This design comes from an exercise in tuning for small area and a short achievable clock period on the open sky130 flow, not from production work.
Where RTL was checked, it was by simulation tests only, not by an equivalence proof against the original.
The series may have gaps, and a smaller design here may also do less where the tests do not look.
No functional check of the RTL was part of runs 2 to 8 and 10 to 14.
Power and IR drop assume default switching activity.

## flow/design.v in outline (module list and top-level ports)
// module MAF_DP: 2508 lines
// module MAF_FA: 4 lines
// module MAF_HA: 4 lines
// module maf_top: 17 lines
module maf_top (
    input         clk,
    input  [1:0]  func,
    input  [31:0] A,
    input  [31:0] B,
    input  [31:0] C,
    output [63:0] result
);
  // ...
==> flow/run.sh <==
#!/bin/bash
# synth_recipe.tcl (not shown) runs the flow's synth.tcl, then flattens the netlist and writes it again
# the make line also repeats each setting of config.mk as NAME=value (left out here)
make -C /OpenROAD-flow-scripts/flow DESIGN_CONFIG=/design/flow/config.mk WORK_HOME=/design/flow/orfs CLKGATE_MAP_FILE= SYNTH_SCRIPT=/design/flow/synth_recipe.tcl finish
==> flow/config.mk <==
export PLATFORM = sky130hd
export DESIGN_NAME = maf_top
export DESIGN_NICKNAME = maf_top
export VERILOG_FILES = /design/flow/design.v
export SDC_FILE = /design/flow/constraint.sdc
export NUM_CORES = 4
export LEC_CHECK = 0
export CAP_MARGIN = 20
export CORE_MARGIN = 2
export CORE_UTILIZATION = 40
export SLEW_MARGIN = 20
export SYNTH_HIERARCHICAL = 1
==> flow/constraint.sdc <==
create_clock -name core_clock -period 60.0 [get_ports {clk}]
set_input_delay 12.0000 -clock core_clock [delete_from_list [all_inputs] [get_ports {clk}]]
set_output_delay 12.0000 -clock core_clock [all_outputs]
set_load 0.01 [all_outputs]
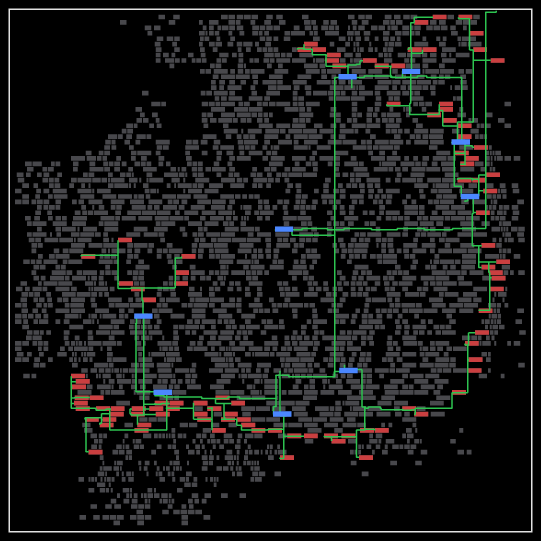
*Clock wires, drivers and flops, run 1*
(2 px per um)
- red: flip-flops (count 100)
- blue: clock drivers (count 9)
- green: clock wires (length 1,830 um)
- routed clock nets: 10
- flops lie: widely spread
clock group share of total power: 0.038
clock distribution power: 63.5 uW

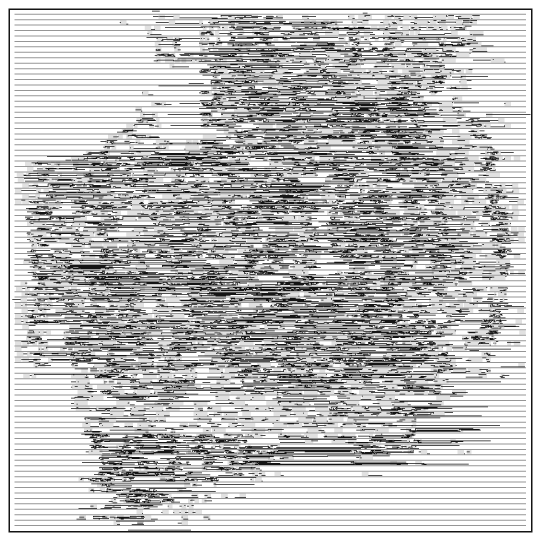
*M1 wires, run 1*
(2 px per um) Supply wires on this layer in grey. Cells faint in the background.
- share of all routed wire: 37%
- nets with wire on the layer: 2,784

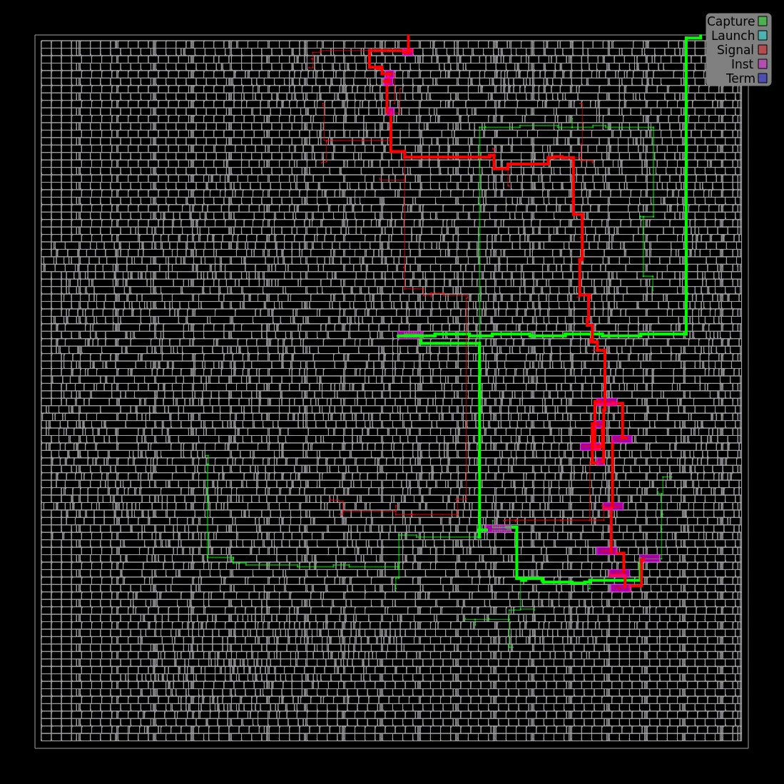
*The worst timing path, run 1*
Final Instance Count excl. Fillers: 3,421
Layout Utilization: 0.443

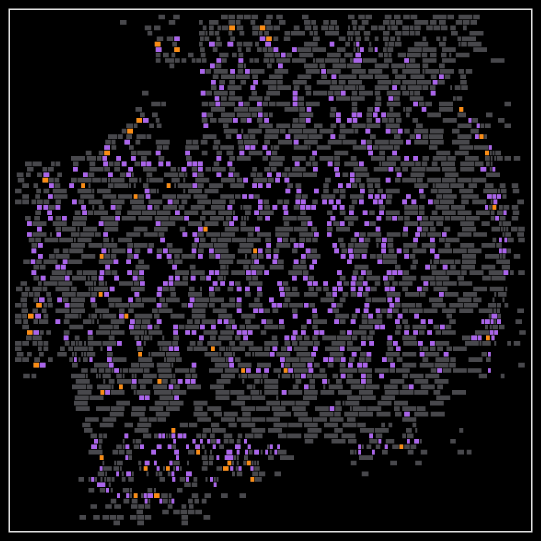
*Gate-type map, run 1*
(2 px per um)
- orange: and/or cells (cells 45; most used and2_1; where widely spread)
- purple: aoi and oai cells (cells 591; most used a22oi_1)

==> results.cfg, run 1 <==
[detailed_routing]
wl_met1_um = 35200
top_layer_used = met4

[clocking]
ctsResizeCount = 0
root_buffer = clkbuf_16

[cells_and_area]
inverters = 61
comb.multi_input.count = 2134
area_delta_synth_final_pct = 10.0

[logic_synthesis]
synth_top_family_by_area = adder cells
yosys_warnings = 7
muxShareOfSynthArea = 0.0118
synth_cell_types = 52
synth.cell_area_sq_um = 26300
syn_avg_cell_area_sq_um = 10.1
synth_compound_area_frac = 0.180
seq_area_frac_synth = 0.0761
synth-simple-area-share = 0.0580

[power_and_ir_drop]
peakVddDrop_v = 0.0000474
largestPowerGroup = combinational cells
p_int_uw = 835

[die]
core_sq_um = 65400
nWellTaps = 864
die_area_sq_um = 67900
initial_core_util = 0.402
rows = 94

[sta]
hold_ws_ns = 12.44
slew_violations = 0
final-setup-viol-count = 0
hold_viol = 0
worst_slew_pin_slew_ns = 0.890
setup_slack_ns = 42.97

[outcome]
status = timing/DRC/antenna clean

[global_route]
grt_use_total = 0.284

[placed_design]
dp_slack_ns = 42.59

[worst_setup_path]
cp_slowest_cell = fa_1
--- run 2: outline of the changes from run 1 ---
flow/design.v: 2535 -> 2401 lines; modules unchanged: 3
  MAF_DP: edited, 2508 -> 2374 lines
==> flow/flow/run.sh (new file) <==
#!/bin/bash
# The standard layout, with the port buffers made of buf_2 cells instead of
# the default choice (a delay buffer). Every port still gets its buffer.
set -euo pipefail
bash standard.sh BUFFER_PORTS_ARGS="-buffer_cell sky130_fd_sc_hd__buf_2" finish > standard_flow.log 2>&1
==> flow/standard.sh (new file) <==
#!/bin/bash
# synth_recipe.tcl (not shown) runs the flow's synth.tcl, then flattens the netlist and writes it again
# the make line also repeats each setting of config.mk as NAME=value (left out here)
make -C /OpenROAD-flow-scripts/flow DESIGN_CONFIG=/design/flow/config.mk WORK_HOME=/design/flow/orfs CLKGATE_MAP_FILE= SYNTH_SCRIPT=/design/flow/synth_recipe.tcl "${@:-finish}"
removed: flow/run.sh
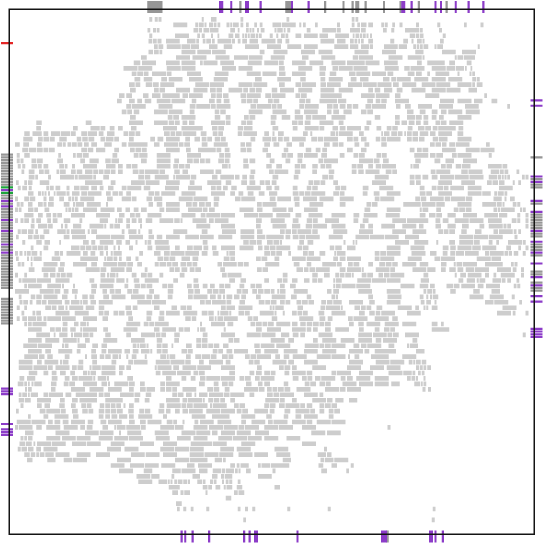
*Pin map, run 2*
(2 px per um) Pins as bars across the die edge, other pins in grey.
- purple: `result` (pins 64; direction output; edge 18 east, 16 north, 16 south, 14 west)
- green: `func` (pins 2; direction input; edge west)
- red: `clk` (pins 1; direction input; edge west)
- all pins by edge: 68 west, 40 east, 38 north, 17 south

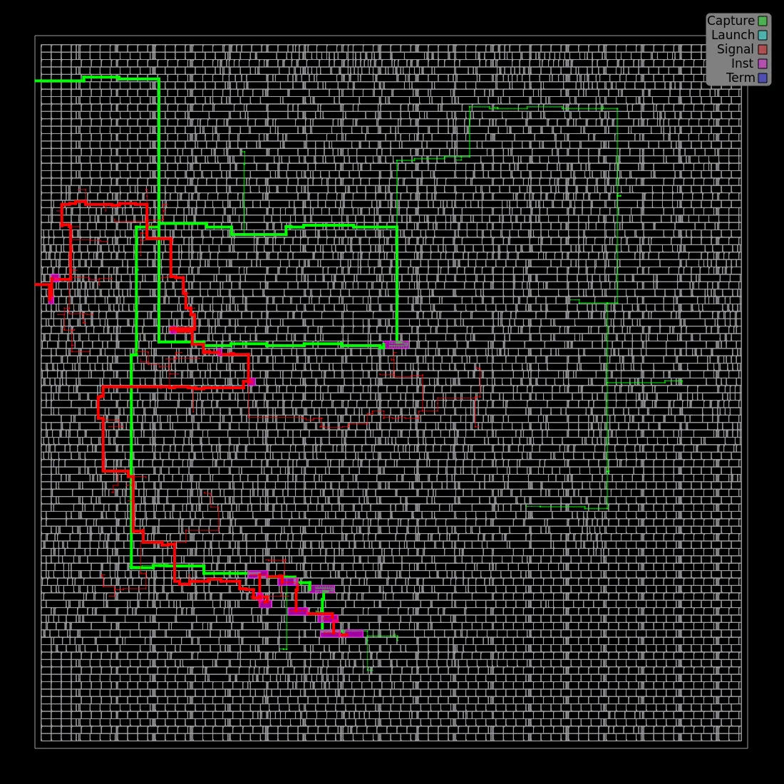
*The worst timing path, run 2*
Layout Utilization: 0.437
Final WS setup: 43.51 ns

==> run 2 against run 1 <==
Net effect:
- still clean on timing, DRC and antenna
- sequential share of layout area up 1.6 points
- worst hold slack worse by 0.42 ns
- critical path depth down 1
- non-clock buffer count down 15
- synthesized cell count down 1.6%
- first-iteration DRC count up 5.9%
- core utilization down 0.53 points
- sequential cell count up 22
- global-route usage down 0.18 points
- design area down 0.67%
- clock power up 95%
- fmax up 3.3%
- critical path type unchanged
- critical endpoint is now DP.rx42
==> results.cfg, run 2 <==
[die]
core_sq_um = 65700
nWellTaps = 864
initial_core_util = 0.404

[cells_and_area]
final_cells = 3391
inverters = 66
area_delta_synth_final_pct = 8.23

[logic_synthesis]
yosys_warnings = 12
synth_top_family_by_area = adder cells
seq_area_frac_synth = 0.0919
synth_compound_area_frac = 0.172
synth.cell_area_sq_um = 26600
synth-simple-area-share = 0.0505
synth_cell_types = 57
muxShareOfSynthArea = 0.0117

[outcome]
status = timing/DRC/antenna clean

[global_route]
grt_use_total = 0.282

[power_and_ir_drop]
peakVddDrop_v = 0.0000412
p_int_uw = 752
largestPowerGroup = combinational cells

[sta]
hold_ws_ns = 12.03
final-setup-viol-count = 0
slew_violations = 0

[worst_setup_path]
cp_slowest_cell = fa_1

[placed_design]
dp_slack_ns = 43.00

[detailed_routing]
wl_met1_um = 35900

[clocking]
ctsResizeCount = 0
root_buffer = clkbuf_16
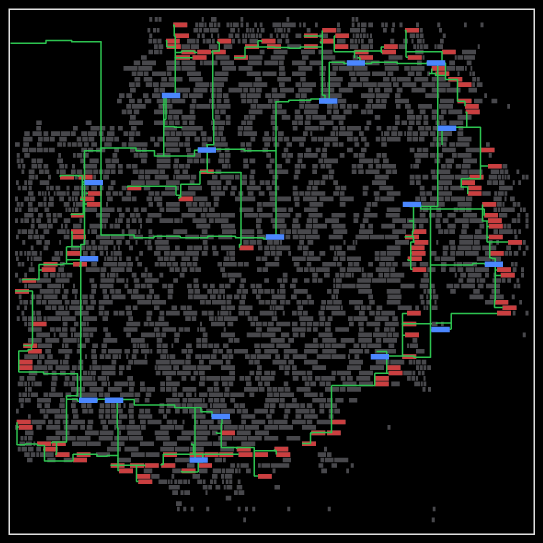
*Clock wires, drivers and flops, run 2*
(2 px per um)
- red: flip-flops (count 122)
- green: clock wires (length 2,510 um)
- blue: clock drivers (count 17)
- routed clock nets: 18
clock distribution power: 124 uW
clock group share of total power: 0.085

--- run 3: outline of the changes from run 2 ---
flow/design.v: 2401 -> 2401 lines; modules unchanged: 3
  MAF_DP: edited, 2374 -> 2374 lines
--- a/flow/config.mk
+++ b/flow/config.mk
@@ -8,5 +8,6 @@
 export CAP_MARGIN = 20
 export CORE_MARGIN = 2
-export CORE_UTILIZATION = 40
+export CORE_UTILIZATION = 70
+export PLACE_DENSITY = 0.8
 export SLEW_MARGIN = 20
 export SYNTH_HIERARCHICAL = 1
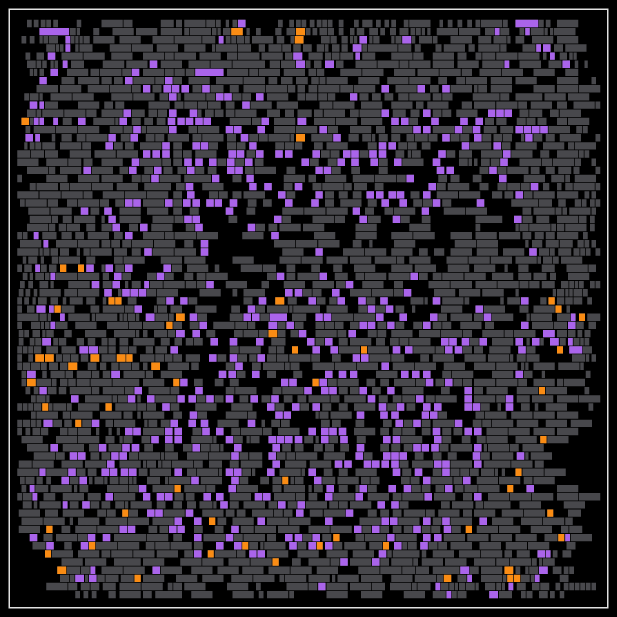
*Gate-type map, run 3*
(3 px per um)
- purple: aoi and oai cells (cells 544; most used a22oi_1; where widely spread)
- orange: and/or cells (cells 59; most used and2_1)

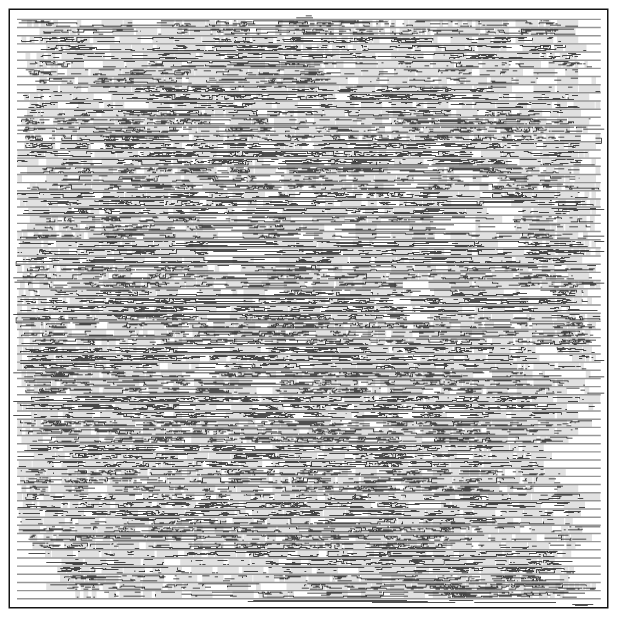
*M1 wires, run 3*
(3 px per um) Supply wires on this layer in grey. Cells faint in the background.
- nets with wire on the layer: 2,777
- main direction: horizontal
met1 usage: 0.586
Post-Route WL: 88,400 um
vias post-DR: 22,000

==> run 3 against run 2 <==
Net effect:
- sequential power up 3%
- power down 0.98%
- global-route usage up 18 points
- area after synthesis up 0.15%
- design area down 2.1%
- clock power down 15%
- fmax down 1.4%
- critical path depth unchanged
- count of clock-buffer cells in the layout up 2
- critical path type unchanged
- critical endpoint is now DP.ry30
- largest cell class unchanged
- highest routed layer unchanged
==> results.cfg, run 3 <==
[outcome]
status = timing/DRC/antenna clean

[sta]
slew_violations = 0
setup_slack_ns = 43.28
worst_slew_pin_slew_ns = 1.10
hold_ws_ns = 12.03
hold_viol = 0
final-setup-viol-count = 0
rsz0062_at_grt = no

[die]
rows = 71
core_sq_um = 37600
die_area_sq_um = 39600
initial_core_util = 0.708
nWellTaps = 511

[logic_synthesis]
synth_fa_ha_area_frac = 0.437
yosys_warnings = 7
synth-simple-area-share = 0.0535
syn_avg_cell_area_sq_um = 10.4
muxShareOfSynthArea = 0.0117
synthCells = 2561
synth_top_family_by_area = adder cells
synth_most_common_cell = xnor2_1
synthFlopType = dfxtp_1
seq_area_frac_synth = 0.0918
synth_compound_area_frac = 0.172
synth.cell_area_sq_um = 26600
synth_cell_types = 58

[cells_and_area]
comb.multi_input.count = 2065
inverters = 67
drive_gt1_frac = 0.131
clk_share = 0.0202
multi_input_area_sq_um = 23000
area_delta_synth_final_pct = 5.76
seq_cells = 122
clockBufferCount = 20
buf_share = 0.0444

[detailed_routing]
wl_met1_um = 30200
top_layer_used = met5
drc = 0
vias_per_cell = 7.27

[placed_design]
dp_slack_ns = 42.98
dp_hpwl_um = 57100

[clocking]
ctsResizeCount = 0
h-tree-depth = 4
root_buffer = clkbuf_16
clk_pin_slew_worst_paths_ns = 0.06
post_cts_buffers = 0

[power_and_ir_drop]
power_frac_seq = 0.117
peakVddDrop_v = 0.0000418
power_mw = 1.45
p_int_uw = 737
p_clk_frac = 0.073
largestPowerGroup = combinational cells
p_clk_uw = 106

[worst_setup_path]
crit_type = input pin to flip-flop
cp.depth = 12
cp_slowest_cell = a21oi_2
worst_ep_required_time_ns = 60.36

[global_route]
overflow = 0
grt_use_total = 0.465
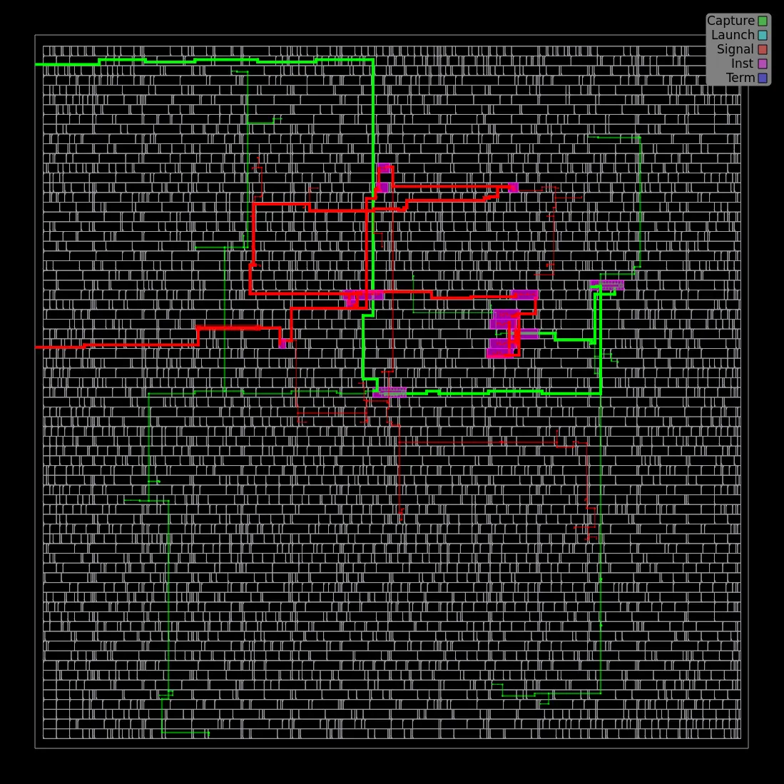
*The worst timing path, run 3*
Final TNS setup: 0 ns
min Tclk post-route: 16.72 ns
Layout Utilization: 0.749
Final Instance Count excl. Fillers: 3,018

==> run 4: changes to the inputs <==
--- a/flow/config.mk
+++ b/flow/config.mk
@@ -9,4 +9,4 @@
 export CORE_MARGIN = 2
-export CORE_UTILIZATION = 70
-export PLACE_DENSITY = 0.8
+export CORE_UTILIZATION = 55
+export PLACE_DENSITY = 0.7
 export SLEW_MARGIN = 20
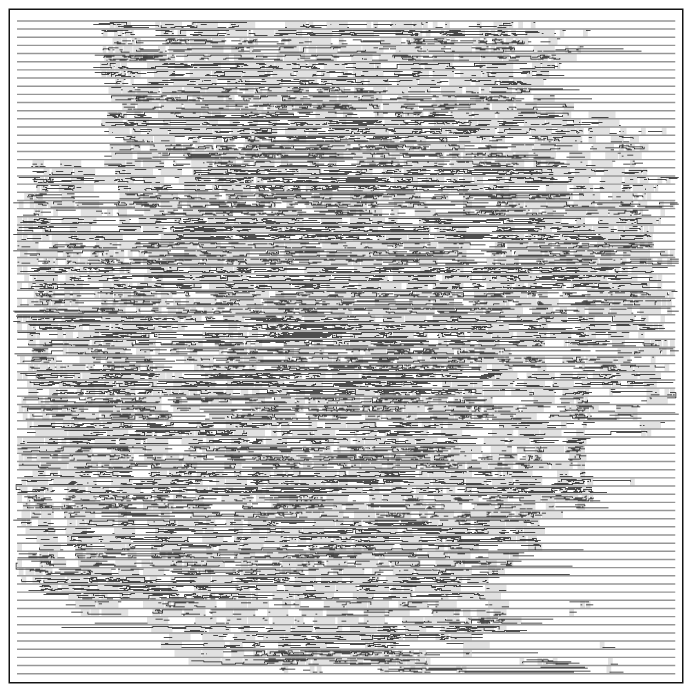
*M1 wires, run 4*
(3 px per um) Supply wires on this layer in grey. Cells faint in the background.
- share of all routed wire: 36%
- longest straight run: 58.4 um
- main direction: horizontal
- nets with wire on the layer: 2,759
vias post-DR: 21,600
met1 usage: 0.458

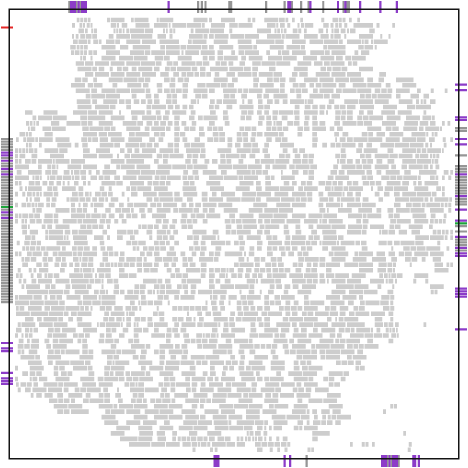
*Pin map, run 4*
(2 px per um) Pins as bars across the die edge, other pins in grey.
- purple: `result` (pins 64; direction output; edge 19 east, 16 north, 15 south, 14 west)
- red: `clk` (pins 1; direction input; edge west)
- green: `func` (pins 2; direction input; edge 1 west, 1 east)
die height: 224 um
width of the die: 224 um
PortBufs: 162

==> run 4 against run 3 <==
Net effect:
- sequential power about the same
- via count decreased by 1.7%
- clock power up about 10%
- synthesized cell count stayed put
- area after synthesis did not move
- fmax up 1.4%
- design area rose by 0.55%
- sequential cell count stayed put
- worst hold slack worse by 0.046 ns
- largest cell class unchanged
- sequential share of layout area hardly changed
==> results.cfg, run 4 <==
[outcome]
status = timing/DRC/antenna clean

[logic_synthesis]
yosys_warnings = 7
synth.cell_area_sq_um = 26600
syn_avg_cell_area_sq_um = 10.4
synth_cell_types = 58
synth_fa_ha_area_frac = 0.437
muxShareOfSynthArea = 0.0117
seq_area_frac_synth = 0.0918
synth_most_common_cell = xnor2_1
synth_compound_area_frac = 0.172
synth_top_family_by_area = adder cells

[cells_and_area]
clockBufferCount = 18
multi_input_area_sq_um = 23000
seq_cells = 122
comb.multi_input.count = 2065
drive_gt1_frac = 0.131
buf_share = 0.0433
clk_share = 0.0223
area_delta_synth_final_pct = 6.34
inverters = 67

[detailed_routing]
drc = 0
top_layer_used = met5
wl_um = 89400
wl_met1_um = 32200

[sta]
fin_tns_setup_ns = 0
hold_ws_ns = 11.98
period_minus_slack_ns = 16.49
worst_slew_pin_slew_ns = 1.20
slew_violations = 0
hold_viol = 0
final-setup-viol-count = 0
setup_slack_ns = 43.51

[die]
initial_core_util = 0.557
core_sq_um = 47700
die_area_sq_um = 50200
nWellTaps = 615
rows = 80

[global_route]
overflow = 0
grt_use_total = 0.368

[power_and_ir_drop]
peakVddDrop_v = 0.0000466
p_int_uw = 753
p_clk_frac = 0.079
power_frac_seq = 0.114
power_mw = 1.47
largestPowerGroup = combinational cells
p_clk_uw = 117

[placed_design]
dp_hpwl_um = 57800
dp_slack_ns = 43.19

[clocking]
post_cts_buffers = 0
clk_pin_slew_worst_paths_ns = 0.08
root_buffer = clkbuf_16
ctsResizeCount = 0

[worst_setup_path]
crit_type = flip-flop to output port
worst_ep_required_time_ns = 48.00
cp.depth = 12
cp_slowest_cell = a2111oi_4
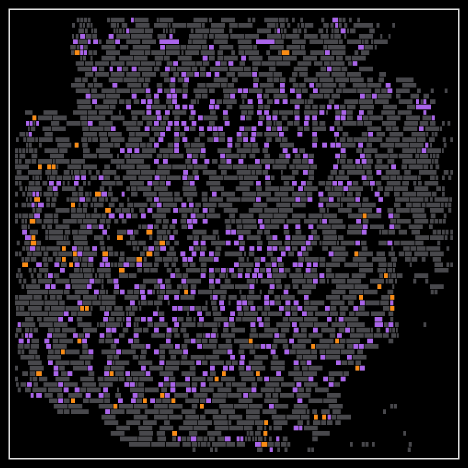
*Gate-type map, run 4*
(2 px per um)
- purple: aoi and oai cells (cells 544; most used a22oi_1)
- orange: and/or cells (cells 59; most used and2_1)
multi-input gate share of total cell area: 0.812
Final Instance Count excl. Fillers: 3,122
commonest non-fill, non-tap cell in the layout: xnor2_1

==> run 5: changes to the inputs <==
--- a/flow/design.v
+++ b/flow/design.v
@@ -607,2 +607,3 @@
 assign pp15[32] = ((one15 & 1'b0) | (two15 & A[31])) ^ neg15;
+wire b31 = bp[31];
 wire [31:0] cx = C & {32{en}};
@@ -859,3 +860,3 @@
 wire s251, c252;
-MAF_FA fs251 (.a(pp14[4]), .b(pp15[2]), .c((A[0] & bp[31])), .s(s251), .co(c252));
+MAF_FA fs251 (.a(pp14[4]), .b(pp15[2]), .c((A[0] & b31)), .s(s251), .co(c252));
 wire s253, c254;
@@ -867,3 +868,3 @@
 wire s259, c260;
-MAF_FA fs259 (.a(pp14[5]), .b(pp15[3]), .c((A[1] & bp[31])), .s(s259), .co(c260));
+MAF_FA fs259 (.a(pp14[5]), .b(pp15[3]), .c((A[1] & b31)), .s(s259), .co(c260));
 wire s261, c262;
@@ -875,3 +876,3 @@
 wire s267, c268;
-MAF_FA fs267 (.a(pp14[6]), .b(pp15[4]), .c((A[2] & bp[31])), .s(s267), .co(c268));
+MAF_FA fs267 (.a(pp14[6]), .b(pp15[4]), .c((A[2] & b31)), .s(s267), .co(c268));
 wire s269, c270;
@@ -885,3 +886,3 @@
 wire s277, c278;
-MAF_FA fs277 (.a((A[3] & bp[31])), .b(c90), .c(c82), .s(s277), .co(c278));
+MAF_FA fs277 (.a((A[3] & b31)), .b(c90), .c(c82), .s(s277), .co(c278));
 wire s279, c280;
@@ -893,3 +894,3 @@
 wire s285, c286;
-MAF_FA fs285 (.a(pp15[6]), .b((A[4] & bp[31])), .c(s99), .s(s285), .co(c286));
+MAF_FA fs285 (.a(pp15[6]), .b((A[4] & b31)), .c(s99), .s(s285), .co(c286));
 wire s287, c288;
@@ -901,3 +902,3 @@
 wire s293, c294;
-MAF_FA fs293 (.a(pp14[9]), .b(pp15[7]), .c((A[5] & bp[31])), .s(s293), .co(c294));
+MAF_FA fs293 (.a(pp14[9]), .b(pp15[7]), .c((A[5] & b31)), .s(s293), .co(c294));
 wire s295, c296;
@@ -911,3 +912,3 @@
 wire s303, c304;
-MAF_FA fs303 (.a((A[6] & bp[31])), .b(s113), .c(s117), .s(s303), .co(c304));
+MAF_FA fs303 (.a((A[6] & b31)), .b(s113), .c(s117), .s(s303), .co(c304));
 wire s305, c306;
@@ -919,3 +920,3 @@
 wire s311, c312;
-MAF_FA fs311 (.a(pp15[9]), .b((A[7] & bp[31])), .c(c118), .s(s311), .co(c312));
+MAF_FA fs311 (.a(pp15[9]), .b((A[7] & b31)), .c(c118), .s(s311), .co(c312));
 wire s313, c314;
@@ -927,3 +928,3 @@
 wire s319, c320;
-MAF_FA fs319 (.a(pp14[12]), .b(pp15[10]), .c((A[8] & bp[31])), .s(s319), .co(c320));
+MAF_FA fs319 (.a(pp14[12]), .b(pp15[10]), .c((A[8] & b31)), .s(s319), .co(c320));
 wire s321, c322;
@@ -937,3 +938,3 @@
 wire s329, c330;
-MAF_FA fs329 (.a((A[9] & bp[31])), .b(c126), .c(c124), .s(s329), .co(c330));
+MAF_FA fs329 (.a((A[9] & b31)), .b(c126), .c(c124), .s(s329), .co(c330));
 wire s331, c332;
@@ -945,3 +946,3 @@
 wire s337, c338;
-MAF_FA fs337 (.a(pp15[12]), .b((A[10] & bp[31])), .c(s129), .s(s337), .co(c338));
+MAF_FA fs337 (.a(pp15[12]), .b((A[10] & b31)), .c(s129), .s(s337), .co(c338));
 wire s339, c340;
@@ -1185,3 +1186,3 @@
 wire s577, c578;
-MAF_FA fs577 (.a((A[11] & bp[31])), .b(c332), .c(c334), .s(s577), .co(c578));
+MAF_FA fs577 (.a((A[11] & b31)), .b(c332), .c(c334), .s(s577), .co(c578));
 wire s579, c580;
@@ -1191,3 +1192,3 @@
 wire s583, c584;
-MAF_FA fs583 (.a((A[12] & bp[31])), .b(s347), .c(s353), .s(s583), .co(c584));
+MAF_FA fs583 (.a((A[12] & b31)), .b(s347), .c(s353), .s(s583), .co(c584));
 wire s585, c586;
@@ -1197,3 +1198,3 @@
 wire s589, c590;
-MAF_FA fs589 (.a(pp15[15]), .b((A[13] & bp[31])), .c(c354), .s(s589), .co(c590));
+MAF_FA fs589 (.a(pp15[15]), .b((A[13] & b31)), .c(c354), .s(s589), .co(c590));
 wire s591, c592;
@@ -1203,3 +1204,3 @@
 wire s595, c596;
-MAF_FA fs595 (.a(pp14[18]), .b(pp15[16]), .c((A[14] & bp[31])), .s(s595), .co(c596));
+MAF_FA fs595 (.a(pp14[18]), .b(pp15[16]), .c((A[14] & b31)), .s(s595), .co(c596));
 wire s597, c598;
@@ -1211,3 +1212,3 @@
 wire s603, c604;
-MAF_FA fs603 (.a((A[15] & bp[31])), .b(c366), .c(c362), .s(s603), .co(c604));
+MAF_FA fs603 (.a((A[15] & b31)), .b(c366), .c(c362), .s(s603), .co(c604));
 wire s605, c606;
@@ -1217,3 +1218,3 @@
 wire s609, c610;
-MAF_FA fs609 (.a(pp15[18]), .b((A[16] & bp[31])), .c(s371), .s(s609), .co(c610));
+MAF_FA fs609 (.a(pp15[18]), .b((A[16] & b31)), .c(s371), .s(s609), .co(c610));
 wire s611, c612;
@@ -1223,3 +1224,3 @@
 wire s615, c616;
-MAF_FA fs615 (.a(pp14[21]), .b(pp15[19]), .c((A[17] & bp[31])), .s(s615), .co(c616));
+MAF_FA fs615 (.a(pp14[21]), .b(pp15[19]), .c((A[17] & b31)), .s(s615), .co(c616));
 wire s617, c618;
@@ -1231,3 +1232,3 @@
 wire s623, c624;
-MAF_FA fs623 (.a((A[18] & bp[31])), .b(s377), .c(c376), .s(s623), .co(c624));
+MAF_FA fs623 (.a((A[18] & b31)), .b(s377), .c(c376), .s(s623), .co(c624));
 wire s625, c626;
@@ -1237,3 +1238,3 @@
 wire s629, c630;
-MAF_FA fs629 (.a(pp14[23]), .b(pp15[21]), .c((A[19] & bp[31])), .s(s629), .co(c630));
+MAF_FA fs629 (.a(pp14[23]), .b(pp15[21]), .c((A[19] & b31)), .s(s629), .co(c630));
 wire s631 = ~(pp10[32] ^ pp11[30]);
@@ -1243,3 +1244,3 @@
 wire s635, c636;
-MAF_HA hs635 (.a(pp15[22]), .b((A[20] & bp[31])), .s(s635), .co(c636));
+MAF_HA hs635 (.a(pp15[22]), .b((A[20] & b31)), .s(s635), .co(c636));
 wire s637, c638;
@@ -1449,3 +1450,3 @@
 wire s841, c842;
-MAF_FA fs841 (.a((A[21] & bp[31])), .b(c636), .c(c632), .s(s841), .co(c842));
+MAF_FA fs841 (.a((A[21] & b31)), .b(c636), .c(c632), .s(s841), .co(c842));
 wire s843, c844;
@@ -1453,3 +1454,3 @@
 wire s845, c846;
-MAF_FA fs845 (.a(pp15[24]), .b((A[22] & bp[31])), .c(s641), .s(s845), .co(c846));
+MAF_FA fs845 (.a(pp15[24]), .b((A[22] & b31)), .c(s641), .s(s845), .co(c846));
 wire s847, c848;
@@ -1457,3 +1458,3 @@
 wire s849, c850;
-MAF_FA fs849 (.a(pp14[27]), .b(pp15[25]), .c((A[23] & bp[31])), .s(s849), .co(c850));
+MAF_FA fs849 (.a(pp14[27]), .b(pp15[25]), .c((A[23] & b31)), .s(s849), .co(c850));
 wire s851, c852;
@@ -1463,3 +1464,3 @@
 wire s855, c856;
-MAF_FA fs855 (.a((A[24] & bp[31])), .b(s647), .c(c646), .s(s855), .co(c856));
+MAF_FA fs855 (.a((A[24] & b31)), .b(s647), .c(c646), .s(s855), .co(c856));
 wire s857, c858;
@@ -1467,3 +1468,3 @@
 wire s859, c860;
-MAF_FA fs859 (.a(pp14[29]), .b(pp15[27]), .c((A[25] & bp[31])), .s(s859), .co(c860));
+MAF_FA fs859 (.a(pp14[29]), .b(pp15[27]), .c((A[25] & b31)), .s(s859), .co(c860));
 wire s861 = ~(pp13[32] ^ pp14[30]);
@@ -1471,3 +1472,3 @@
 wire s863, c864;
-MAF_HA hs863 (.a(pp15[28]), .b((A[26] & bp[31])), .s(s863), .co(c864));
+MAF_HA hs863 (.a(pp15[28]), .b((A[26] & b31)), .s(s863), .co(c864));
 wire s865, c866;
@@ -1591,5 +1592,5 @@
 wire s983, c984;
-MAF_FA fs983 (.a((A[27] & bp[31])), .b(c864), .c(c862), .s(s983), .co(c984));
+MAF_FA fs983 (.a((A[27] & b31)), .b(c864), .c(c862), .s(s983), .co(c984));
 wire s985, c986;
-MAF_FA fs985 (.a(pp15[30]), .b((A[28] & bp[31])), .c(s867), .s(s985), .co(c986));
+MAF_FA fs985 (.a(pp15[30]), .b((A[28] & b31)), .c(s867), .s(s985), .co(c986));
 wire s987, c988;
@@ -1721,7 +1722,7 @@
 wire s1113, c1114;
-MAF_FA fs1113 (.a((A[29] & bp[31])), .b(c986), .c(s987), .s(s1113), .co(c1114));
+MAF_FA fs1113 (.a((A[29] & b31)), .b(c986), .c(s987), .s(s1113), .co(c1114));
 wire s1115, c1116;
-MAF_FA fs1115 (.a((A[30] & bp[31])), .b(s989), .c(c988), .s(s1115), .co(c1116));
+MAF_FA fs1115 (.a((A[30] & b31)), .b(s989), .c(c988), .s(s1115), .co(c1116));
 wire s1117, c1118;
-MAF_FA fs1117 (.a(~neg15), .b(c990), .c((A[31] & bp[31])), .s(s1117), .co(c1118));
+MAF_FA fs1117 (.a(~neg15), .b(c990), .c((A[31] & b31)), .s(s1117), .co(c1118));
 wire s1119, c1120;
--- a/flow/config.mk
+++ b/flow/config.mk
@@ -7,7 +7,6 @@
 export LEC_CHECK = 0
-export CAP_MARGIN = 20
+export CAP_MARGIN = 60
 export CORE_MARGIN = 2
-export CORE_UTILIZATION = 55
-export PLACE_DENSITY = 0.7
-export SLEW_MARGIN = 20
+export CORE_UTILIZATION = 40
+export SLEW_MARGIN = 60
 export SYNTH_HIERARCHICAL = 1
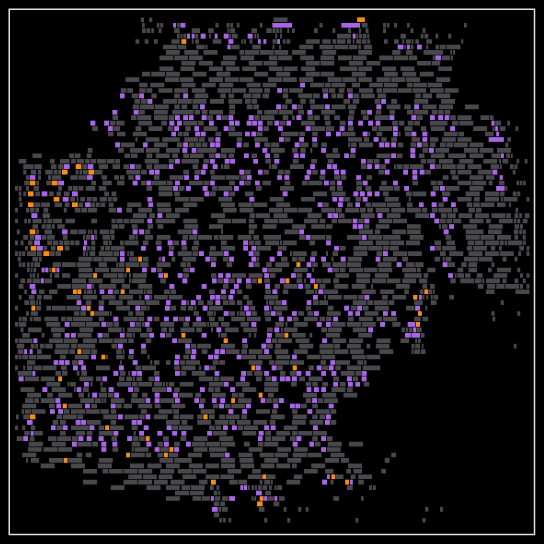
*Gate-type map, run 5*
(2 px per um)
- orange: and/or cells (cells 59; most used and2_1)
- purple: aoi and oai cells (cells 544; most used a22oi_1)

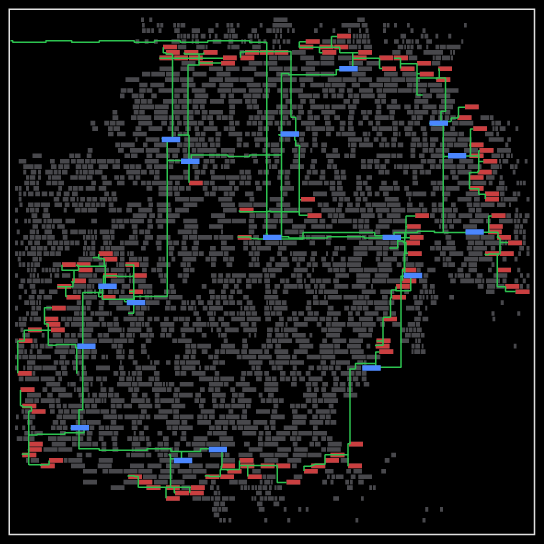
*Clock wires, drivers and flops, run 5*
(2 px per um)
clock distribution power: 103 uW
clock group share of total power: 0.071

==> run 5 against run 4 <==
Net effect:
- still clean on timing, DRC and antenna
- sequential power about the same
- area after synthesis did not move
- via count down 0.68%
- first-iteration DRC count is 20% lower
- worst setup slack improved by 0.17 ns
- synthesized cell count did not move
- wire length increased by 6.0%
- fmax increased by 1.1%
- critical endpoint is now DP.ry34
==> results.cfg, run 5 <==
[logic_synthesis]
seq_area_frac_synth = 0.0918
synth_fa_ha_area_frac = 0.437
synth_top_family_by_area = adder cells
synth_cell_types = 58
synth.cell_area_sq_um = 26600
synth_most_common_cell = xnor2_1
syn_avg_cell_area_sq_um = 10.4
synthCells = 2561
synth_compound_area_frac = 0.172
yosys_warnings = 7
synthFlopType = dfxtp_1

[sta]
worst_slew_pin_slew_ns = 0.648
final-setup-viol-count = 0
slew_violations = 0
rsz0062_at_grt = no
hold_viol = 0
hold_ws_ns = 12.04
fin_tns_setup_ns = 0

[power_and_ir_drop]
p_int_uw = 735
power_mw = 1.44
peakVddDrop_v = 0.0000371

[cells_and_area]
fin_util = 0.438
area_delta_synth_final_pct = 8.35
clk_share = 0.0195
inverters = 67
seq_cells = 122
multi_input_area_sq_um = 23000
comb.multi_input.count = 2065
drive_gt1_frac = 0.135

[detailed_routing]
vias = 21400
top_layer_used = met5
vias_per_cell = 6.35
drc = 0
wl_met1_um = 36400
wl_um = 94800

[die]
core_sq_um = 65900
die_x_um = 262
nWellTaps = 864
initial_core_util = 0.404
rows = 94
chipHeight_um = 262

[placed_design]
dp_hpwl_um = 60400
dp_slack_ns = 43.32
port_buffers = 162

[clocking]
ctsResizeCount = 0
clk_pin_slew_worst_paths_ns = 0.07

[outcome]
status = timing/DRC/antenna clean

[worst_setup_path]
crit_type = input pin to flip-flop
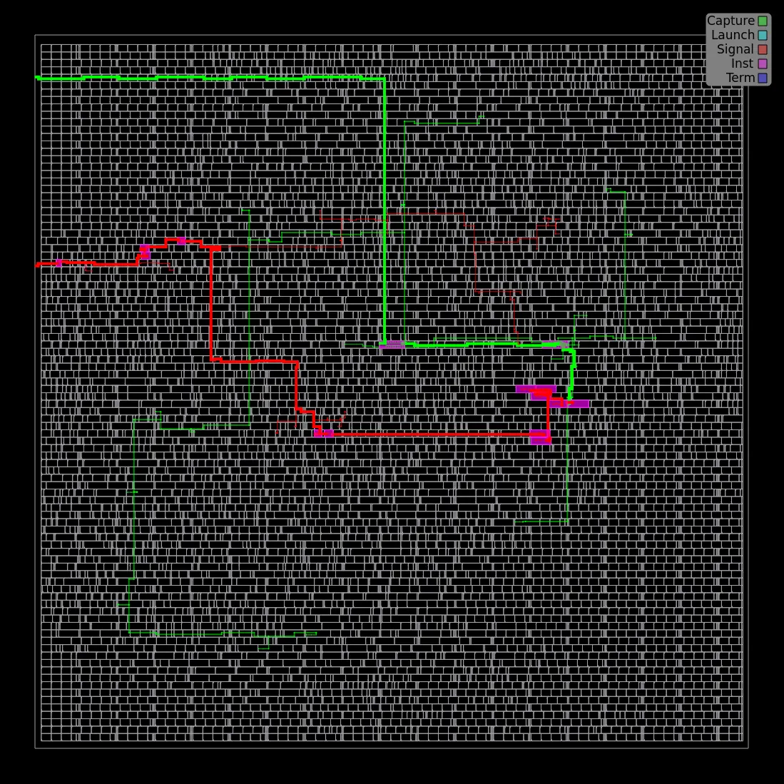
*The worst timing path, run 5*
Final Instance Count excl. Fillers: 3,378
min Tclk post-route: 16.32 ns

==> run 6: too many edits to list; what changed since run 5 <==
flow/design.v: 2402 -> 2403 lines; modules unchanged: 3
  MAF_DP: edited, 2375 -> 2372 lines
  MAF_BENC: new, 4 lines
==> module MAF_BENC as of run 6 <==
module MAF_BENC (input b1, b0, bm, output one, two);
assign one = b0 ^ bm;
assign two = (b1 & ~b0 & ~bm) | (~b1 & b0 & bm);
endmodule
--- a/flow/config.mk
+++ b/flow/config.mk
@@ -8,5 +8,6 @@
 export CAP_MARGIN = 60
 export CORE_MARGIN = 2
-export CORE_UTILIZATION = 40
+export CORE_UTILIZATION = 55
+export PLACE_DENSITY = 0.7
 export SLEW_MARGIN = 60
 export SYNTH_HIERARCHICAL = 1
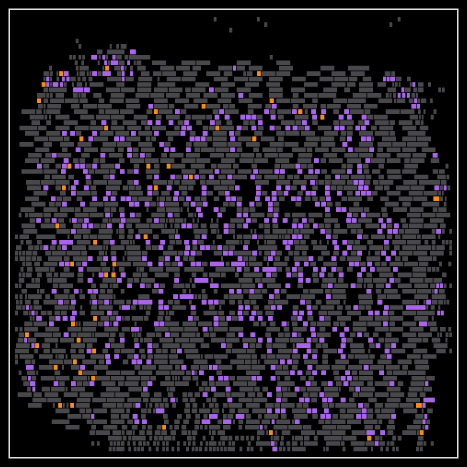
*Gate-type map, run 6*
(2 px per um)
- orange: and/or cells (cells 45; most used and2_1)
- purple: aoi and oai cells (cells 584; most used a22oi_1)

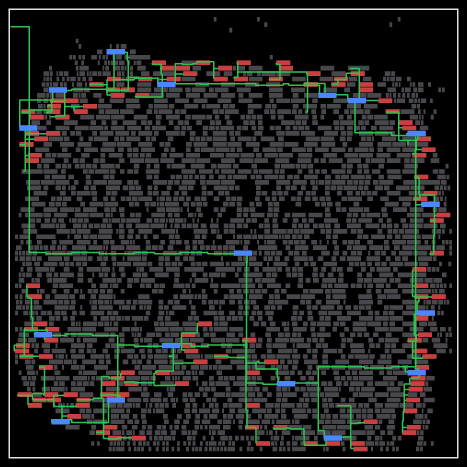
*Clock wires, drivers and flops, run 6*
(2 px per um)
clock group share of total power: 0.076
clock distribution power: 119 uW

==> run 6 against run 5 <==
Net effect:
- fmax decreased by 1.4%
- combinational power increased by 9%
- via count decreased by 0.34%
- critical path depth increased by 1
- first-iteration DRC count increased by 15%
- clock power increased by 16%
- highest routed layer is now met4
==> results.cfg, run 6 <==
[global_route]
grt.met1_usage = 0.452
grt_use_total = 0.366

[power_and_ir_drop]
p_int_uw = 803
power_frac_seq = 0.109
power_mw = 1.56
largestPowerGroup = combinational cells
peakVddDrop_v = 0.0000411

[placed_design]
dp_hpwl_um = 59700
dp_slack_ns = 43.04

[logic_synthesis]
yosys_warnings = 7
synth-simple-area-share = 0.0514
synthFlopType = dfxtp_1
synthCells = 2557
synth.cell_area_sq_um = 26500
synth_fa_ha_area_frac = 0.438
synth_most_common_cell = xnor2_1
muxShareOfSynthArea = 0
synth_compound_area_frac = 0.171
syn_avg_cell_area_sq_um = 10.4
synth_top_family_by_area = adder cells

[cells_and_area]
comb.multi_input.count = 2070
seq_cells = 122
inverters = 63
drive_gt1_frac = 0.144
multi_input_area_share = 0.801
buf_share = 0.0553
clk_share = 0.0229
layout_commonest_cell = xnor2_1
final_cells = 3157
clockBufferCount = 23
multi_input_area_sq_um = 23000

[worst_setup_path]
cp_slowest_cell = fa_1
cp.depth = 13
worst_ep_required_time_ns = 60.36

[sta]
setup_slack_ns = 43.45
final-setup-viol-count = 0
hold_viol = 0
period_minus_slack_ns = 16.55
hold_ws_ns = 12.03
worst_slew_pin_slew_ns = 0.635
slew_violations = 0

[die]
rows = 80
nWellTaps = 615
initial_core_util = 0.556
die_x_um = 224
chipHeight_um = 224

[detailed_routing]
wl_um = 87800
vias_per_cell = 6.77
drc = 0
vias = 21400
wl_met1_um = 31000

[clocking]
root_buffer = clkbuf_16
clk_pin_slew_worst_paths_ns = 0.05
post_cts_buffers = 0

[outcome]
status = timing/DRC/antenna clean
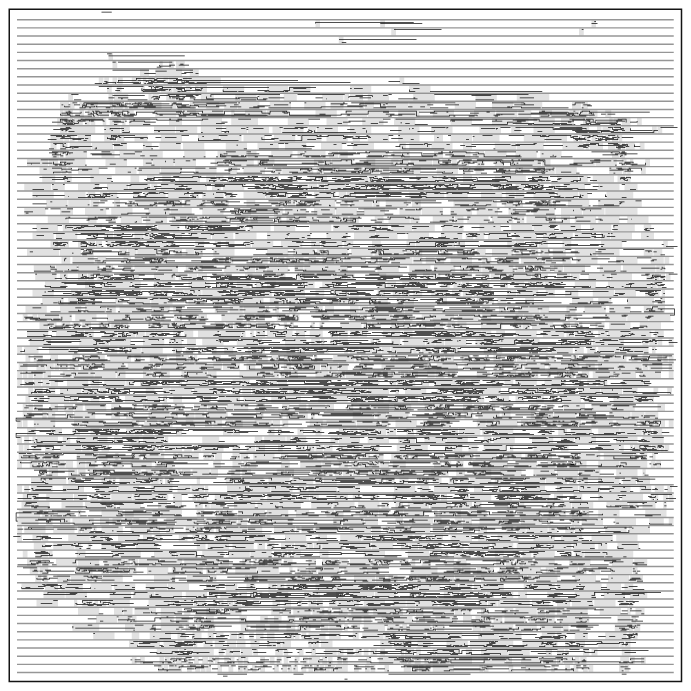
*M1 wires, run 6*
(3 px per um) Supply wires on this layer in grey. Cells faint in the background.
- nets with wire on the layer: 2,815
- share of all routed wire: 35%
- main direction: horizontal

==> run 7: changes to the inputs <==
--- a/flow/config.mk
+++ b/flow/config.mk
@@ -10,2 +10,3 @@
 export CORE_UTILIZATION = 55
+export CTS_BUF_LIST = sky130_fd_sc_hd__clkbuf_4 sky130_fd_sc_hd__clkbuf_8
 export PLACE_DENSITY = 0.7
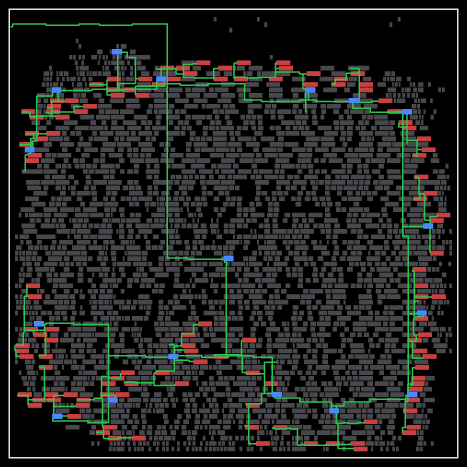
*Clock wires, drivers and flops, run 7*
(2 px per um)
clock group share of total power: 0.061
clock distribution power: 93.6 uW

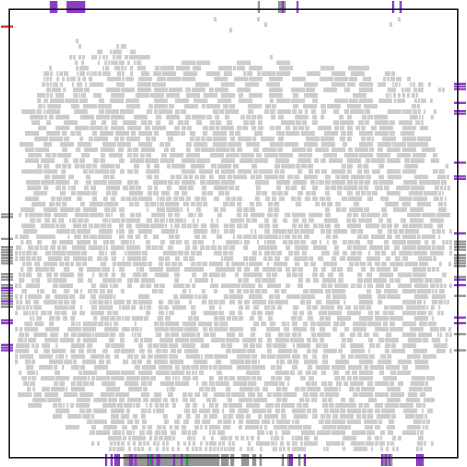
*Pin map, run 7*
(2 px per um) Pins as bars across the die edge, other pins in grey.
die height: 224 um
width of the die: 224 um

==> run 7 against run 6 <==
Net effect:
- worst hold slack lost 0.078 ns
- sequential share of layout area is 0.050 points higher
- area after synthesis unchanged
- fmax increased by 0.54%
- first-iteration DRC count is 3.1% lower
- via count is 0.72% lower
- count of clock-buffer cells in the layout did not move
- cell count unchanged
- largest power group unchanged
- sequential power hardly changed
- highest routed layer unchanged
- worst setup slack better by 0.088 ns
- combinational power about the same
==> results.cfg, run 7 <==
[outcome]
status = timing/DRC/antenna clean

[die]
core_sq_um = 47600
nWellTaps = 615
rows = 80

[cells_and_area]
multi_input_area_sq_um = 23000
inverters = 63
multi_input_area_share = 0.806
seq_cells = 122

[detailed_routing]
vias = 21200
drc = 0
vias_per_cell = 6.72
wl_um = 87700

[logic_synthesis]
synth_cell_types = 51
yosys_warnings = 7
syn_avg_cell_area_sq_um = 10.4
seq_area_frac_synth = 0.0921
synth.cell_area_sq_um = 26500
synth-simple-area-share = 0.0514
muxShareOfSynthArea = 0

[clocking]
h-tree-depth = 4
clk_pin_slew_worst_paths_ns = 0.07
root_buffer = clkbuf_8

[power_and_ir_drop]
power_frac_seq = 0.110
peakVddDrop_v = 0.0000467
largestPowerGroup = combinational cells
p_int_uw = 780

[worst_setup_path]
cp_slowest_cell = fa_1

[placed_design]
port_buffers = 162
dp_hpwl_um = 59700

[sta]
worst_slew_pin_slew_ns = 0.628
hold_ws_ns = 11.96
rsz0062_at_grt = no
final-setup-viol-count = 0
hold_viol = 0

[global_route]
overflow = 0
grt.met1_usage = 0.448
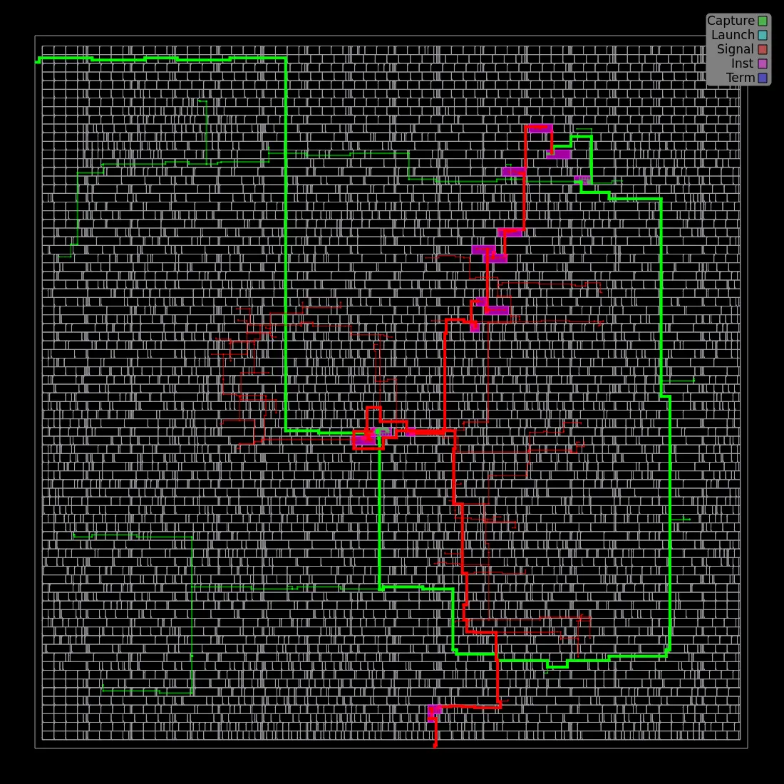
*The worst timing path, run 7*
Final WS setup: 43.54 ns
min Tclk post-route: 16.46 ns
Layout Utilization: 0.599
Final Instance Count excl. Fillers: 3,157

==> run 8: changes to the inputs <==
--- a/flow/design.v
+++ b/flow/design.v
@@ -13,5 +13,4 @@
 wire [33:0] ab = {2'b00, A};
-wire one0, two0;
-wire neg0 = ab[1];
-MAF_BENC e0 (.b1(ab[1]), .b0(ab[0]), .bm(1'b0), .one(one0), .two(two0));
+wire one0, two0, neg0;
+MAF_BENCZ e0 (.b1(ab[1]), .b0(ab[0]), .bm(1'b0), .one(one0), .two(two0), .neg(neg0));
 wire [32:0] pp0;
@@ -50,5 +49,4 @@
 assign pp0[32] = ((one0 & 1'b0) | (two0 & M[31])) ^ neg0;
-wire one1, two1;
-wire neg1 = ab[3];
-MAF_BENC e1 (.b1(ab[3]), .b0(ab[2]), .bm(ab[1]), .one(one1), .two(two1));
+wire one1, two1, neg1;
+MAF_BENCZ e1 (.b1(ab[3]), .b0(ab[2]), .bm(ab[1]), .one(one1), .two(two1), .neg(neg1));
 wire [32:0] pp1;
@@ -87,5 +85,4 @@
 assign pp1[32] = ((one1 & 1'b0) | (two1 & M[31])) ^ neg1;
-wire one2, two2;
-wire neg2 = ab[5];
-MAF_BENC e2 (.b1(ab[5]), .b0(ab[4]), .bm(ab[3]), .one(one2), .two(two2));
+wire one2, two2, neg2;
+MAF_BENCZ e2 (.b1(ab[5]), .b0(ab[4]), .bm(ab[3]), .one(one2), .two(two2), .neg(neg2));
 wire [32:0] pp2;
@@ -124,5 +121,4 @@
 assign pp2[32] = ((one2 & 1'b0) | (two2 & M[31])) ^ neg2;
-wire one3, two3;
-wire neg3 = ab[7];
-MAF_BENC e3 (.b1(ab[7]), .b0(ab[6]), .bm(ab[5]), .one(one3), .two(two3));
+wire one3, two3, neg3;
+MAF_BENCZ e3 (.b1(ab[7]), .b0(ab[6]), .bm(ab[5]), .one(one3), .two(two3), .neg(neg3));
 wire [32:0] pp3;
@@ -161,5 +157,4 @@
 assign pp3[32] = ((one3 & 1'b0) | (two3 & M[31])) ^ neg3;
-wire one4, two4;
-wire neg4 = ab[9];
-MAF_BENC e4 (.b1(ab[9]), .b0(ab[8]), .bm(ab[7]), .one(one4), .two(two4));
+wire one4, two4, neg4;
+MAF_BENCZ e4 (.b1(ab[9]), .b0(ab[8]), .bm(ab[7]), .one(one4), .two(two4), .neg(neg4));
 wire [32:0] pp4;
@@ -198,5 +193,4 @@
 assign pp4[32] = ((one4 & 1'b0) | (two4 & M[31])) ^ neg4;
-wire one5, two5;
-wire neg5 = ab[11];
-MAF_BENC e5 (.b1(ab[11]), .b0(ab[10]), .bm(ab[9]), .one(one5), .two(two5));
+wire one5, two5, neg5;
+MAF_BENCZ e5 (.b1(ab[11]), .b0(ab[10]), .bm(ab[9]), .one(one5), .two(two5), .neg(neg5));
 wire [32:0] pp5;
@@ -235,5 +229,4 @@
 assign pp5[32] = ((one5 & 1'b0) | (two5 & M[31])) ^ neg5;
-wire one6, two6;
-wire neg6 = ab[13];
-MAF_BENC e6 (.b1(ab[13]), .b0(ab[12]), .bm(ab[11]), .one(one6), .two(two6));
+wire one6, two6, neg6;
+MAF_BENCZ e6 (.b1(ab[13]), .b0(ab[12]), .bm(ab[11]), .one(one6), .two(two6), .neg(neg6));
 wire [32:0] pp6;
@@ -272,5 +265,4 @@
 assign pp6[32] = ((one6 & 1'b0) | (two6 & M[31])) ^ neg6;
-wire one7, two7;
-wire neg7 = ab[15];
-MAF_BENC e7 (.b1(ab[15]), .b0(ab[14]), .bm(ab[13]), .one(one7), .two(two7));
+wire one7, two7, neg7;
+MAF_BENCZ e7 (.b1(ab[15]), .b0(ab[14]), .bm(ab[13]), .one(one7), .two(two7), .neg(neg7));
 wire [32:0] pp7;
@@ -309,5 +301,4 @@
 assign pp7[32] = ((one7 & 1'b0) | (two7 & M[31])) ^ neg7;
-wire one8, two8;
-wire neg8 = ab[17];
-MAF_BENC e8 (.b1(ab[17]), .b0(ab[16]), .bm(ab[15]), .one(one8), .two(two8));
+wire one8, two8, neg8;
+MAF_BENCZ e8 (.b1(ab[17]), .b0(ab[16]), .bm(ab[15]), .one(one8), .two(two8), .neg(neg8));
 wire [32:0] pp8;
@@ -346,5 +337,4 @@
 assign pp8[32] = ((one8 & 1'b0) | (two8 & M[31])) ^ neg8;
-wire one9, two9;
-wire neg9 = ab[19];
-MAF_BENC e9 (.b1(ab[19]), .b0(ab[18]), .bm(ab[17]), .one(one9), .two(two9));
+wire one9, two9, neg9;
+MAF_BENCZ e9 (.b1(ab[19]), .b0(ab[18]), .bm(ab[17]), .one(one9), .two(two9), .neg(neg9));
 wire [32:0] pp9;
@@ -383,5 +373,4 @@
 assign pp9[32] = ((one9 & 1'b0) | (two9 & M[31])) ^ neg9;
-wire one10, two10;
-wire neg10 = ab[21];
-MAF_BENC e10 (.b1(ab[21]), .b0(ab[20]), .bm(ab[19]), .one(one10), .two(two10));
+wire one10, two10, neg10;
+MAF_BENCZ e10 (.b1(ab[21]), .b0(ab[20]), .bm(ab[19]), .one(one10), .two(two10), .neg(neg10));
 wire [32:0] pp10;
@@ -420,5 +409,4 @@
 assign pp10[32] = ((one10 & 1'b0) | (two10 & M[31])) ^ neg10;
-wire one11, two11;
-wire neg11 = ab[23];
-MAF_BENC e11 (.b1(ab[23]), .b0(ab[22]), .bm(ab[21]), .one(one11), .two(two11));
+wire one11, two11, neg11;
+MAF_BENCZ e11 (.b1(ab[23]), .b0(ab[22]), .bm(ab[21]), .one(one11), .two(two11), .neg(neg11));
 wire [32:0] pp11;
@@ -457,5 +445,4 @@
 assign pp11[32] = ((one11 & 1'b0) | (two11 & M[31])) ^ neg11;
-wire one12, two12;
-wire neg12 = ab[25];
-MAF_BENC e12 (.b1(ab[25]), .b0(ab[24]), .bm(ab[23]), .one(one12), .two(two12));
+wire one12, two12, neg12;
+MAF_BENCZ e12 (.b1(ab[25]), .b0(ab[24]), .bm(ab[23]), .one(one12), .two(two12), .neg(neg12));
 wire [32:0] pp12;
@@ -494,5 +481,4 @@
 assign pp12[32] = ((one12 & 1'b0) | (two12 & M[31])) ^ neg12;
-wire one13, two13;
-wire neg13 = ab[27];
-MAF_BENC e13 (.b1(ab[27]), .b0(ab[26]), .bm(ab[25]), .one(one13), .two(two13));
+wire one13, two13, neg13;
+MAF_BENCZ e13 (.b1(ab[27]), .b0(ab[26]), .bm(ab[25]), .one(one13), .two(two13), .neg(neg13));
 wire [32:0] pp13;
@@ -531,5 +517,4 @@
 assign pp13[32] = ((one13 & 1'b0) | (two13 & M[31])) ^ neg13;
-wire one14, two14;
-wire neg14 = ab[29];
-MAF_BENC e14 (.b1(ab[29]), .b0(ab[28]), .bm(ab[27]), .one(one14), .two(two14));
+wire one14, two14, neg14;
+MAF_BENCZ e14 (.b1(ab[29]), .b0(ab[28]), .bm(ab[27]), .one(one14), .two(two14), .neg(neg14));
 wire [32:0] pp14;
@@ -568,5 +553,4 @@
 assign pp14[32] = ((one14 & 1'b0) | (two14 & M[31])) ^ neg14;
-wire one15, two15;
-wire neg15 = ab[31];
-MAF_BENC e15 (.b1(ab[31]), .b0(ab[30]), .bm(ab[29]), .one(one15), .two(two15));
+wire one15, two15, neg15;
+MAF_BENCZ e15 (.b1(ab[31]), .b0(ab[30]), .bm(ab[29]), .one(one15), .two(two15), .neg(neg15));
 wire [32:0] pp15;
@@ -2381,2 +2365,7 @@
 endmodule
+module MAF_BENCZ (input b1, b0, bm, output one, two, neg);
+assign one = b0 ^ bm;
+assign two = (b1 & ~b0 & ~bm) | (~b1 & b0 & bm);
+assign neg = b1 & ~(b0 & bm);
+endmodule
 module MAF_HA (input a, b, output s, co);
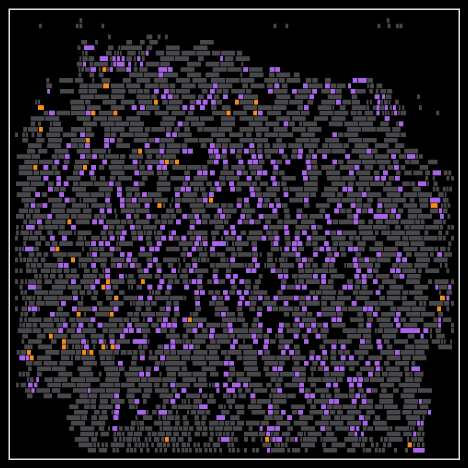
*Gate-type map, run 8*
(2 px per um)
- orange: and/or cells (cells 44; most used and2_1)
- purple: aoi and oai cells (cells 586; most used a22oi_1; where widely spread)
multi-input gate share of total cell area: 0.810
Final Instance Count excl. Fillers: 3,165

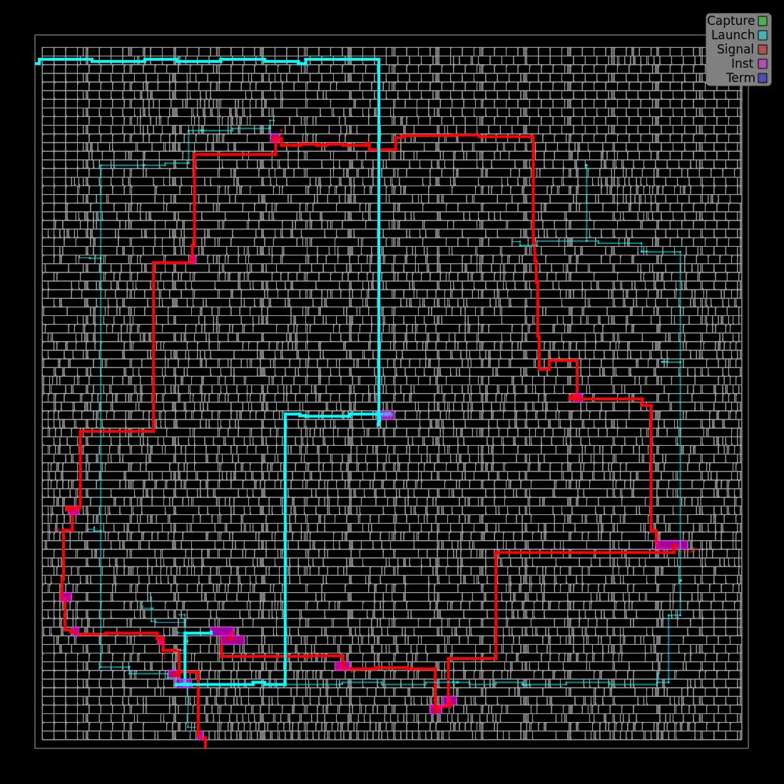
*The worst timing path, run 8*
min Tclk post-route: 16.30 ns
Final WS setup: 43.70 ns
Layout Utilization: 0.595

==> run 8 against run 7 <==
Net effect:
- largest power group unchanged
- still clean
- clock power is 13% lower
- critical path depth is 1 higher
- critical path type is now flip-flop to output port
- highest routed layer is now met5
- wire length is 1.8% higher
==> results.cfg, run 8 <==
[outcome]
status = timing/DRC/antenna clean

[cells_and_area]
inverters = 63
comb.multi_input.count = 2083
clk_share = 0.0146
area_delta_synth_final_pct = 6.73
layout_commonest_cell = xnor2_1
clockBufferCount = 20
seq_cells = 122
multi_input_area_sq_um = 23100
drive_gt1_frac = 0.145

[worst_setup_path]
cp.depth = 14
crit_type = flip-flop to output port
cp_slowest_cell = fa_1
timing.critical_path.max_delay_family = compound AO/OA/AOI/OAI gates

[detailed_routing]
drt_pre_antenna_iters = 7
vias = 21500
vias_per_cell = 6.80
drc = 0
wl_um = 89300
top_layer_used = met5

[sta]
final-setup-viol-count = 0
rsz0062_at_grt = no
slew_violations = 0
worst_slew_pin_slew_ns = 0.651
hold_ws_ns = 11.95

[die]
initial_core_util = 0.558
nWellTaps = 615
rows = 80
die_area_sq_um = 50300
chipHeight_um = 224
core_sq_um = 47800

[clocking]
ctsResizeCount = 0
h-tree-depth = 4
root_buffer = clkbuf_8
clk_pin_slew_worst_paths_ns = 0.07

[global_route]
grt_use_total = 0.370
overflow = 0

[logic_synthesis]
synth.cell_area_sq_um = 26700
muxShareOfSynthArea = 0
synth_cell_types = 56
synthCells = 2570
synth_top_family_by_area = adder cells
synth_fa_ha_area_frac = 0.443
seq_area_frac_synth = 0.0916
synth_most_common_cell = xnor2_1
synthFlopType = dfxtp_1
synth-simple-area-share = 0.0548
synth_compound_area_frac = 0.170

[power_and_ir_drop]
power_frac_seq = 0.108
power_mw = 1.60
peakVddDrop_v = 0.0000442
p_int_uw = 802
largestPowerGroup = combinational cells

[placed_design]
dp_slack_ns = 43.61
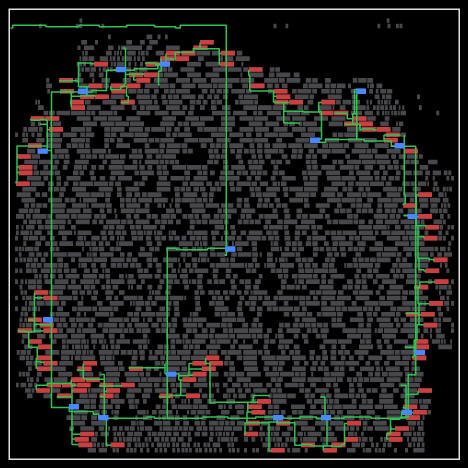
*Clock wires, drivers and flops, run 8*
(2 px per um)
clock group share of total power: 0.051
clock distribution power: 81.5 uW

==> run 9: changes to the inputs <==
--- a/flow/design.v
+++ b/flow/design.v
@@ -2361,6 +2361,2 @@
 endmodule
-module MAF_BENC (input b1, b0, bm, output one, two);
-assign one = b0 ^ bm;
-assign two = (b1 & ~b0 & ~bm) | (~b1 & b0 & bm);
-endmodule
 module MAF_BENCZ (input b1, b0, bm, output one, two, neg);
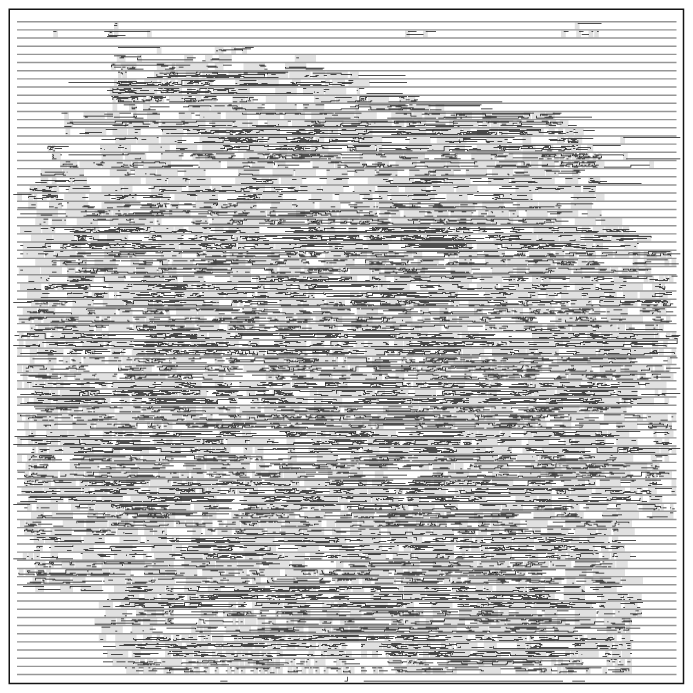
*M1 wires, run 9*
(3 px per um) Supply wires on this layer in grey. Cells faint in the background.
Post-Route WL: 89,300 um
met1 usage: 0.466

==> run 9 against run 8 <==
Net effect:
- worst setup slack unchanged
- first-iteration DRC count is the same
- count of clock-buffer cells in the layout unchanged
- wire length did not move
- design area is the same
- die area unchanged
- critical path depth is the same
- global-route usage unchanged
- critical endpoint unchanged
- power stayed put
- largest power group unchanged
- fmax unchanged
==> results.cfg, run 9 <==
[worst_setup_path]
timing.critical_path.max_delay_family = compound AO/OA/AOI/OAI gates
worst_ep_required_time_ns = 48.00
cp.depth = 14

[power_and_ir_drop]
largestPowerGroup = combinational cells
p_clk_frac = 0.051
p_clk_uw = 81.5
power_frac_seq = 0.108
peakVddDrop_v = 0.0000442
p_int_uw = 802

[sta]
rsz0062_at_grt = no
final-setup-viol-count = 0

[die]
rows = 80
core_sq_um = 47800
nWellTaps = 615

[logic_synthesis]
syn_avg_cell_area_sq_um = 10.4
synth_top_family_by_area = adder cells
synth_compound_area_frac = 0.170
synth.cell_area_sq_um = 26700
yosys_warnings = 7
synthFlopType = dfxtp_1
synth_fa_ha_area_frac = 0.443

[clocking]
ctsResizeCount = 0
clk_pin_slew_worst_paths_ns = 0.07
h-tree-depth = 4
post_cts_buffers = 0

[cells_and_area]
area_delta_synth_final_pct = 6.73
layout_commonest_cell = xnor2_1
multi_input_area_sq_um = 23100
comb.multi_input.count = 2083
inverters = 63

[outcome]
status = timing/DRC/antenna clean

[placed_design]
dp_slack_ns = 43.61

[global_route]
grt_use_total = 0.370
overflow = 0

[detailed_routing]
vias_per_cell = 6.80
vias = 21500
drc = 0
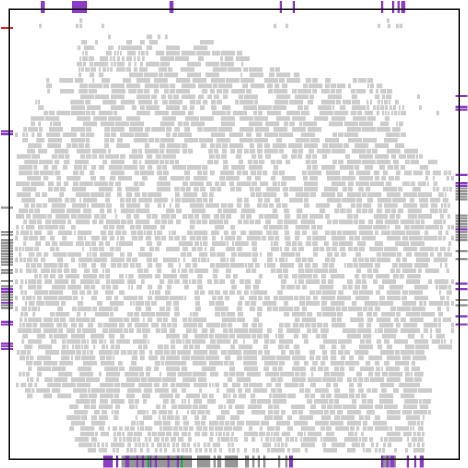
*Pin map, run 9*
(2 px per um) Pins as bars across the die edge, other pins in grey.
- green: `func` (pins 2; direction input; edge south)
- purple: `result` (pins 64; direction output; edge 24 south, 19 north, 11 east, 10 west)
- red: `clk` (pins 1; direction input; edge west)
- all pins by edge: 82 south, 33 west, 29 east, 19 north
die height: 224 um
width of the die: 224 um

==> run 10: changes to the inputs <==
--- a/flow/design.v
+++ b/flow/design.v
@@ -1722,2 +1722,116 @@
 MAF_FA fs1131 (.a(c1002), .b(s1003), .c(c1130), .s(s1131), .co(c1132));
+wire pg_p7, pg_g7;
+MAF_HA hpg7 (.a(c1004), .b(s1005), .s(pg_p7), .co(pg_g7));
+wire pg_p8, pg_g8;
+MAF_HA hpg8 (.a(c1006), .b(s1007), .s(pg_p8), .co(pg_g8));
+wire pg_p9, pg_g9;
+MAF_HA hpg9 (.a(c1008), .b(s1009), .s(pg_p9), .co(pg_g9));
+wire pg_p10, pg_g10;
+MAF_HA hpg10 (.a(c1010), .b(s1011), .s(pg_p10), .co(pg_g10));
+wire pg_p11, pg_g11;
+MAF_HA hpg11 (.a(c1012), .b(s1013), .s(pg_p11), .co(pg_g11));
+wire pg_p12, pg_g12;
+MAF_HA hpg12 (.a(c1014), .b(s1015), .s(pg_p12), .co(pg_g12));
+wire pg_p13, pg_g13;
+MAF_HA hpg13 (.a(c1016), .b(s1017), .s(pg_p13), .co(pg_g13));
+wire pg_p14, pg_g14;
+MAF_HA hpg14 (.a(c1018), .b(s1019), .s(pg_p14), .co(pg_g14));
+wire pg_p15, pg_g15;
+MAF_HA hpg15 (.a(c1020), .b(s1021), .s(pg_p15), .co(pg_g15));
+wire pg_p16, pg_g16;
+MAF_HA hpg16 (.a(c1022), .b(s1023), .s(pg_p16), .co(pg_g16));
+wire pg_p17, pg_g17;
+MAF_HA hpg17 (.a(c1024), .b(s1025), .s(pg_p17), .co(pg_g17));
+wire pg_p18, pg_g18;
+MAF_HA hpg18 (.a(c1026), .b(s1027), .s(pg_p18), .co(pg_g18));
+wire pg_p19, pg_g19;
+MAF_HA hpg19 (.a(c1028), .b(s1029), .s(pg_p19), .co(pg_g19));
+wire pg_p20, pg_g20;
+MAF_HA hpg20 (.a(c1030), .b(s1031), .s(pg_p20), .co(pg_g20));
+wire pg_p21, pg_g21;
+MAF_HA hpg21 (.a(c1032), .b(s1033), .s(pg_p21), .co(pg_g21));
+wire pg_p22, pg_g22;
+MAF_HA hpg22 (.a(c1034), .b(s1035), .s(pg_p22), .co(pg_g22));
+wire pg_p23, pg_g23;
+MAF_HA hpg23 (.a(c1036), .b(s1037), .s(pg_p23), .co(pg_g23));
+wire pg_p24, pg_g24;
+MAF_HA hpg24 (.a(c1038), .b(s1039), .s(pg_p24), .co(pg_g24));
+wire pg_p25, pg_g25;
+MAF_HA hpg25 (.a(c1040), .b(s1041), .s(pg_p25), .co(pg_g25));
+wire pg_p26, pg_g26;
+MAF_HA hpg26 (.a(c1042), .b(s1043), .s(pg_p26), .co(pg_g26));
+wire pg_p27, pg_g27;
+MAF_HA hpg27 (.a(c1044), .b(s1045), .s(pg_p27), .co(pg_g27));
+wire pg_p28, pg_g28;
+MAF_HA hpg28 (.a(c1046), .b(s1047), .s(pg_p28), .co(pg_g28));
+wire pg_p29, pg_g29;
+MAF_HA hpg29 (.a(c1048), .b(s1049), .s(pg_p29), .co(pg_g29));
+wire pg_p30, pg_g30;
+MAF_HA hpg30 (.a(c1050), .b(s1051), .s(pg_p30), .co(pg_g30));
+wire pg_p31, pg_g31;
+MAF_HA hpg31 (.a(c1052), .b(s1053), .s(pg_p31), .co(pg_g31));
+wire pg_p32, pg_g32;
+MAF_HA hpg32 (.a(c1054), .b(s1055), .s(pg_p32), .co(pg_g32));
+wire pg_p33, pg_g33;
+MAF_HA hpg33 (.a(c1056), .b(s1057), .s(pg_p33), .co(pg_g33));
+wire pg_p34, pg_g34;
+MAF_HA hpg34 (.a(c1058), .b(s1059), .s(pg_p34), .co(pg_g34));
+wire pg_p35, pg_g35;
+MAF_HA hpg35 (.a(c1060), .b(s1061), .s(pg_p35), .co(pg_g35));
+wire pg_p36, pg_g36;
+MAF_HA hpg36 (.a(c1062), .b(s1063), .s(pg_p36), .co(pg_g36));
+wire pg_p37, pg_g37;
+MAF_HA hpg37 (.a(c1064), .b(s1065), .s(pg_p37), .co(pg_g37));
+wire pg_p38, pg_g38;
+MAF_HA hpg38 (.a(c1066), .b(s1067), .s(pg_p38), .co(pg_g38));
+wire pg_p39, pg_g39;
+MAF_HA hpg39 (.a(c1068), .b(s1069), .s(pg_p39), .co(pg_g39));
+wire pg_p40, pg_g40;
+MAF_HA hpg40 (.a(c1070), .b(s1071), .s(pg_p40), .co(pg_g40));
+wire pg_p41, pg_g41;
+MAF_HA hpg41 (.a(c1072), .b(s1073), .s(pg_p41), .co(pg_g41));
+wire pg_p42, pg_g42;
+MAF_HA hpg42 (.a(s1075), .b(c1074), .s(pg_p42), .co(pg_g42));
+wire pg_p43, pg_g43;
+MAF_HA hpg43 (.a(s1077), .b(c1076), .s(pg_p43), .co(pg_g43));
+wire pg_p44, pg_g44;
+MAF_HA hpg44 (.a(c1078), .b(s1079), .s(pg_p44), .co(pg_g44));
+wire pg_p45, pg_g45;
+MAF_HA hpg45 (.a(s1081), .b(c1080), .s(pg_p45), .co(pg_g45));
+wire pg_p46, pg_g46;
+MAF_HA hpg46 (.a(s1083), .b(c1082), .s(pg_p46), .co(pg_g46));
+wire pg_p47, pg_g47;
+MAF_HA hpg47 (.a(c1084), .b(s1085), .s(pg_p47), .co(pg_g47));
+wire pg_p48, pg_g48;
+MAF_HA hpg48 (.a(c1086), .b(s1087), .s(pg_p48), .co(pg_g48));
+wire pg_p49, pg_g49;
+MAF_HA hpg49 (.a(c1088), .b(s1089), .s(pg_p49), .co(pg_g49));
+wire pg_p50, pg_g50;
+MAF_HA hpg50 (.a(c1090), .b(s1091), .s(pg_p50), .co(pg_g50));
+wire pg_p51, pg_g51;
+MAF_HA hpg51 (.a(s1093), .b(c1092), .s(pg_p51), .co(pg_g51));
+wire pg_p52, pg_g52;
+MAF_HA hpg52 (.a(s1095), .b(c1094), .s(pg_p52), .co(pg_g52));
+wire pg_p53, pg_g53;
+MAF_HA hpg53 (.a(s1097), .b(c1096), .s(pg_p53), .co(pg_g53));
+wire pg_p54, pg_g54;
+MAF_HA hpg54 (.a(c1098), .b(s1099), .s(pg_p54), .co(pg_g54));
+wire pg_p55, pg_g55;
+MAF_HA hpg55 (.a(c1100), .b(s1101), .s(pg_p55), .co(pg_g55));
+wire pg_p56, pg_g56;
+MAF_HA hpg56 (.a(c1102), .b(s1103), .s(pg_p56), .co(pg_g56));
+wire pg_p57, pg_g57;
+MAF_HA hpg57 (.a(s1105), .b(c1104), .s(pg_p57), .co(pg_g57));
+wire pg_p58, pg_g58;
+MAF_HA hpg58 (.a(s1107), .b(c1106), .s(pg_p58), .co(pg_g58));
+wire pg_p59, pg_g59;
+MAF_HA hpg59 (.a(s1109), .b(c1108), .s(pg_p59), .co(pg_g59));
+wire pg_p60, pg_g60;
+MAF_HA hpg60 (.a(s1111), .b(c1110), .s(pg_p60), .co(pg_g60));
+wire pg_p61, pg_g61;
+MAF_HA hpg61 (.a(s1113), .b(c1112), .s(pg_p61), .co(pg_g61));
+wire pg_p62, pg_g62;
+MAF_HA hpg62 (.a(s1115), .b(c1114), .s(pg_p62), .co(pg_g62));
+wire pg_p63, pg_g63;
+MAF_HA hpg63 (.a(s1117), .b(c1116), .s(pg_p63), .co(pg_g63));
 reg rx0;
@@ -1852,116 +1966,116 @@
     rx6 <= s1131;
-    rx7 <= c1004;
-    ry7 <= s1005;
-    rx8 <= c1006;
-    ry8 <= s1007;
-    rx9 <= c1008;
-    ry9 <= s1009;
-    rx10 <= c1010;
-    ry10 <= s1011;
-    rx11 <= c1012;
-    ry11 <= s1013;
-    rx12 <= c1014;
-    ry12 <= s1015;
-    rx13 <= c1016;
-    ry13 <= s1017;
-    rx14 <= c1018;
-    ry14 <= s1019;
-    rx15 <= c1020;
-    ry15 <= s1021;
-    rx16 <= c1022;
-    ry16 <= s1023;
-    rx17 <= c1024;
-    ry17 <= s1025;
-    rx18 <= c1026;
-    ry18 <= s1027;
-    rx19 <= c1028;
-    ry19 <= s1029;
-    rx20 <= c1030;
-    ry20 <= s1031;
-    rx21 <= c1032;
-    ry21 <= s1033;
-    rx22 <= c1034;
-    ry22 <= s1035;
-    rx23 <= c1036;
-    ry23 <= s1037;
-    rx24 <= c1038;
-    ry24 <= s1039;
-    rx25 <= c1040;
-    ry25 <= s1041;
-    rx26 <= c1042;
-    ry26 <= s1043;
-    rx27 <= c1044;
-    ry27 <= s1045;
-    rx28 <= c1046;
-    ry28 <= s1047;
-    rx29 <= c1048;
-    ry29 <= s1049;
-    rx30 <= c1050;
-    ry30 <= s1051;
-    rx31 <= c1052;
-    ry31 <= s1053;
-    rx32 <= c1054;
-    ry32 <= s1055;
-    rx33 <= c1056;
-    ry33 <= s1057;
-    rx34 <= c1058;
-    ry34 <= s1059;
-    rx35 <= c1060;
-    ry35 <= s1061;
-    rx36 <= c1062;
-    ry36 <= s1063;
-    rx37 <= c1064;
-    ry37 <= s1065;
-    rx38 <= c1066;
-    ry38 <= s1067;
-    rx39 <= c1068;
-    ry39 <= s1069;
-    rx40 <= c1070;
-    ry40 <= s1071;
-    rx41 <= c1072;
-    ry41 <= s1073;
-    rx42 <= s1075;
-    ry42 <= c1074;
-    rx43 <= s1077;
-    ry43 <= c1076;
-    rx44 <= c1078;
-    ry44 <= s1079;
-    rx45 <= s1081;
-    ry45 <= c1080;
-    rx46 <= s1083;
-    ry46 <= c1082;
-    rx47 <= c1084;
-    ry47 <= s1085;
-    rx48 <= c1086;
-    ry48 <= s1087;
-    rx49 <= c1088;
-    ry49 <= s1089;
-    rx50 <= c1090;
-    ry50 <= s1091;
-    rx51 <= s1093;
-    ry51 <= c1092;
-    rx52 <= s1095;
-    ry52 <= c1094;
-    rx53 <= s1097;
-    ry53 <= c1096;
-    rx54 <= c1098;
-    ry54 <= s1099;
-    rx55 <= c1100;
-    ry55 <= s1101;
-    rx56 <= c1102;
-    ry56 <= s1103;
-    rx57 <= s1105;
-    ry57 <= c1104;
-    rx58 <= s1107;
-    ry58 <= c1106;
-    rx59 <= s1109;
-    ry59 <= c1108;
-    rx60 <= s1111;
-    ry60 <= c1110;
-    rx61 <= s1113;
-    ry61 <= c1112;
-    rx62 <= s1115;
-    ry62 <= c1114;
-    rx63 <= s1117;
-    ry63 <= c1116;
+    rx7 <= pg_p7;
+    ry7 <= pg_g7;
+    rx8 <= pg_p8;
+    ry8 <= pg_g8;
+    rx9 <= pg_p9;
+    ry9 <= pg_g9;
+    rx10 <= pg_p10;
+    ry10 <= pg_g10;
+    rx11 <= pg_p11;
+    ry11 <= pg_g11;
+    rx12 <= pg_p12;
+    ry12 <= pg_g12;
+    rx13 <= pg_p13;
+    ry13 <= pg_g13;
+    rx14 <= pg_p14;
+    ry14 <= pg_g14;
+    rx15 <= pg_p15;
+    ry15 <= pg_g15;
+    rx16 <= pg_p16;
+    ry16 <= pg_g16;
+    rx17 <= pg_p17;
+    ry17 <= pg_g17;
+    rx18 <= pg_p18;
+    ry18 <= pg_g18;
+    rx19 <= pg_p19;
+    ry19 <= pg_g19;
+    rx20 <= pg_p20;
+    ry20 <= pg_g20;
+    rx21 <= pg_p21;
+    ry21 <= pg_g21;
+    rx22 <= pg_p22;
+    ry22 <= pg_g22;
+    rx23 <= pg_p23;
+    ry23 <= pg_g23;
+    rx24 <= pg_p24;
+    ry24 <= pg_g24;
+    rx25 <= pg_p25;
+    ry25 <= pg_g25;
+    rx26 <= pg_p26;
+    ry26 <= pg_g26;
+    rx27 <= pg_p27;
+    ry27 <= pg_g27;
+    rx28 <= pg_p28;
+    ry28 <= pg_g28;
+    rx29 <= pg_p29;
+    ry29 <= pg_g29;
+    rx30 <= pg_p30;
+    ry30 <= pg_g30;
+    rx31 <= pg_p31;
+    ry31 <= pg_g31;
+    rx32 <= pg_p32;
+    ry32 <= pg_g32;
+    rx33 <= pg_p33;
+    ry33 <= pg_g33;
+    rx34 <= pg_p34;
+    ry34 <= pg_g34;
+    rx35 <= pg_p35;
+    ry35 <= pg_g35;
+    rx36 <= pg_p36;
+    ry36 <= pg_g36;
+    rx37 <= pg_p37;
+    ry37 <= pg_g37;
+    rx38 <= pg_p38;
+    ry38 <= pg_g38;
+    rx39 <= pg_p39;
+    ry39 <= pg_g39;
+    rx40 <= pg_p40;
+    ry40 <= pg_g40;
+    rx41 <= pg_p41;
+    ry41 <= pg_g41;
+    rx42 <= pg_p42;
+    ry42 <= pg_g42;
+    rx43 <= pg_p43;
+    ry43 <= pg_g43;
+    rx44 <= pg_p44;
+    ry44 <= pg_g44;
+    rx45 <= pg_p45;
+    ry45 <= pg_g45;
+    rx46 <= pg_p46;
+    ry46 <= pg_g46;
+    rx47 <= pg_p47;
+    ry47 <= pg_g47;
+    rx48 <= pg_p48;
+    ry48 <= pg_g48;
+    rx49 <= pg_p49;
+    ry49 <= pg_g49;
+    rx50 <= pg_p50;
+    ry50 <= pg_g50;
+    rx51 <= pg_p51;
+    ry51 <= pg_g51;
+    rx52 <= pg_p52;
+    ry52 <= pg_g52;
+    rx53 <= pg_p53;
+    ry53 <= pg_g53;
+    rx54 <= pg_p54;
+    ry54 <= pg_g54;
+    rx55 <= pg_p55;
+    ry55 <= pg_g55;
+    rx56 <= pg_p56;
+    ry56 <= pg_g56;
+    rx57 <= pg_p57;
+    ry57 <= pg_g57;
+    rx58 <= pg_p58;
+    ry58 <= pg_g58;
+    rx59 <= pg_p59;
+    ry59 <= pg_g59;
+    rx60 <= pg_p60;
+    ry60 <= pg_g60;
+    rx61 <= pg_p61;
+    ry61 <= pg_g61;
+    rx62 <= pg_p62;
+    ry62 <= pg_g62;
+    rx63 <= pg_p63;
+    ry63 <= pg_g63;
     rc7 <= c1132;
@@ -1972,3 +2086,3 @@
 assign result[6:0] = X[6:0];
-wire [63:0] g0 = X & Y, p0 = X ^ Y;
+wire [63:0] g0 = Y, p0 = X;
 wire ag1 = g0[7] | (p0[7] & ci);
@@ -2361,2 +2475,6 @@
 endmodule
+module MAF_BENC (input b1, b0, bm, output one, two);
+assign one = b0 ^ bm;
+assign two = (b1 & ~b0 & ~bm) | (~b1 & b0 & bm);
+endmodule
 module MAF_BENCZ (input b1, b0, bm, output one, two, neg);
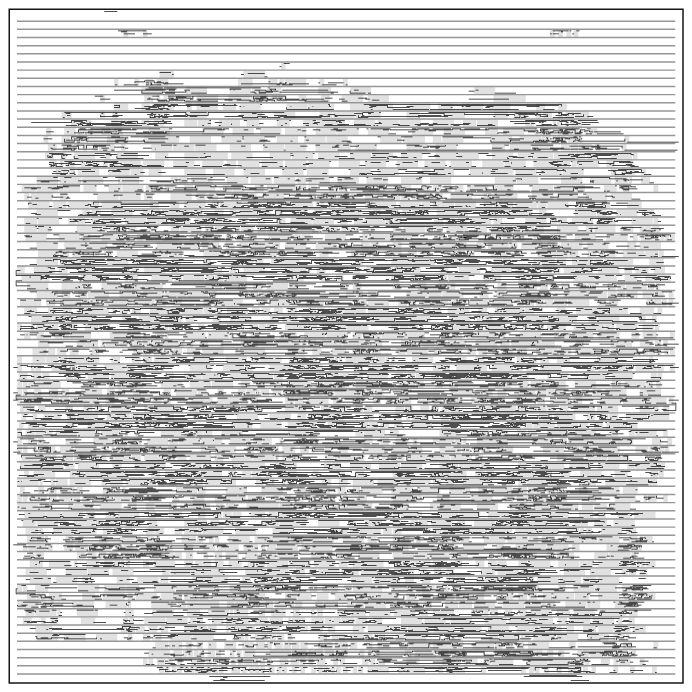
*M1 wires, run 10*
(3 px per um) Supply wires on this layer in grey. Cells faint in the background.
met1 usage: 0.458
vias post-DR: 21,700

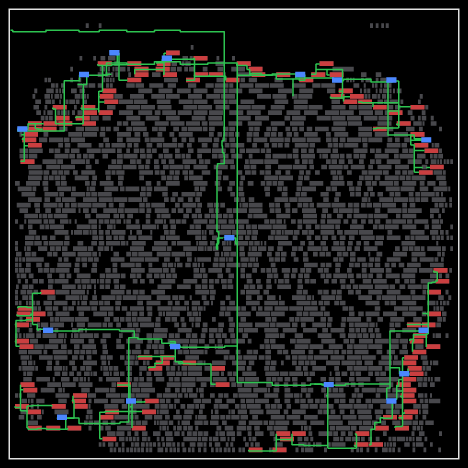
*Clock wires, drivers and flops, run 10*
(2 px per um)
- red: flip-flops (count 121)
- blue: clock drivers (count 17)
- green: clock wires (length 2,140 um)
- routed clock nets: 18
clock distribution power: 83.4 uW
clock group share of total power: 0.048

==> run 10 against run 9 <==
Net effect:
- fmax is 0.67% lower
- area after synthesis is 0.17% lower
- still clean on timing, DRC and antenna
- sequential cell count is 1 lower
- first-iteration DRC count is 1.3% lower
==> results.cfg, run 10 <==
[cells_and_area]
area_delta_synth_final_pct = 7.13
final_cells = 3164
seq_cells = 121
buf_share = 0.0547
multi_input_area_share = 0.811
drive_gt1_frac = 0.142

[detailed_routing]
drc = 0
drt_pre_antenna_iters = 9
vias_per_cell = 6.87

[logic_synthesis]
synth_most_common_cell = xnor2_1
synthCells = 2571
synth.cell_area_sq_um = 26600
muxShareOfSynthArea = 0

[sta]
final-setup-viol-count = 0
period_minus_slack_ns = 16.41
hold_ws_ns = 11.92
setup_slack_ns = 43.59
slew_violations = 0
hold_viol = 0

[power_and_ir_drop]
p_int_uw = 880
largestPowerGroup = combinational cells

[worst_setup_path]
timing.critical_path.max_delay_family = compound AO/OA/AOI/OAI gates
crit_type = flip-flop to output port

[global_route]
overflow = 0

[placed_design]
dp_slack_ns = 43.31

[outcome]
status = timing/DRC/antenna clean

[die]
initial_core_util = 0.558
die_x_um = 224
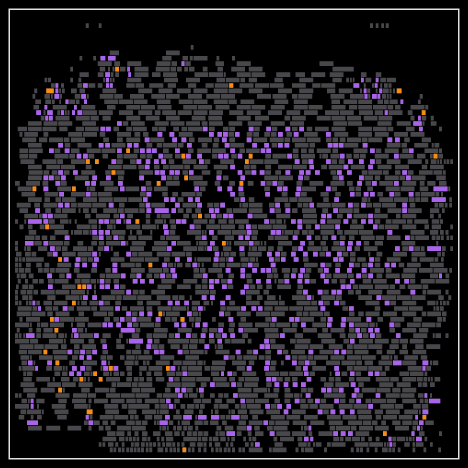
*Gate-type map, run 10*
(2 px per um)
- purple: aoi and oai cells (cells 578; most used a22oi_1)
- orange: and/or cells (cells 43; most used and2_1)

==> run 11: changes to the inputs <==
--- a/flow/config.mk
+++ b/flow/config.mk
@@ -9,5 +9,7 @@
 export CORE_MARGIN = 2
-export CORE_UTILIZATION = 55
+export CORE_UTILIZATION = 65
 export CTS_BUF_LIST = sky130_fd_sc_hd__clkbuf_4 sky130_fd_sc_hd__clkbuf_8
-export PLACE_DENSITY = 0.7
+export CTS_CLUSTER_DIAMETER = 100
+export CTS_CLUSTER_SIZE = 30
+export PLACE_DENSITY = 0.78
 export SLEW_MARGIN = 60
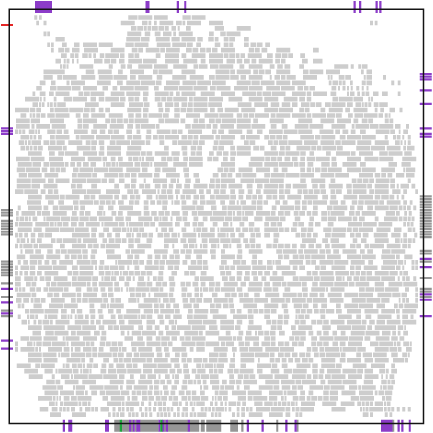
*Pin map, run 11*
(2 px per um) Pins as bars across the die edge, other pins in grey.
- green: `func` (pins 2; direction input; edge south)
- purple: `result` (pins 64; direction output; edge 26 south, 17 north, 13 east, 8 west)
- red: `clk` (pins 1; direction input; edge west)
- all pins by edge: 82 south, 36 east, 28 west, 17 north
width of the die: 206 um
die height: 206 um

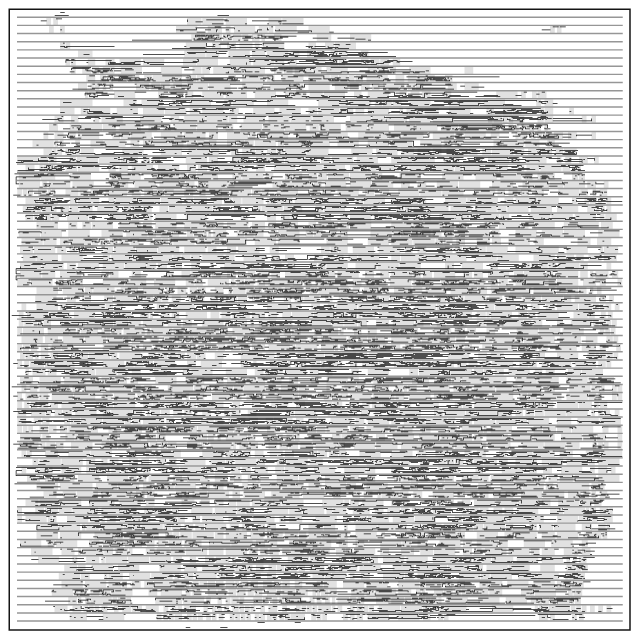
*M1 wires, run 11*
(3 px per um) Supply wires on this layer in grey. Cells faint in the background.
- main direction: horizontal
- nets with wire on the layer: 2,805
- wire length on this layer: 28.9 mm
- share of all routed wire: 33%
- longest straight run: 64.4 um

==> run 11 against run 10 <==
Net effect:
- global-route usage increased by 6.1 points
- synthesized cell count unchanged
- wire length decreased by 3.0%
- non-clock buffer count increased by 1
- area after synthesis unchanged
- clock power about the same
- critical path type unchanged
- critical endpoint unchanged
- largest power group unchanged
- highest routed layer unchanged
==> results.cfg, run 11 <==
[placed_design]
dp_slack_ns = 43.35

[cells_and_area]
multi_input_area_share = 0.815
inverters = 52
clockBufferCount = 19
seq_cells = 121
buf_share = 0.0547
comb.multi_input.count = 2095

[sta]
final-setup-viol-count = 0
fin_tns_setup_ns = 0
slew_violations = 0

[logic_synthesis]
synth_most_common_cell = xnor2_1
synth_compound_area_frac = 0.171
synthFlopType = dfxtp_1
seq_area_frac_synth = 0.0910
synth_fa_ha_area_frac = 0.443
synthCells = 2571
synth.cell_area_sq_um = 26600
synth_top_family_by_area = adder cells

[detailed_routing]
vias = 21900
drt_pre_antenna_iters = 10
top_layer_used = met4

[outcome]
status = timing/DRC/antenna clean

[power_and_ir_drop]
p_clk_uw = 83.2
power_frac_seq = 0.116

[die]
nWellTaps = 532

[worst_setup_path]
worst_ep_required_time_ns = 48.00

[clocking]
ctsResizeCount = 0
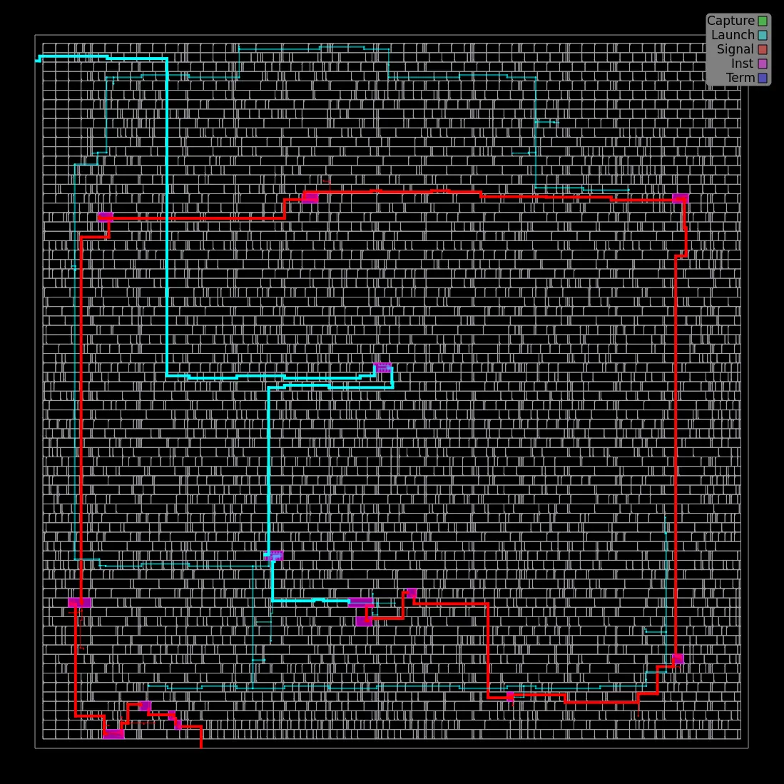
*The worst timing path, run 11*
Final Instance Count excl. Fillers: 3,080
Final WS setup: 43.77 ns

==> run 12: too many edits to list; what changed since run 11 <==
flow/design.v: 2506 -> 2424 lines; modules unchanged: 5
  MAF_DP: edited, 2470 -> 2388 lines
--- a/flow/config.mk
+++ b/flow/config.mk
@@ -8,9 +8,7 @@
 export CAP_MARGIN = 60
 export CORE_MARGIN = 2
-export CORE_UTILIZATION = 65
+export CORE_UTILIZATION = 55
 export CTS_BUF_LIST = sky130_fd_sc_hd__clkbuf_4 sky130_fd_sc_hd__clkbuf_8
-export CTS_CLUSTER_DIAMETER = 100
-export CTS_CLUSTER_SIZE = 30
-export PLACE_DENSITY = 0.78
+export PLACE_DENSITY = 0.7
 export SLEW_MARGIN = 60
 export SYNTH_HIERARCHICAL = 1
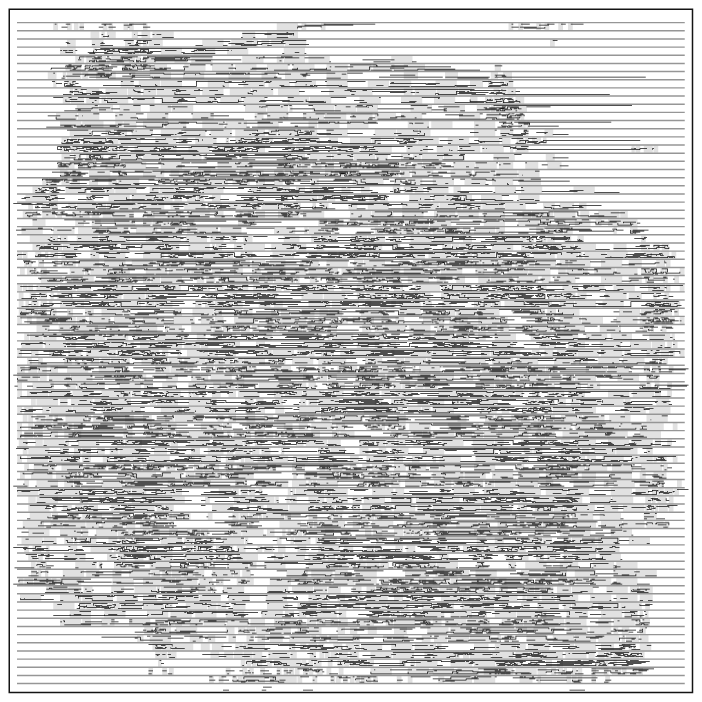
*M1 wires, run 12*
(3 px per um) Supply wires on this layer in grey. Cells faint in the background.
- wire length on this layer: 32.3 mm
- main direction: horizontal
- share of all routed wire: 36%
- longest straight run: 91.5 um
- nets with wire on the layer: 2,948
Post-Route WL: 90,200 um
vias post-DR: 21,600

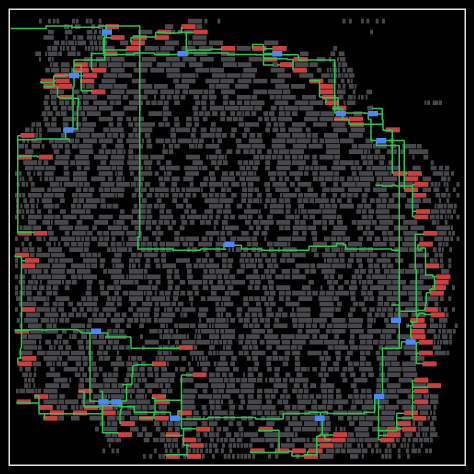
*Clock wires, drivers and flops, run 12*
(2 px per um)
- blue: clock drivers (count 17)
- green: clock wires (length 2,330 um)
- red: flip-flops (count 122)
- routed clock nets: 18
- flops lie: widely spread
clock group share of total power: 0.049
clock distribution power: 78.9 uW

==> run 12 against run 11 <==
Net effect:
- still clean on timing, DRC and antenna
- non-clock buffer count shrank 1
- die area is 21% higher
- sequential cell count is 1 higher
- wire length increased by 2.4%
- count of clock-buffer cells in the layout is the same
- area after synthesis is 2.9% higher
- largest cell class unchanged
- largest power group unchanged
==> results.cfg, run 12 <==
[outcome]
status = timing/DRC/antenna clean

[cells_and_area]
layout_commonest_cell = xnor2_1
final_cells = 3303
seq_cells = 122
comb.multi_input.count = 2168
buf_share = 0.0522

[sta]
fin_tns_setup_ns = 0
period_minus_slack_ns = 16.34
hold_ws_ns = 11.96
final-setup-viol-count = 0
rsz0062_at_grt = no

[clocking]
clk_pin_slew_worst_paths_ns = 0.09
post_cts_buffers = 0

[global_route]
overflow = 0
grt.met1_usage = 0.447

[die]
chipHeight_um = 227
core_sq_um = 49100
initial_core_util = 0.559

[logic_synthesis]
seq_area_frac_synth = 0.0891
synth.cell_area_sq_um = 27400
synth_top_family_by_area = adder cells
synth-simple-area-share = 0.0621
synth_fa_ha_area_frac = 0.439

[detailed_routing]
top_layer_used = met5
vias_per_cell = 6.55
drt_pre_antenna_iters = 6

[placed_design]
dp_hpwl_um = 66300
dp_slack_ns = 43.55
port_buffers = 162

[worst_setup_path]
worst_ep_required_time_ns = 48.00

[power_and_ir_drop]
p_int_uw = 808
peakVddDrop_v = 0.0000443
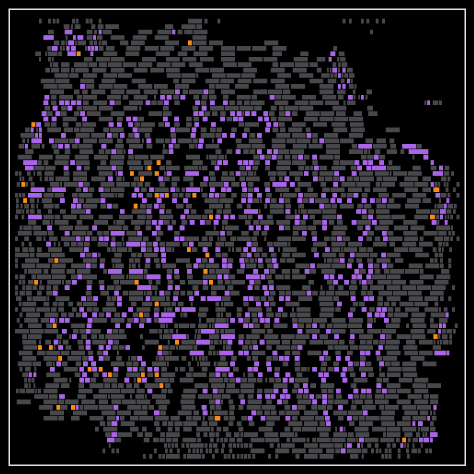
*Gate-type map, run 12*
(2 px per um)
- purple: aoi and oai cells (cells 603; most used a22oi_1)
- orange: and/or cells (cells 44; most used and2_1)

## Run 13: large edit since run 12, in outline
flow/design.v: 2424 -> 2370 lines; modules unchanged: 4
  MAF_DP: edited, 2388 -> 2338 lines
  removed: MAF_BENC
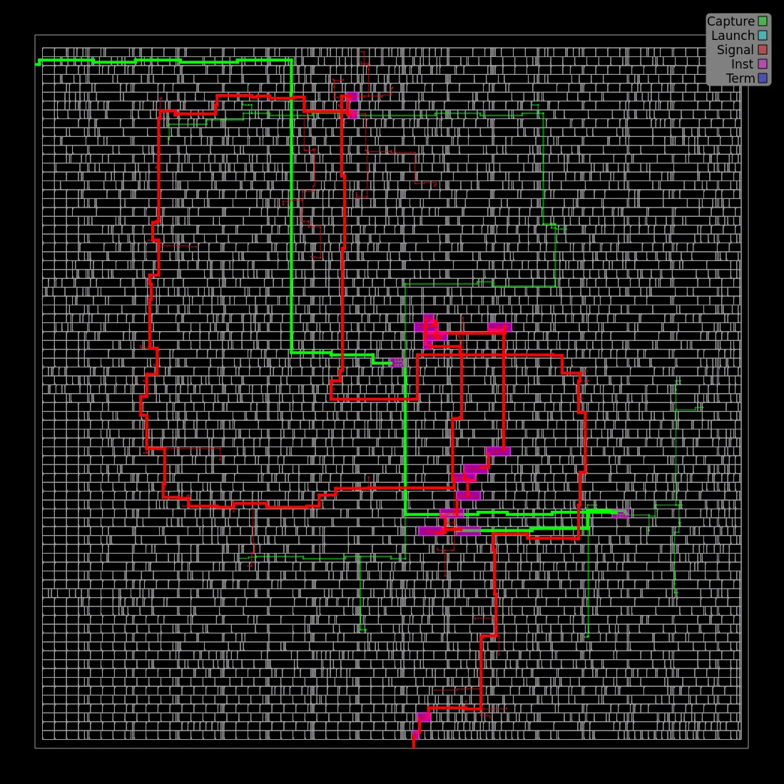
*The worst timing path, run 13*
Layout Utilization: 0.591
min Tclk post-route: 16.89 ns
Final WS setup: 43.11 ns

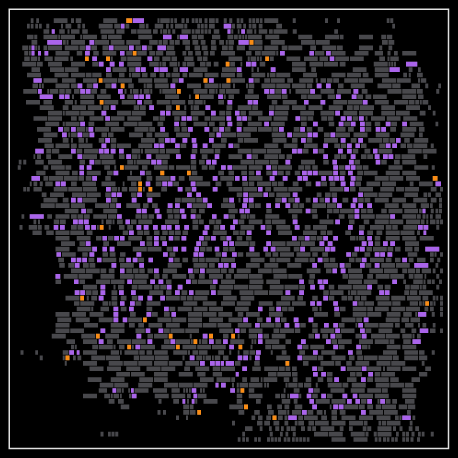
*Gate-type map, run 13*
(2 px per um)
- orange: and/or cells (cells 40; most used and2_1)
- purple: aoi and oai cells (cells 550; most used a22oi_1)
Final Instance Count excl. Fillers: 2,999
multi-input gate share of total cell area: 0.835

==> run 13 against run 12 <==
Net effect:
- largest power group unchanged
- power is 12% higher
- via count decreased by 5.8%
- area after synthesis down 7.4%
- wire length fell by 5.5%
- worst setup slack got worse by 0.55 ns
- global-route usage increased by 0.37 points
- still clean
- highest routed layer unchanged
- first-iteration DRC count grew 12%
- non-clock buffer count down 1
- worst hold slack better by 0.046 ns
==> results.cfg, run 13 <==
[placed_design]
port_buffers = 162

[sta]
fin_tns_setup_ns = 0
final-setup-viol-count = 0
slew_violations = 0

[logic_synthesis]
synth_fa_ha_area_frac = 0.455
synthFlopType = dfxtp_1
syn_avg_cell_area_sq_um = 10.4

[detailed_routing]
wl_um = 85200
drc = 0

[power_and_ir_drop]
p_int_uw = 883
power_frac_seq = 0.088
peakVddDrop_v = 0.0000665
largestPowerGroup = combinational cells

[die]
die_area_sq_um = 47900
nWellTaps = 600
initial_core_util = 0.558
core_sq_um = 45500

[worst_setup_path]
cp.depth = 15
crit_type = input pin to flip-flop

[cells_and_area]
multi_input_area_sq_um = 22400
area_delta_synth_final_pct = 5.91

[outcome]
status = timing/DRC/antenna clean

[clocking]
ctsResizeCount = 0
post_cts_buffers = 0
h-tree-depth = 3
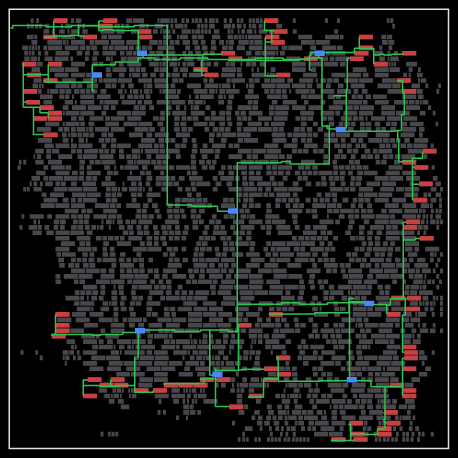
*Clock wires, drivers and flops, run 13*
(2 px per um)
- green: clock wires (length 1,910 um)
- blue: clock drivers (count 9)
- red: flip-flops (count 87)
- flops lie: widely spread
- routed clock nets: 10
clock distribution power: 46.8 uW
clock group share of total power: 0.026

==> run 14: changes to the inputs <==
--- a/flow/design.v
+++ b/flow/design.v
@@ -639,3 +639,3 @@
 wire s49, c50;
-MAF_FA fs49 (.a(c38), .b(s47), .c(c40), .s(s49), .co(c50));
+MAF_HA hs49 (.a(c38), .b(s47), .s(s49), .co(c50));
 wire s51, c52;
@@ -649,3 +649,3 @@
 wire s59, c60;
-MAF_HA hs59 (.a(c48), .b(s57), .s(s59), .co(c60));
+MAF_FA fs59 (.a(c48), .b(s57), .c(c50), .s(s59), .co(c60));
 wire s61, c62;
@@ -687,3 +687,3 @@
 wire s97, c98;
-MAF_FA fs97 (.a(c82), .b(s95), .c(c84), .s(s97), .co(c98));
+MAF_HA hs97 (.a(c82), .b(s95), .s(s97), .co(c98));
 wire s99, c100;
@@ -789,3 +789,3 @@
 wire s199, c200;
-MAF_FA fs199 (.a(c178), .b(s197), .c(c180), .s(s199), .co(c200));
+MAF_HA hs199 (.a(c178), .b(s197), .s(s199), .co(c200));
 wire s201, c202;
@@ -809,3 +809,3 @@
 wire s219, c220;
-MAF_HA hs219 (.a(c198), .b(s217), .s(s219), .co(c220));
+MAF_FA fs219 (.a(c198), .b(s217), .c(c200), .s(s219), .co(c220));
 wire s221, c222;
@@ -831,3 +831,3 @@
 wire s241, c242;
-MAF_FA fs241 (.a(c218), .b(s239), .c(c220), .s(s241), .co(c242));
+MAF_HA hs241 (.a(c218), .b(s239), .s(s241), .co(c242));
 wire s243, c244;
@@ -877,3 +877,3 @@
 wire s287, c288;
-MAF_FA fs287 (.a(c262), .b(s285), .c(c264), .s(s287), .co(c288));
+MAF_HA hs287 (.a(c262), .b(s285), .s(s287), .co(c288));
 wire s289, c290;
@@ -901,3 +901,3 @@
 wire s311, c312;
-MAF_HA hs311 (.a(c286), .b(s309), .s(s311), .co(c312));
+MAF_FA fs311 (.a(c286), .b(s309), .c(c288), .s(s311), .co(c312));
 wire s313, c314;
@@ -927,3 +927,3 @@
 wire s337, c338;
-MAF_FA fs337 (.a(c310), .b(s335), .c(c312), .s(s337), .co(c338));
+MAF_HA hs337 (.a(c310), .b(s335), .s(s337), .co(c338));
 wire s339, c340;
@@ -1039,3 +1039,3 @@
 wire s449, c450;
-MAF_FA fs449 (.a(c418), .b(s447), .c(c420), .s(s449), .co(c450));
+MAF_HA hs449 (.a(c418), .b(s447), .s(s449), .co(c450));
 wire s451, c452;
@@ -1101,3 +1101,3 @@
 wire s511, c512;
-MAF_FA fs511 (.a(c478), .b(s509), .c(c480), .s(s511), .co(c512));
+MAF_HA hs511 (.a(c478), .b(s509), .s(s511), .co(c512));
 wire s513 = ~(~cx[31] ^ pp0[31]);
@@ -1197,3 +1197,3 @@
 wire s607, c608;
-MAF_FA fs607 (.a(c574), .b(s605), .c(c576), .s(s607), .co(c608));
+MAF_HA hs607 (.a(c574), .b(s605), .s(s607), .co(c608));
 wire s609 = ~(pp1[32] ^ pp2[30]);
@@ -1229,3 +1229,3 @@
 wire s639, c640;
-MAF_FA fs639 (.a(c606), .b(s637), .c(c608), .s(s639), .co(c640));
+MAF_HA hs639 (.a(c606), .b(s637), .s(s639), .co(c640));
 wire s641, c642;
@@ -1289,3 +1289,3 @@
 wire s699, c700;
-MAF_FA fs699 (.a(c668), .b(s697), .c(c670), .s(s699), .co(c700));
+MAF_HA hs699 (.a(c668), .b(s697), .s(s699), .co(c700));
 wire s701, c702;
@@ -1345,3 +1345,3 @@
 wire s755, c756;
-MAF_FA fs755 (.a(c726), .b(s753), .c(c728), .s(s755), .co(c756));
+MAF_HA hs755 (.a(c726), .b(s753), .s(s755), .co(c756));
 wire s757, c758;
@@ -1397,3 +1397,3 @@
 wire s807, c808;
-MAF_FA fs807 (.a(c780), .b(s805), .c(c782), .s(s807), .co(c808));
+MAF_HA hs807 (.a(c780), .b(s805), .s(s807), .co(c808));
 wire s809, c810;
@@ -1445,3 +1445,3 @@
 wire s855, c856;
-MAF_FA fs855 (.a(c830), .b(s853), .c(c832), .s(s855), .co(c856));
+MAF_HA hs855 (.a(c830), .b(s853), .s(s855), .co(c856));
 wire s857, c858;
@@ -1717,4 +1717,4 @@
 reg rx8;
+reg ry8;
 reg rx9;
-reg ry9;
 reg rx10;
@@ -1722,2 +1722,3 @@
 reg rx12;
+reg ry12;
 reg rx13;
@@ -1729,10 +1730,12 @@
 reg rx18;
+reg ry18;
 reg rx19;
-reg ry19;
 reg rx20;
+reg ry20;
 reg rx21;
 reg rx22;
+reg ry22;
 reg rx23;
-reg ry23;
 reg rx24;
+reg ry24;
 reg rx25;
@@ -1742,2 +1745,3 @@
 reg rx28;
+reg ry28;
 reg rx29;
@@ -1745,2 +1749,3 @@
 reg rx30;
+reg ry30;
 reg rx31;
@@ -1750,3 +1755,5 @@
 reg rx33;
+reg ry33;
 reg rx34;
+reg ry34;
 reg rx35;
@@ -1754,2 +1761,3 @@
 reg rx36;
+reg ry36;
 reg rx37;
@@ -1757,2 +1765,3 @@
 reg rx38;
+reg ry38;
 reg rx39;
@@ -1760,2 +1769,3 @@
 reg rx40;
+reg ry40;
 reg rx41;
@@ -1763,2 +1773,3 @@
 reg rx42;
+reg ry42;
 reg rx43;
@@ -1805,4 +1816,4 @@
     rx8 <= s49;
+    ry8 <= c40;
     rx9 <= s59;
-    ry9 <= c50;
     rx10 <= s71;
@@ -1810,2 +1821,3 @@
     rx12 <= s97;
+    ry12 <= c84;
     rx13 <= s111;
@@ -1817,10 +1829,12 @@
     rx18 <= s199;
+    ry18 <= c180;
     rx19 <= s219;
-    ry19 <= c200;
     rx20 <= s241;
+    ry20 <= c220;
     rx21 <= s263;
     rx22 <= s287;
+    ry22 <= c264;
     rx23 <= s311;
-    ry23 <= c288;
     rx24 <= s337;
+    ry24 <= c312;
     rx25 <= s363;
@@ -1830,25 +1844,33 @@
     rx28 <= s449;
-    rx29 <= s479;
-    ry29 <= c450;
-    rx30 <= s511;
-    rx31 <= s543;
-    ry31 <= c512;
+    ry28 <= c420;
+    rx29 <= c450;
+    ry29 <= s479;
+    rx30 <= c480;
+    ry30 <= s511;
+    rx31 <= c512;
+    ry31 <= s543;
     rx32 <= s575;
     ry32 <= c544;
-    rx33 <= s607;
-    rx34 <= s639;
-    rx35 <= s669;
-    ry35 <= c640;
+    rx33 <= c576;
+    ry33 <= s607;
+    rx34 <= c608;
+    ry34 <= s639;
+    rx35 <= c640;
+    ry35 <= s669;
     rx36 <= s699;
-    rx37 <= s727;
-    ry37 <= c700;
+    ry36 <= c670;
+    rx37 <= c700;
+    ry37 <= s727;
     rx38 <= s755;
-    rx39 <= s781;
-    ry39 <= c756;
+    ry38 <= c728;
+    rx39 <= c756;
+    ry39 <= s781;
     rx40 <= s807;
-    rx41 <= s831;
-    ry41 <= c808;
+    ry40 <= c782;
+    rx41 <= c808;
+    ry41 <= s831;
     rx42 <= s855;
-    rx43 <= s877;
-    ry43 <= c856;
+    ry42 <= c832;
+    rx43 <= c856;
+    ry43 <= s877;
     rx44 <= s899;
@@ -1885,3 +1907,3 @@
 wire [63:0] X = {rx63, rx62, rx61, rx60, rx59, rx58, rx57, rx56, rx55, rx54, rx53, rx52, rx51, rx50, rx49, rx48, rx47, rx46, rx45, rx44, rx43, rx42, rx41, rx40, rx39, rx38, rx37, rx36, rx35, rx34, rx33, rx32, rx31, rx30, rx29, rx28, rx27, rx26, rx25, rx24, rx23, rx22, rx21, rx20, rx19, rx18, rx17, rx16, rx15, rx14, rx13, rx12, rx11, rx10, rx9, rx8, rx7, rx6, rx5, rx4, rx3, rx2, rx1, rx0};
-wire [63:0] Y = {ry63, 1'b0, ry61, 1'b0, ry59, 1'b0, ry57, 1'b0, ry55, 1'b0, ry53, 1'b0, ry51, 1'b0, ry49, 1'b0, ry47, 1'b0, ry45, 1'b0, ry43, 1'b0, ry41, 1'b0, ry39, 1'b0, ry37, 1'b0, ry35, 1'b0, 1'b0, ry32, ry31, 1'b0, ry29, 1'b0, 1'b0, ry26, 1'b0, 1'b0, ry23, 1'b0, 1'b0, 1'b0, ry19, 1'b0, 1'b0, 1'b0, ry15, 1'b0, 1'b0, 1'b0, 1'b0, 1'b0, ry9, 1'b0, 1'b0, 1'b0, 1'b0, 1'b0, 1'b0, 1'b0, 1'b0, 1'b0};
+wire [63:0] Y = {ry63, 1'b0, ry61, 1'b0, ry59, 1'b0, ry57, 1'b0, ry55, 1'b0, ry53, 1'b0, ry51, 1'b0, ry49, 1'b0, ry47, 1'b0, ry45, 1'b0, ry43, ry42, ry41, ry40, ry39, ry38, ry37, ry36, ry35, ry34, ry33, ry32, ry31, ry30, ry29, ry28, 1'b0, ry26, 1'b0, ry24, 1'b0, ry22, 1'b0, ry20, 1'b0, ry18, 1'b0, 1'b0, ry15, 1'b0, 1'b0, ry12, 1'b0, 1'b0, 1'b0, ry8, 1'b0, 1'b0, 1'b0, 1'b0, 1'b0, 1'b0, 1'b0, 1'b0};
 wire ci = 1'b0;
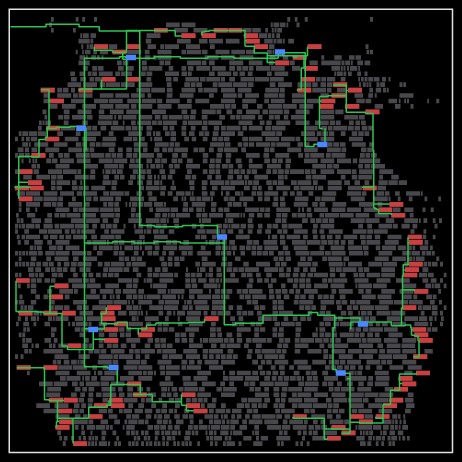
*Clock wires, drivers and flops, run 14*
(2 px per um)
- blue: clock drivers (count 9)
- green: clock wires (length 1,920 um)
- red: flip-flops (count 98)
- flops lie: widely spread
- routed clock nets: 10

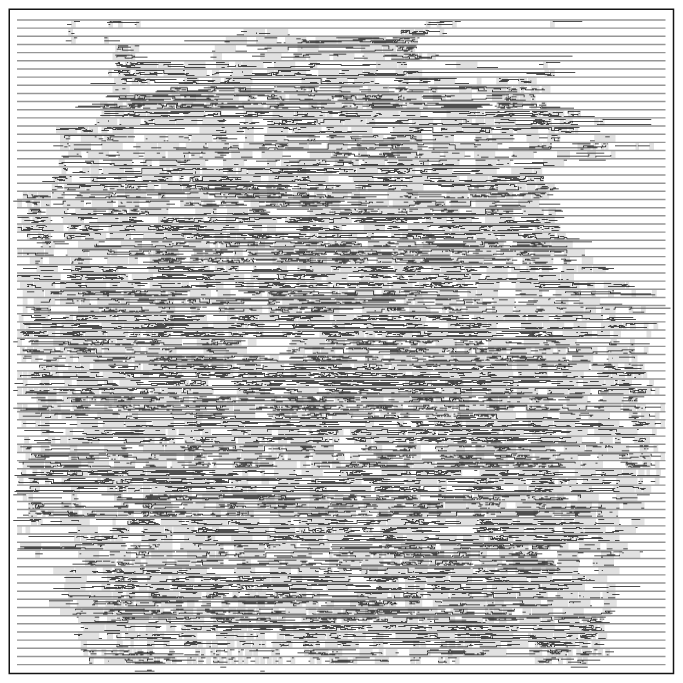
*M1 wires, run 14*
(3 px per um) Supply wires on this layer in grey. Cells faint in the background.
- longest straight run: 52.4 um
- main direction: horizontal
- share of all routed wire: 36%
Post-Route WL: 87,200 um
vias post-DR: 20,800
met1 usage: 0.470

==> run 14 against run 13 <==
Net effect:
- still clean
- critical path depth decreased by 1
- fmax increased by 2.8%
- global-route usage decreased by 0.65 points
- worst setup slack improved by 0.47 ns
- die area increased by 1.9%
- first-iteration DRC count decreased by 7.7%
- combinational power decreased by 9%
- area after synthesis increased by 2.0%
- critical endpoint is now DP.rx44
- largest cell class unchanged
==> results.cfg, run 14 <==
[sta]
hold_ws_ns = 12.03
setup_slack_ns = 43.58
slew_violations = 0
period_minus_slack_ns = 16.42
worst_slew_pin_slew_ns = 0.637
fin_tns_setup_ns = 0
rsz0062_at_grt = no

[logic_synthesis]
seq_area_frac_synth = 0.0758
synth_top_family_by_area = adder cells
muxShareOfSynthArea = 0
syn_avg_cell_area_sq_um = 10.4
synth_cell_types = 53
synth_compound_area_frac = 0.173
synth.cell_area_sq_um = 25900
synth-simple-area-share = 0.0529
synth_most_common_cell = xnor2_1
synth_fa_ha_area_frac = 0.449

[clocking]
root_buffer = clkbuf_8
post_cts_buffers = 0
h-tree-depth = 3
ctsResizeCount = 0
clk_pin_slew_worst_paths_ns = 0.12

[die]
rows = 79
ios = 163
die_area_sq_um = 48800
nWellTaps = 607
die_x_um = 221
chipHeight_um = 221
core_sq_um = 46500

[power_and_ir_drop]
power_frac_seq = 0.099
p_clk_uw = 50.8
power_mw = 1.67
largestPowerGroup = combinational cells
p_clk_frac = 0.030

[cells_and_area]
fin_util = 0.591
seq_cells = 98
comb.multi_input.count = 2023
buf_share = 0.0549
inverters = 70
clockBufferCount = 10
clk_share = 0.00751
multi_input_area_sq_um = 22800
drive_gt1_frac = 0.142

[worst_setup_path]
cp.depth = 14
cp_slowest_cell = fa_1
timing.critical_path.max_delay_family = adder cells
crit_type = input pin to flip-flop

[detailed_routing]
drc = 0
vias_per_cell = 6.81
wl_met1_um = 31400
drt_pre_antenna_iters = 7

[placed_design]
dp_slack_ns = 43.15
dp_hpwl_um = 58900

[global_route]
grt_use_total = 0.362

[outcome]
status = timing/DRC/antenna clean
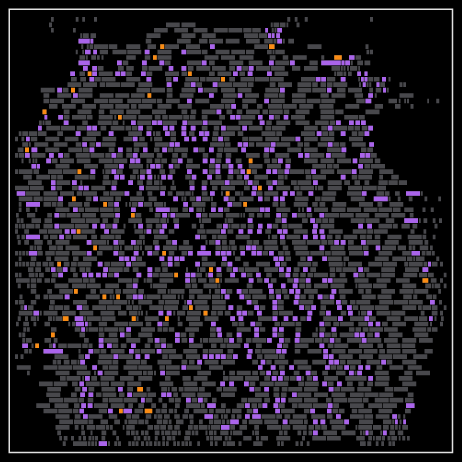
*Gate-type map, run 14*
(2 px per um)
- purple: aoi and oai cells (cells 567; most used a22oi_1)
- orange: and/or cells (cells 42; most used and2_1)
multi-input gate share of total cell area: 0.829
Final Instance Count excl. Fillers: 3,061


==> gallery <==
M1 wires.
(a)
(3 px per um) Supply wires on this layer in grey. Cells faint in the background.
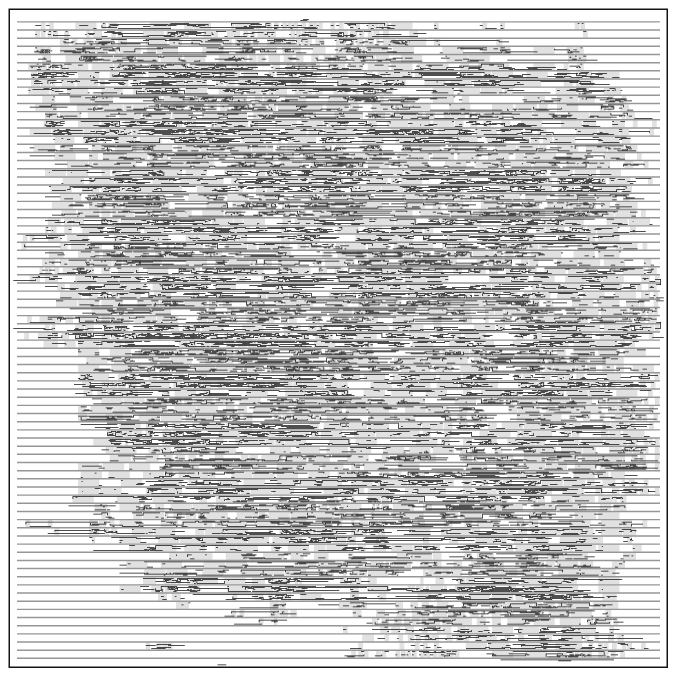
(b)
(2 px per um) Supply wires on this layer in grey. Cells faint in the background.
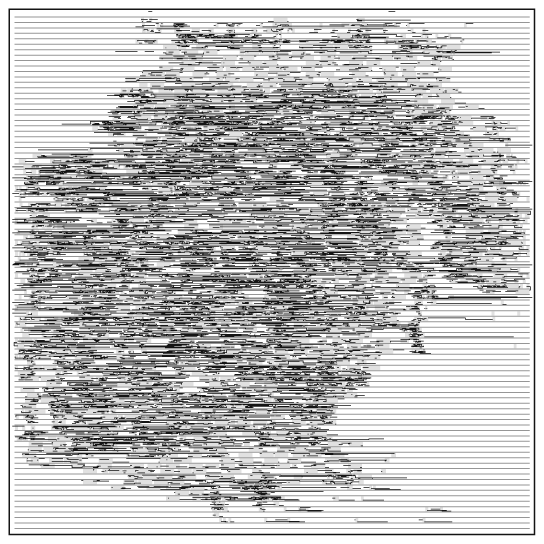
Of these, largest die: (b)
| from | picture |
|---|---|
| run 13 | (a) |
| run 5 | (b) |

Key to (b):
- main direction: horizontal
- nets with wire on the layer: 2,744
- longest straight run: 84.6 um
- wire length on this layer: 36.4 mm
- share of all routed wire: 38%


==> gallery <==
Clock wires, drivers and flops.
shot_01.png
(2 px per um)
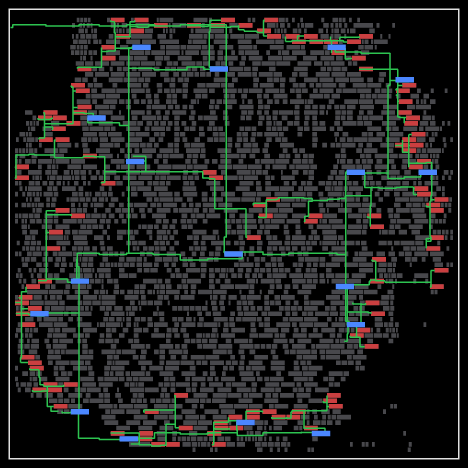
shot_02.png
(3 px per um)
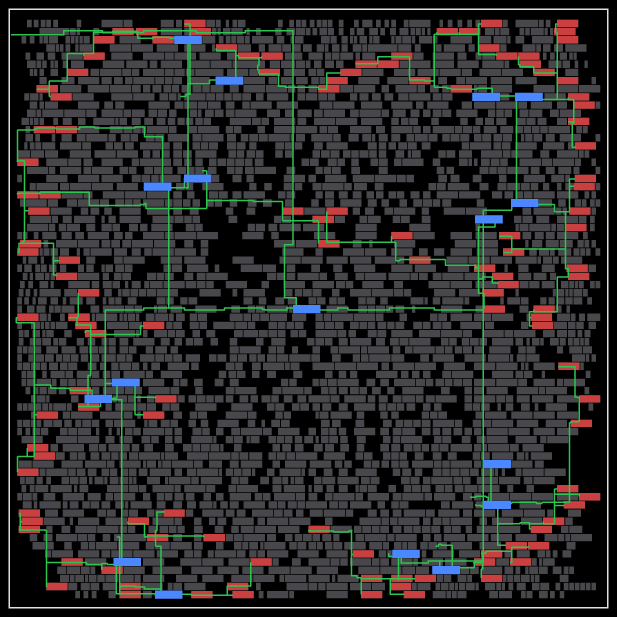
shot_03.png
(3 px per um)
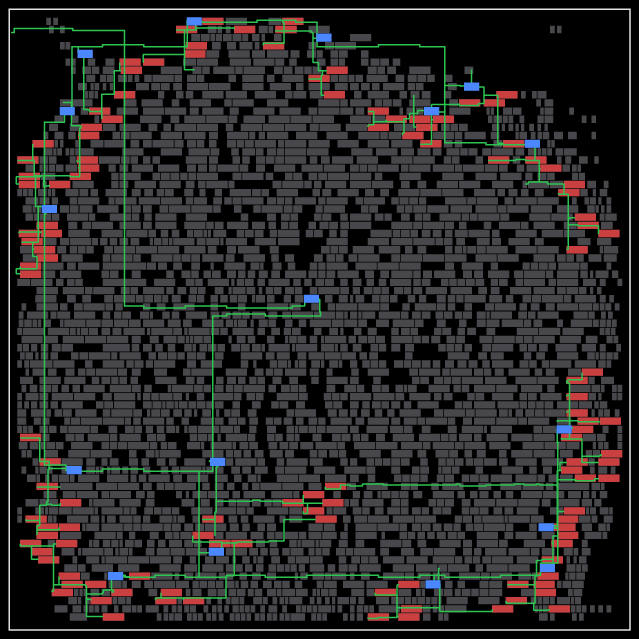
- shot_02.png = run 3
- shot_01.png = run 4
- shot_03.png = run 11

==> port drivers added, routing unchanged <==
Ports are ideal in the flow. The routed layouts listed here were re-timed in OpenROAD.
Step 1, drivers: a clkbuf_16 drives clk and a buf_2 each remaining input, both assumed.
Step 2, shift: input delay + t, output delay - t, t = (earliest + latest rising clock arrival at the registers) / 2. This alone moves slack from input paths to output paths.
Three values: ideal ports, drivers, drivers and shift; two values: the first two.
| run | shift t [ns] | setup slack, ns | hold slack, ns | slew at the worst register clock pin (ns) |
|---|---|---|---|---|
| run 1 | 0.460 | 42.965 / 43.005 / 42.545 | 12.441 / 12.405 / 12.762 | 0.09 / 0.09 |
| run 2 | 0.561 | 43.508 / 43.503 / 42.985 | 12.025 / 11.988 / 12.409 | 0.08 / 0.08 |
| run 3 | 0.530 | 43.282 / 43.240 / 42.709 | 12.030 / 11.998 / 12.413 | 0.07 / 0.07 |
| run 4 | 0.566 | 43.510 / 43.449 / 43.054 | 11.984 / 11.942 / 12.407 | 0.08 / 0.08 |
| run 5 | 0.548 | 43.682 / 43.719 / 43.172 | 12.039 / 11.999 / 12.407 | 0.07 / 0.07 |
| run 6 | 0.547 | 43.453 / 43.488 / 42.941 | 12.034 / 11.995 / 12.415 | 0.06 / 0.06 |
| run 7 | 0.619 | 43.541 / 43.571 / 42.952 | 11.956 / 11.923 / 12.420 | 0.08 / 0.08 |
| run 8 | 0.620 | 43.699 / 43.645 / 43.574 | 11.952 / 11.924 / 12.422 | 0.09 / 0.09 |
| run 9 | 0.620 | 43.699 / 43.645 / 43.574 | 11.952 / 11.924 / 12.422 | 0.09 / 0.09 |
| run 10 | 0.622 | 43.589 / 43.534 / 43.231 | 11.916 / 11.884 / 12.429 | 0.08 / 0.08 |
| run 11 | 0.616 | 43.769 / 43.715 / 43.227 | 11.978 / 11.949 / 12.431 | 0.09 / 0.09 |
| run 12 | 0.609 | 43.656 / 43.597 / 43.423 | 11.956 / 11.921 / 12.438 | 0.10 / 0.10 |
| run 13 | 0.533 | 43.109 / 43.147 / 42.614 | 12.002 / 11.967 / 12.446 | 0.12 / 0.12 |
| run 14 | 0.546 | 43.576 / 43.529 / 42.983 | 12.032 / 12.002 / 12.452 | 0.12 / 0.12 |
After both steps every run listed still meets setup and hold. For run 14, which loses most, drivers alone change the setup slack by -0.047 ns; drivers and shift together by -0.593 ns.
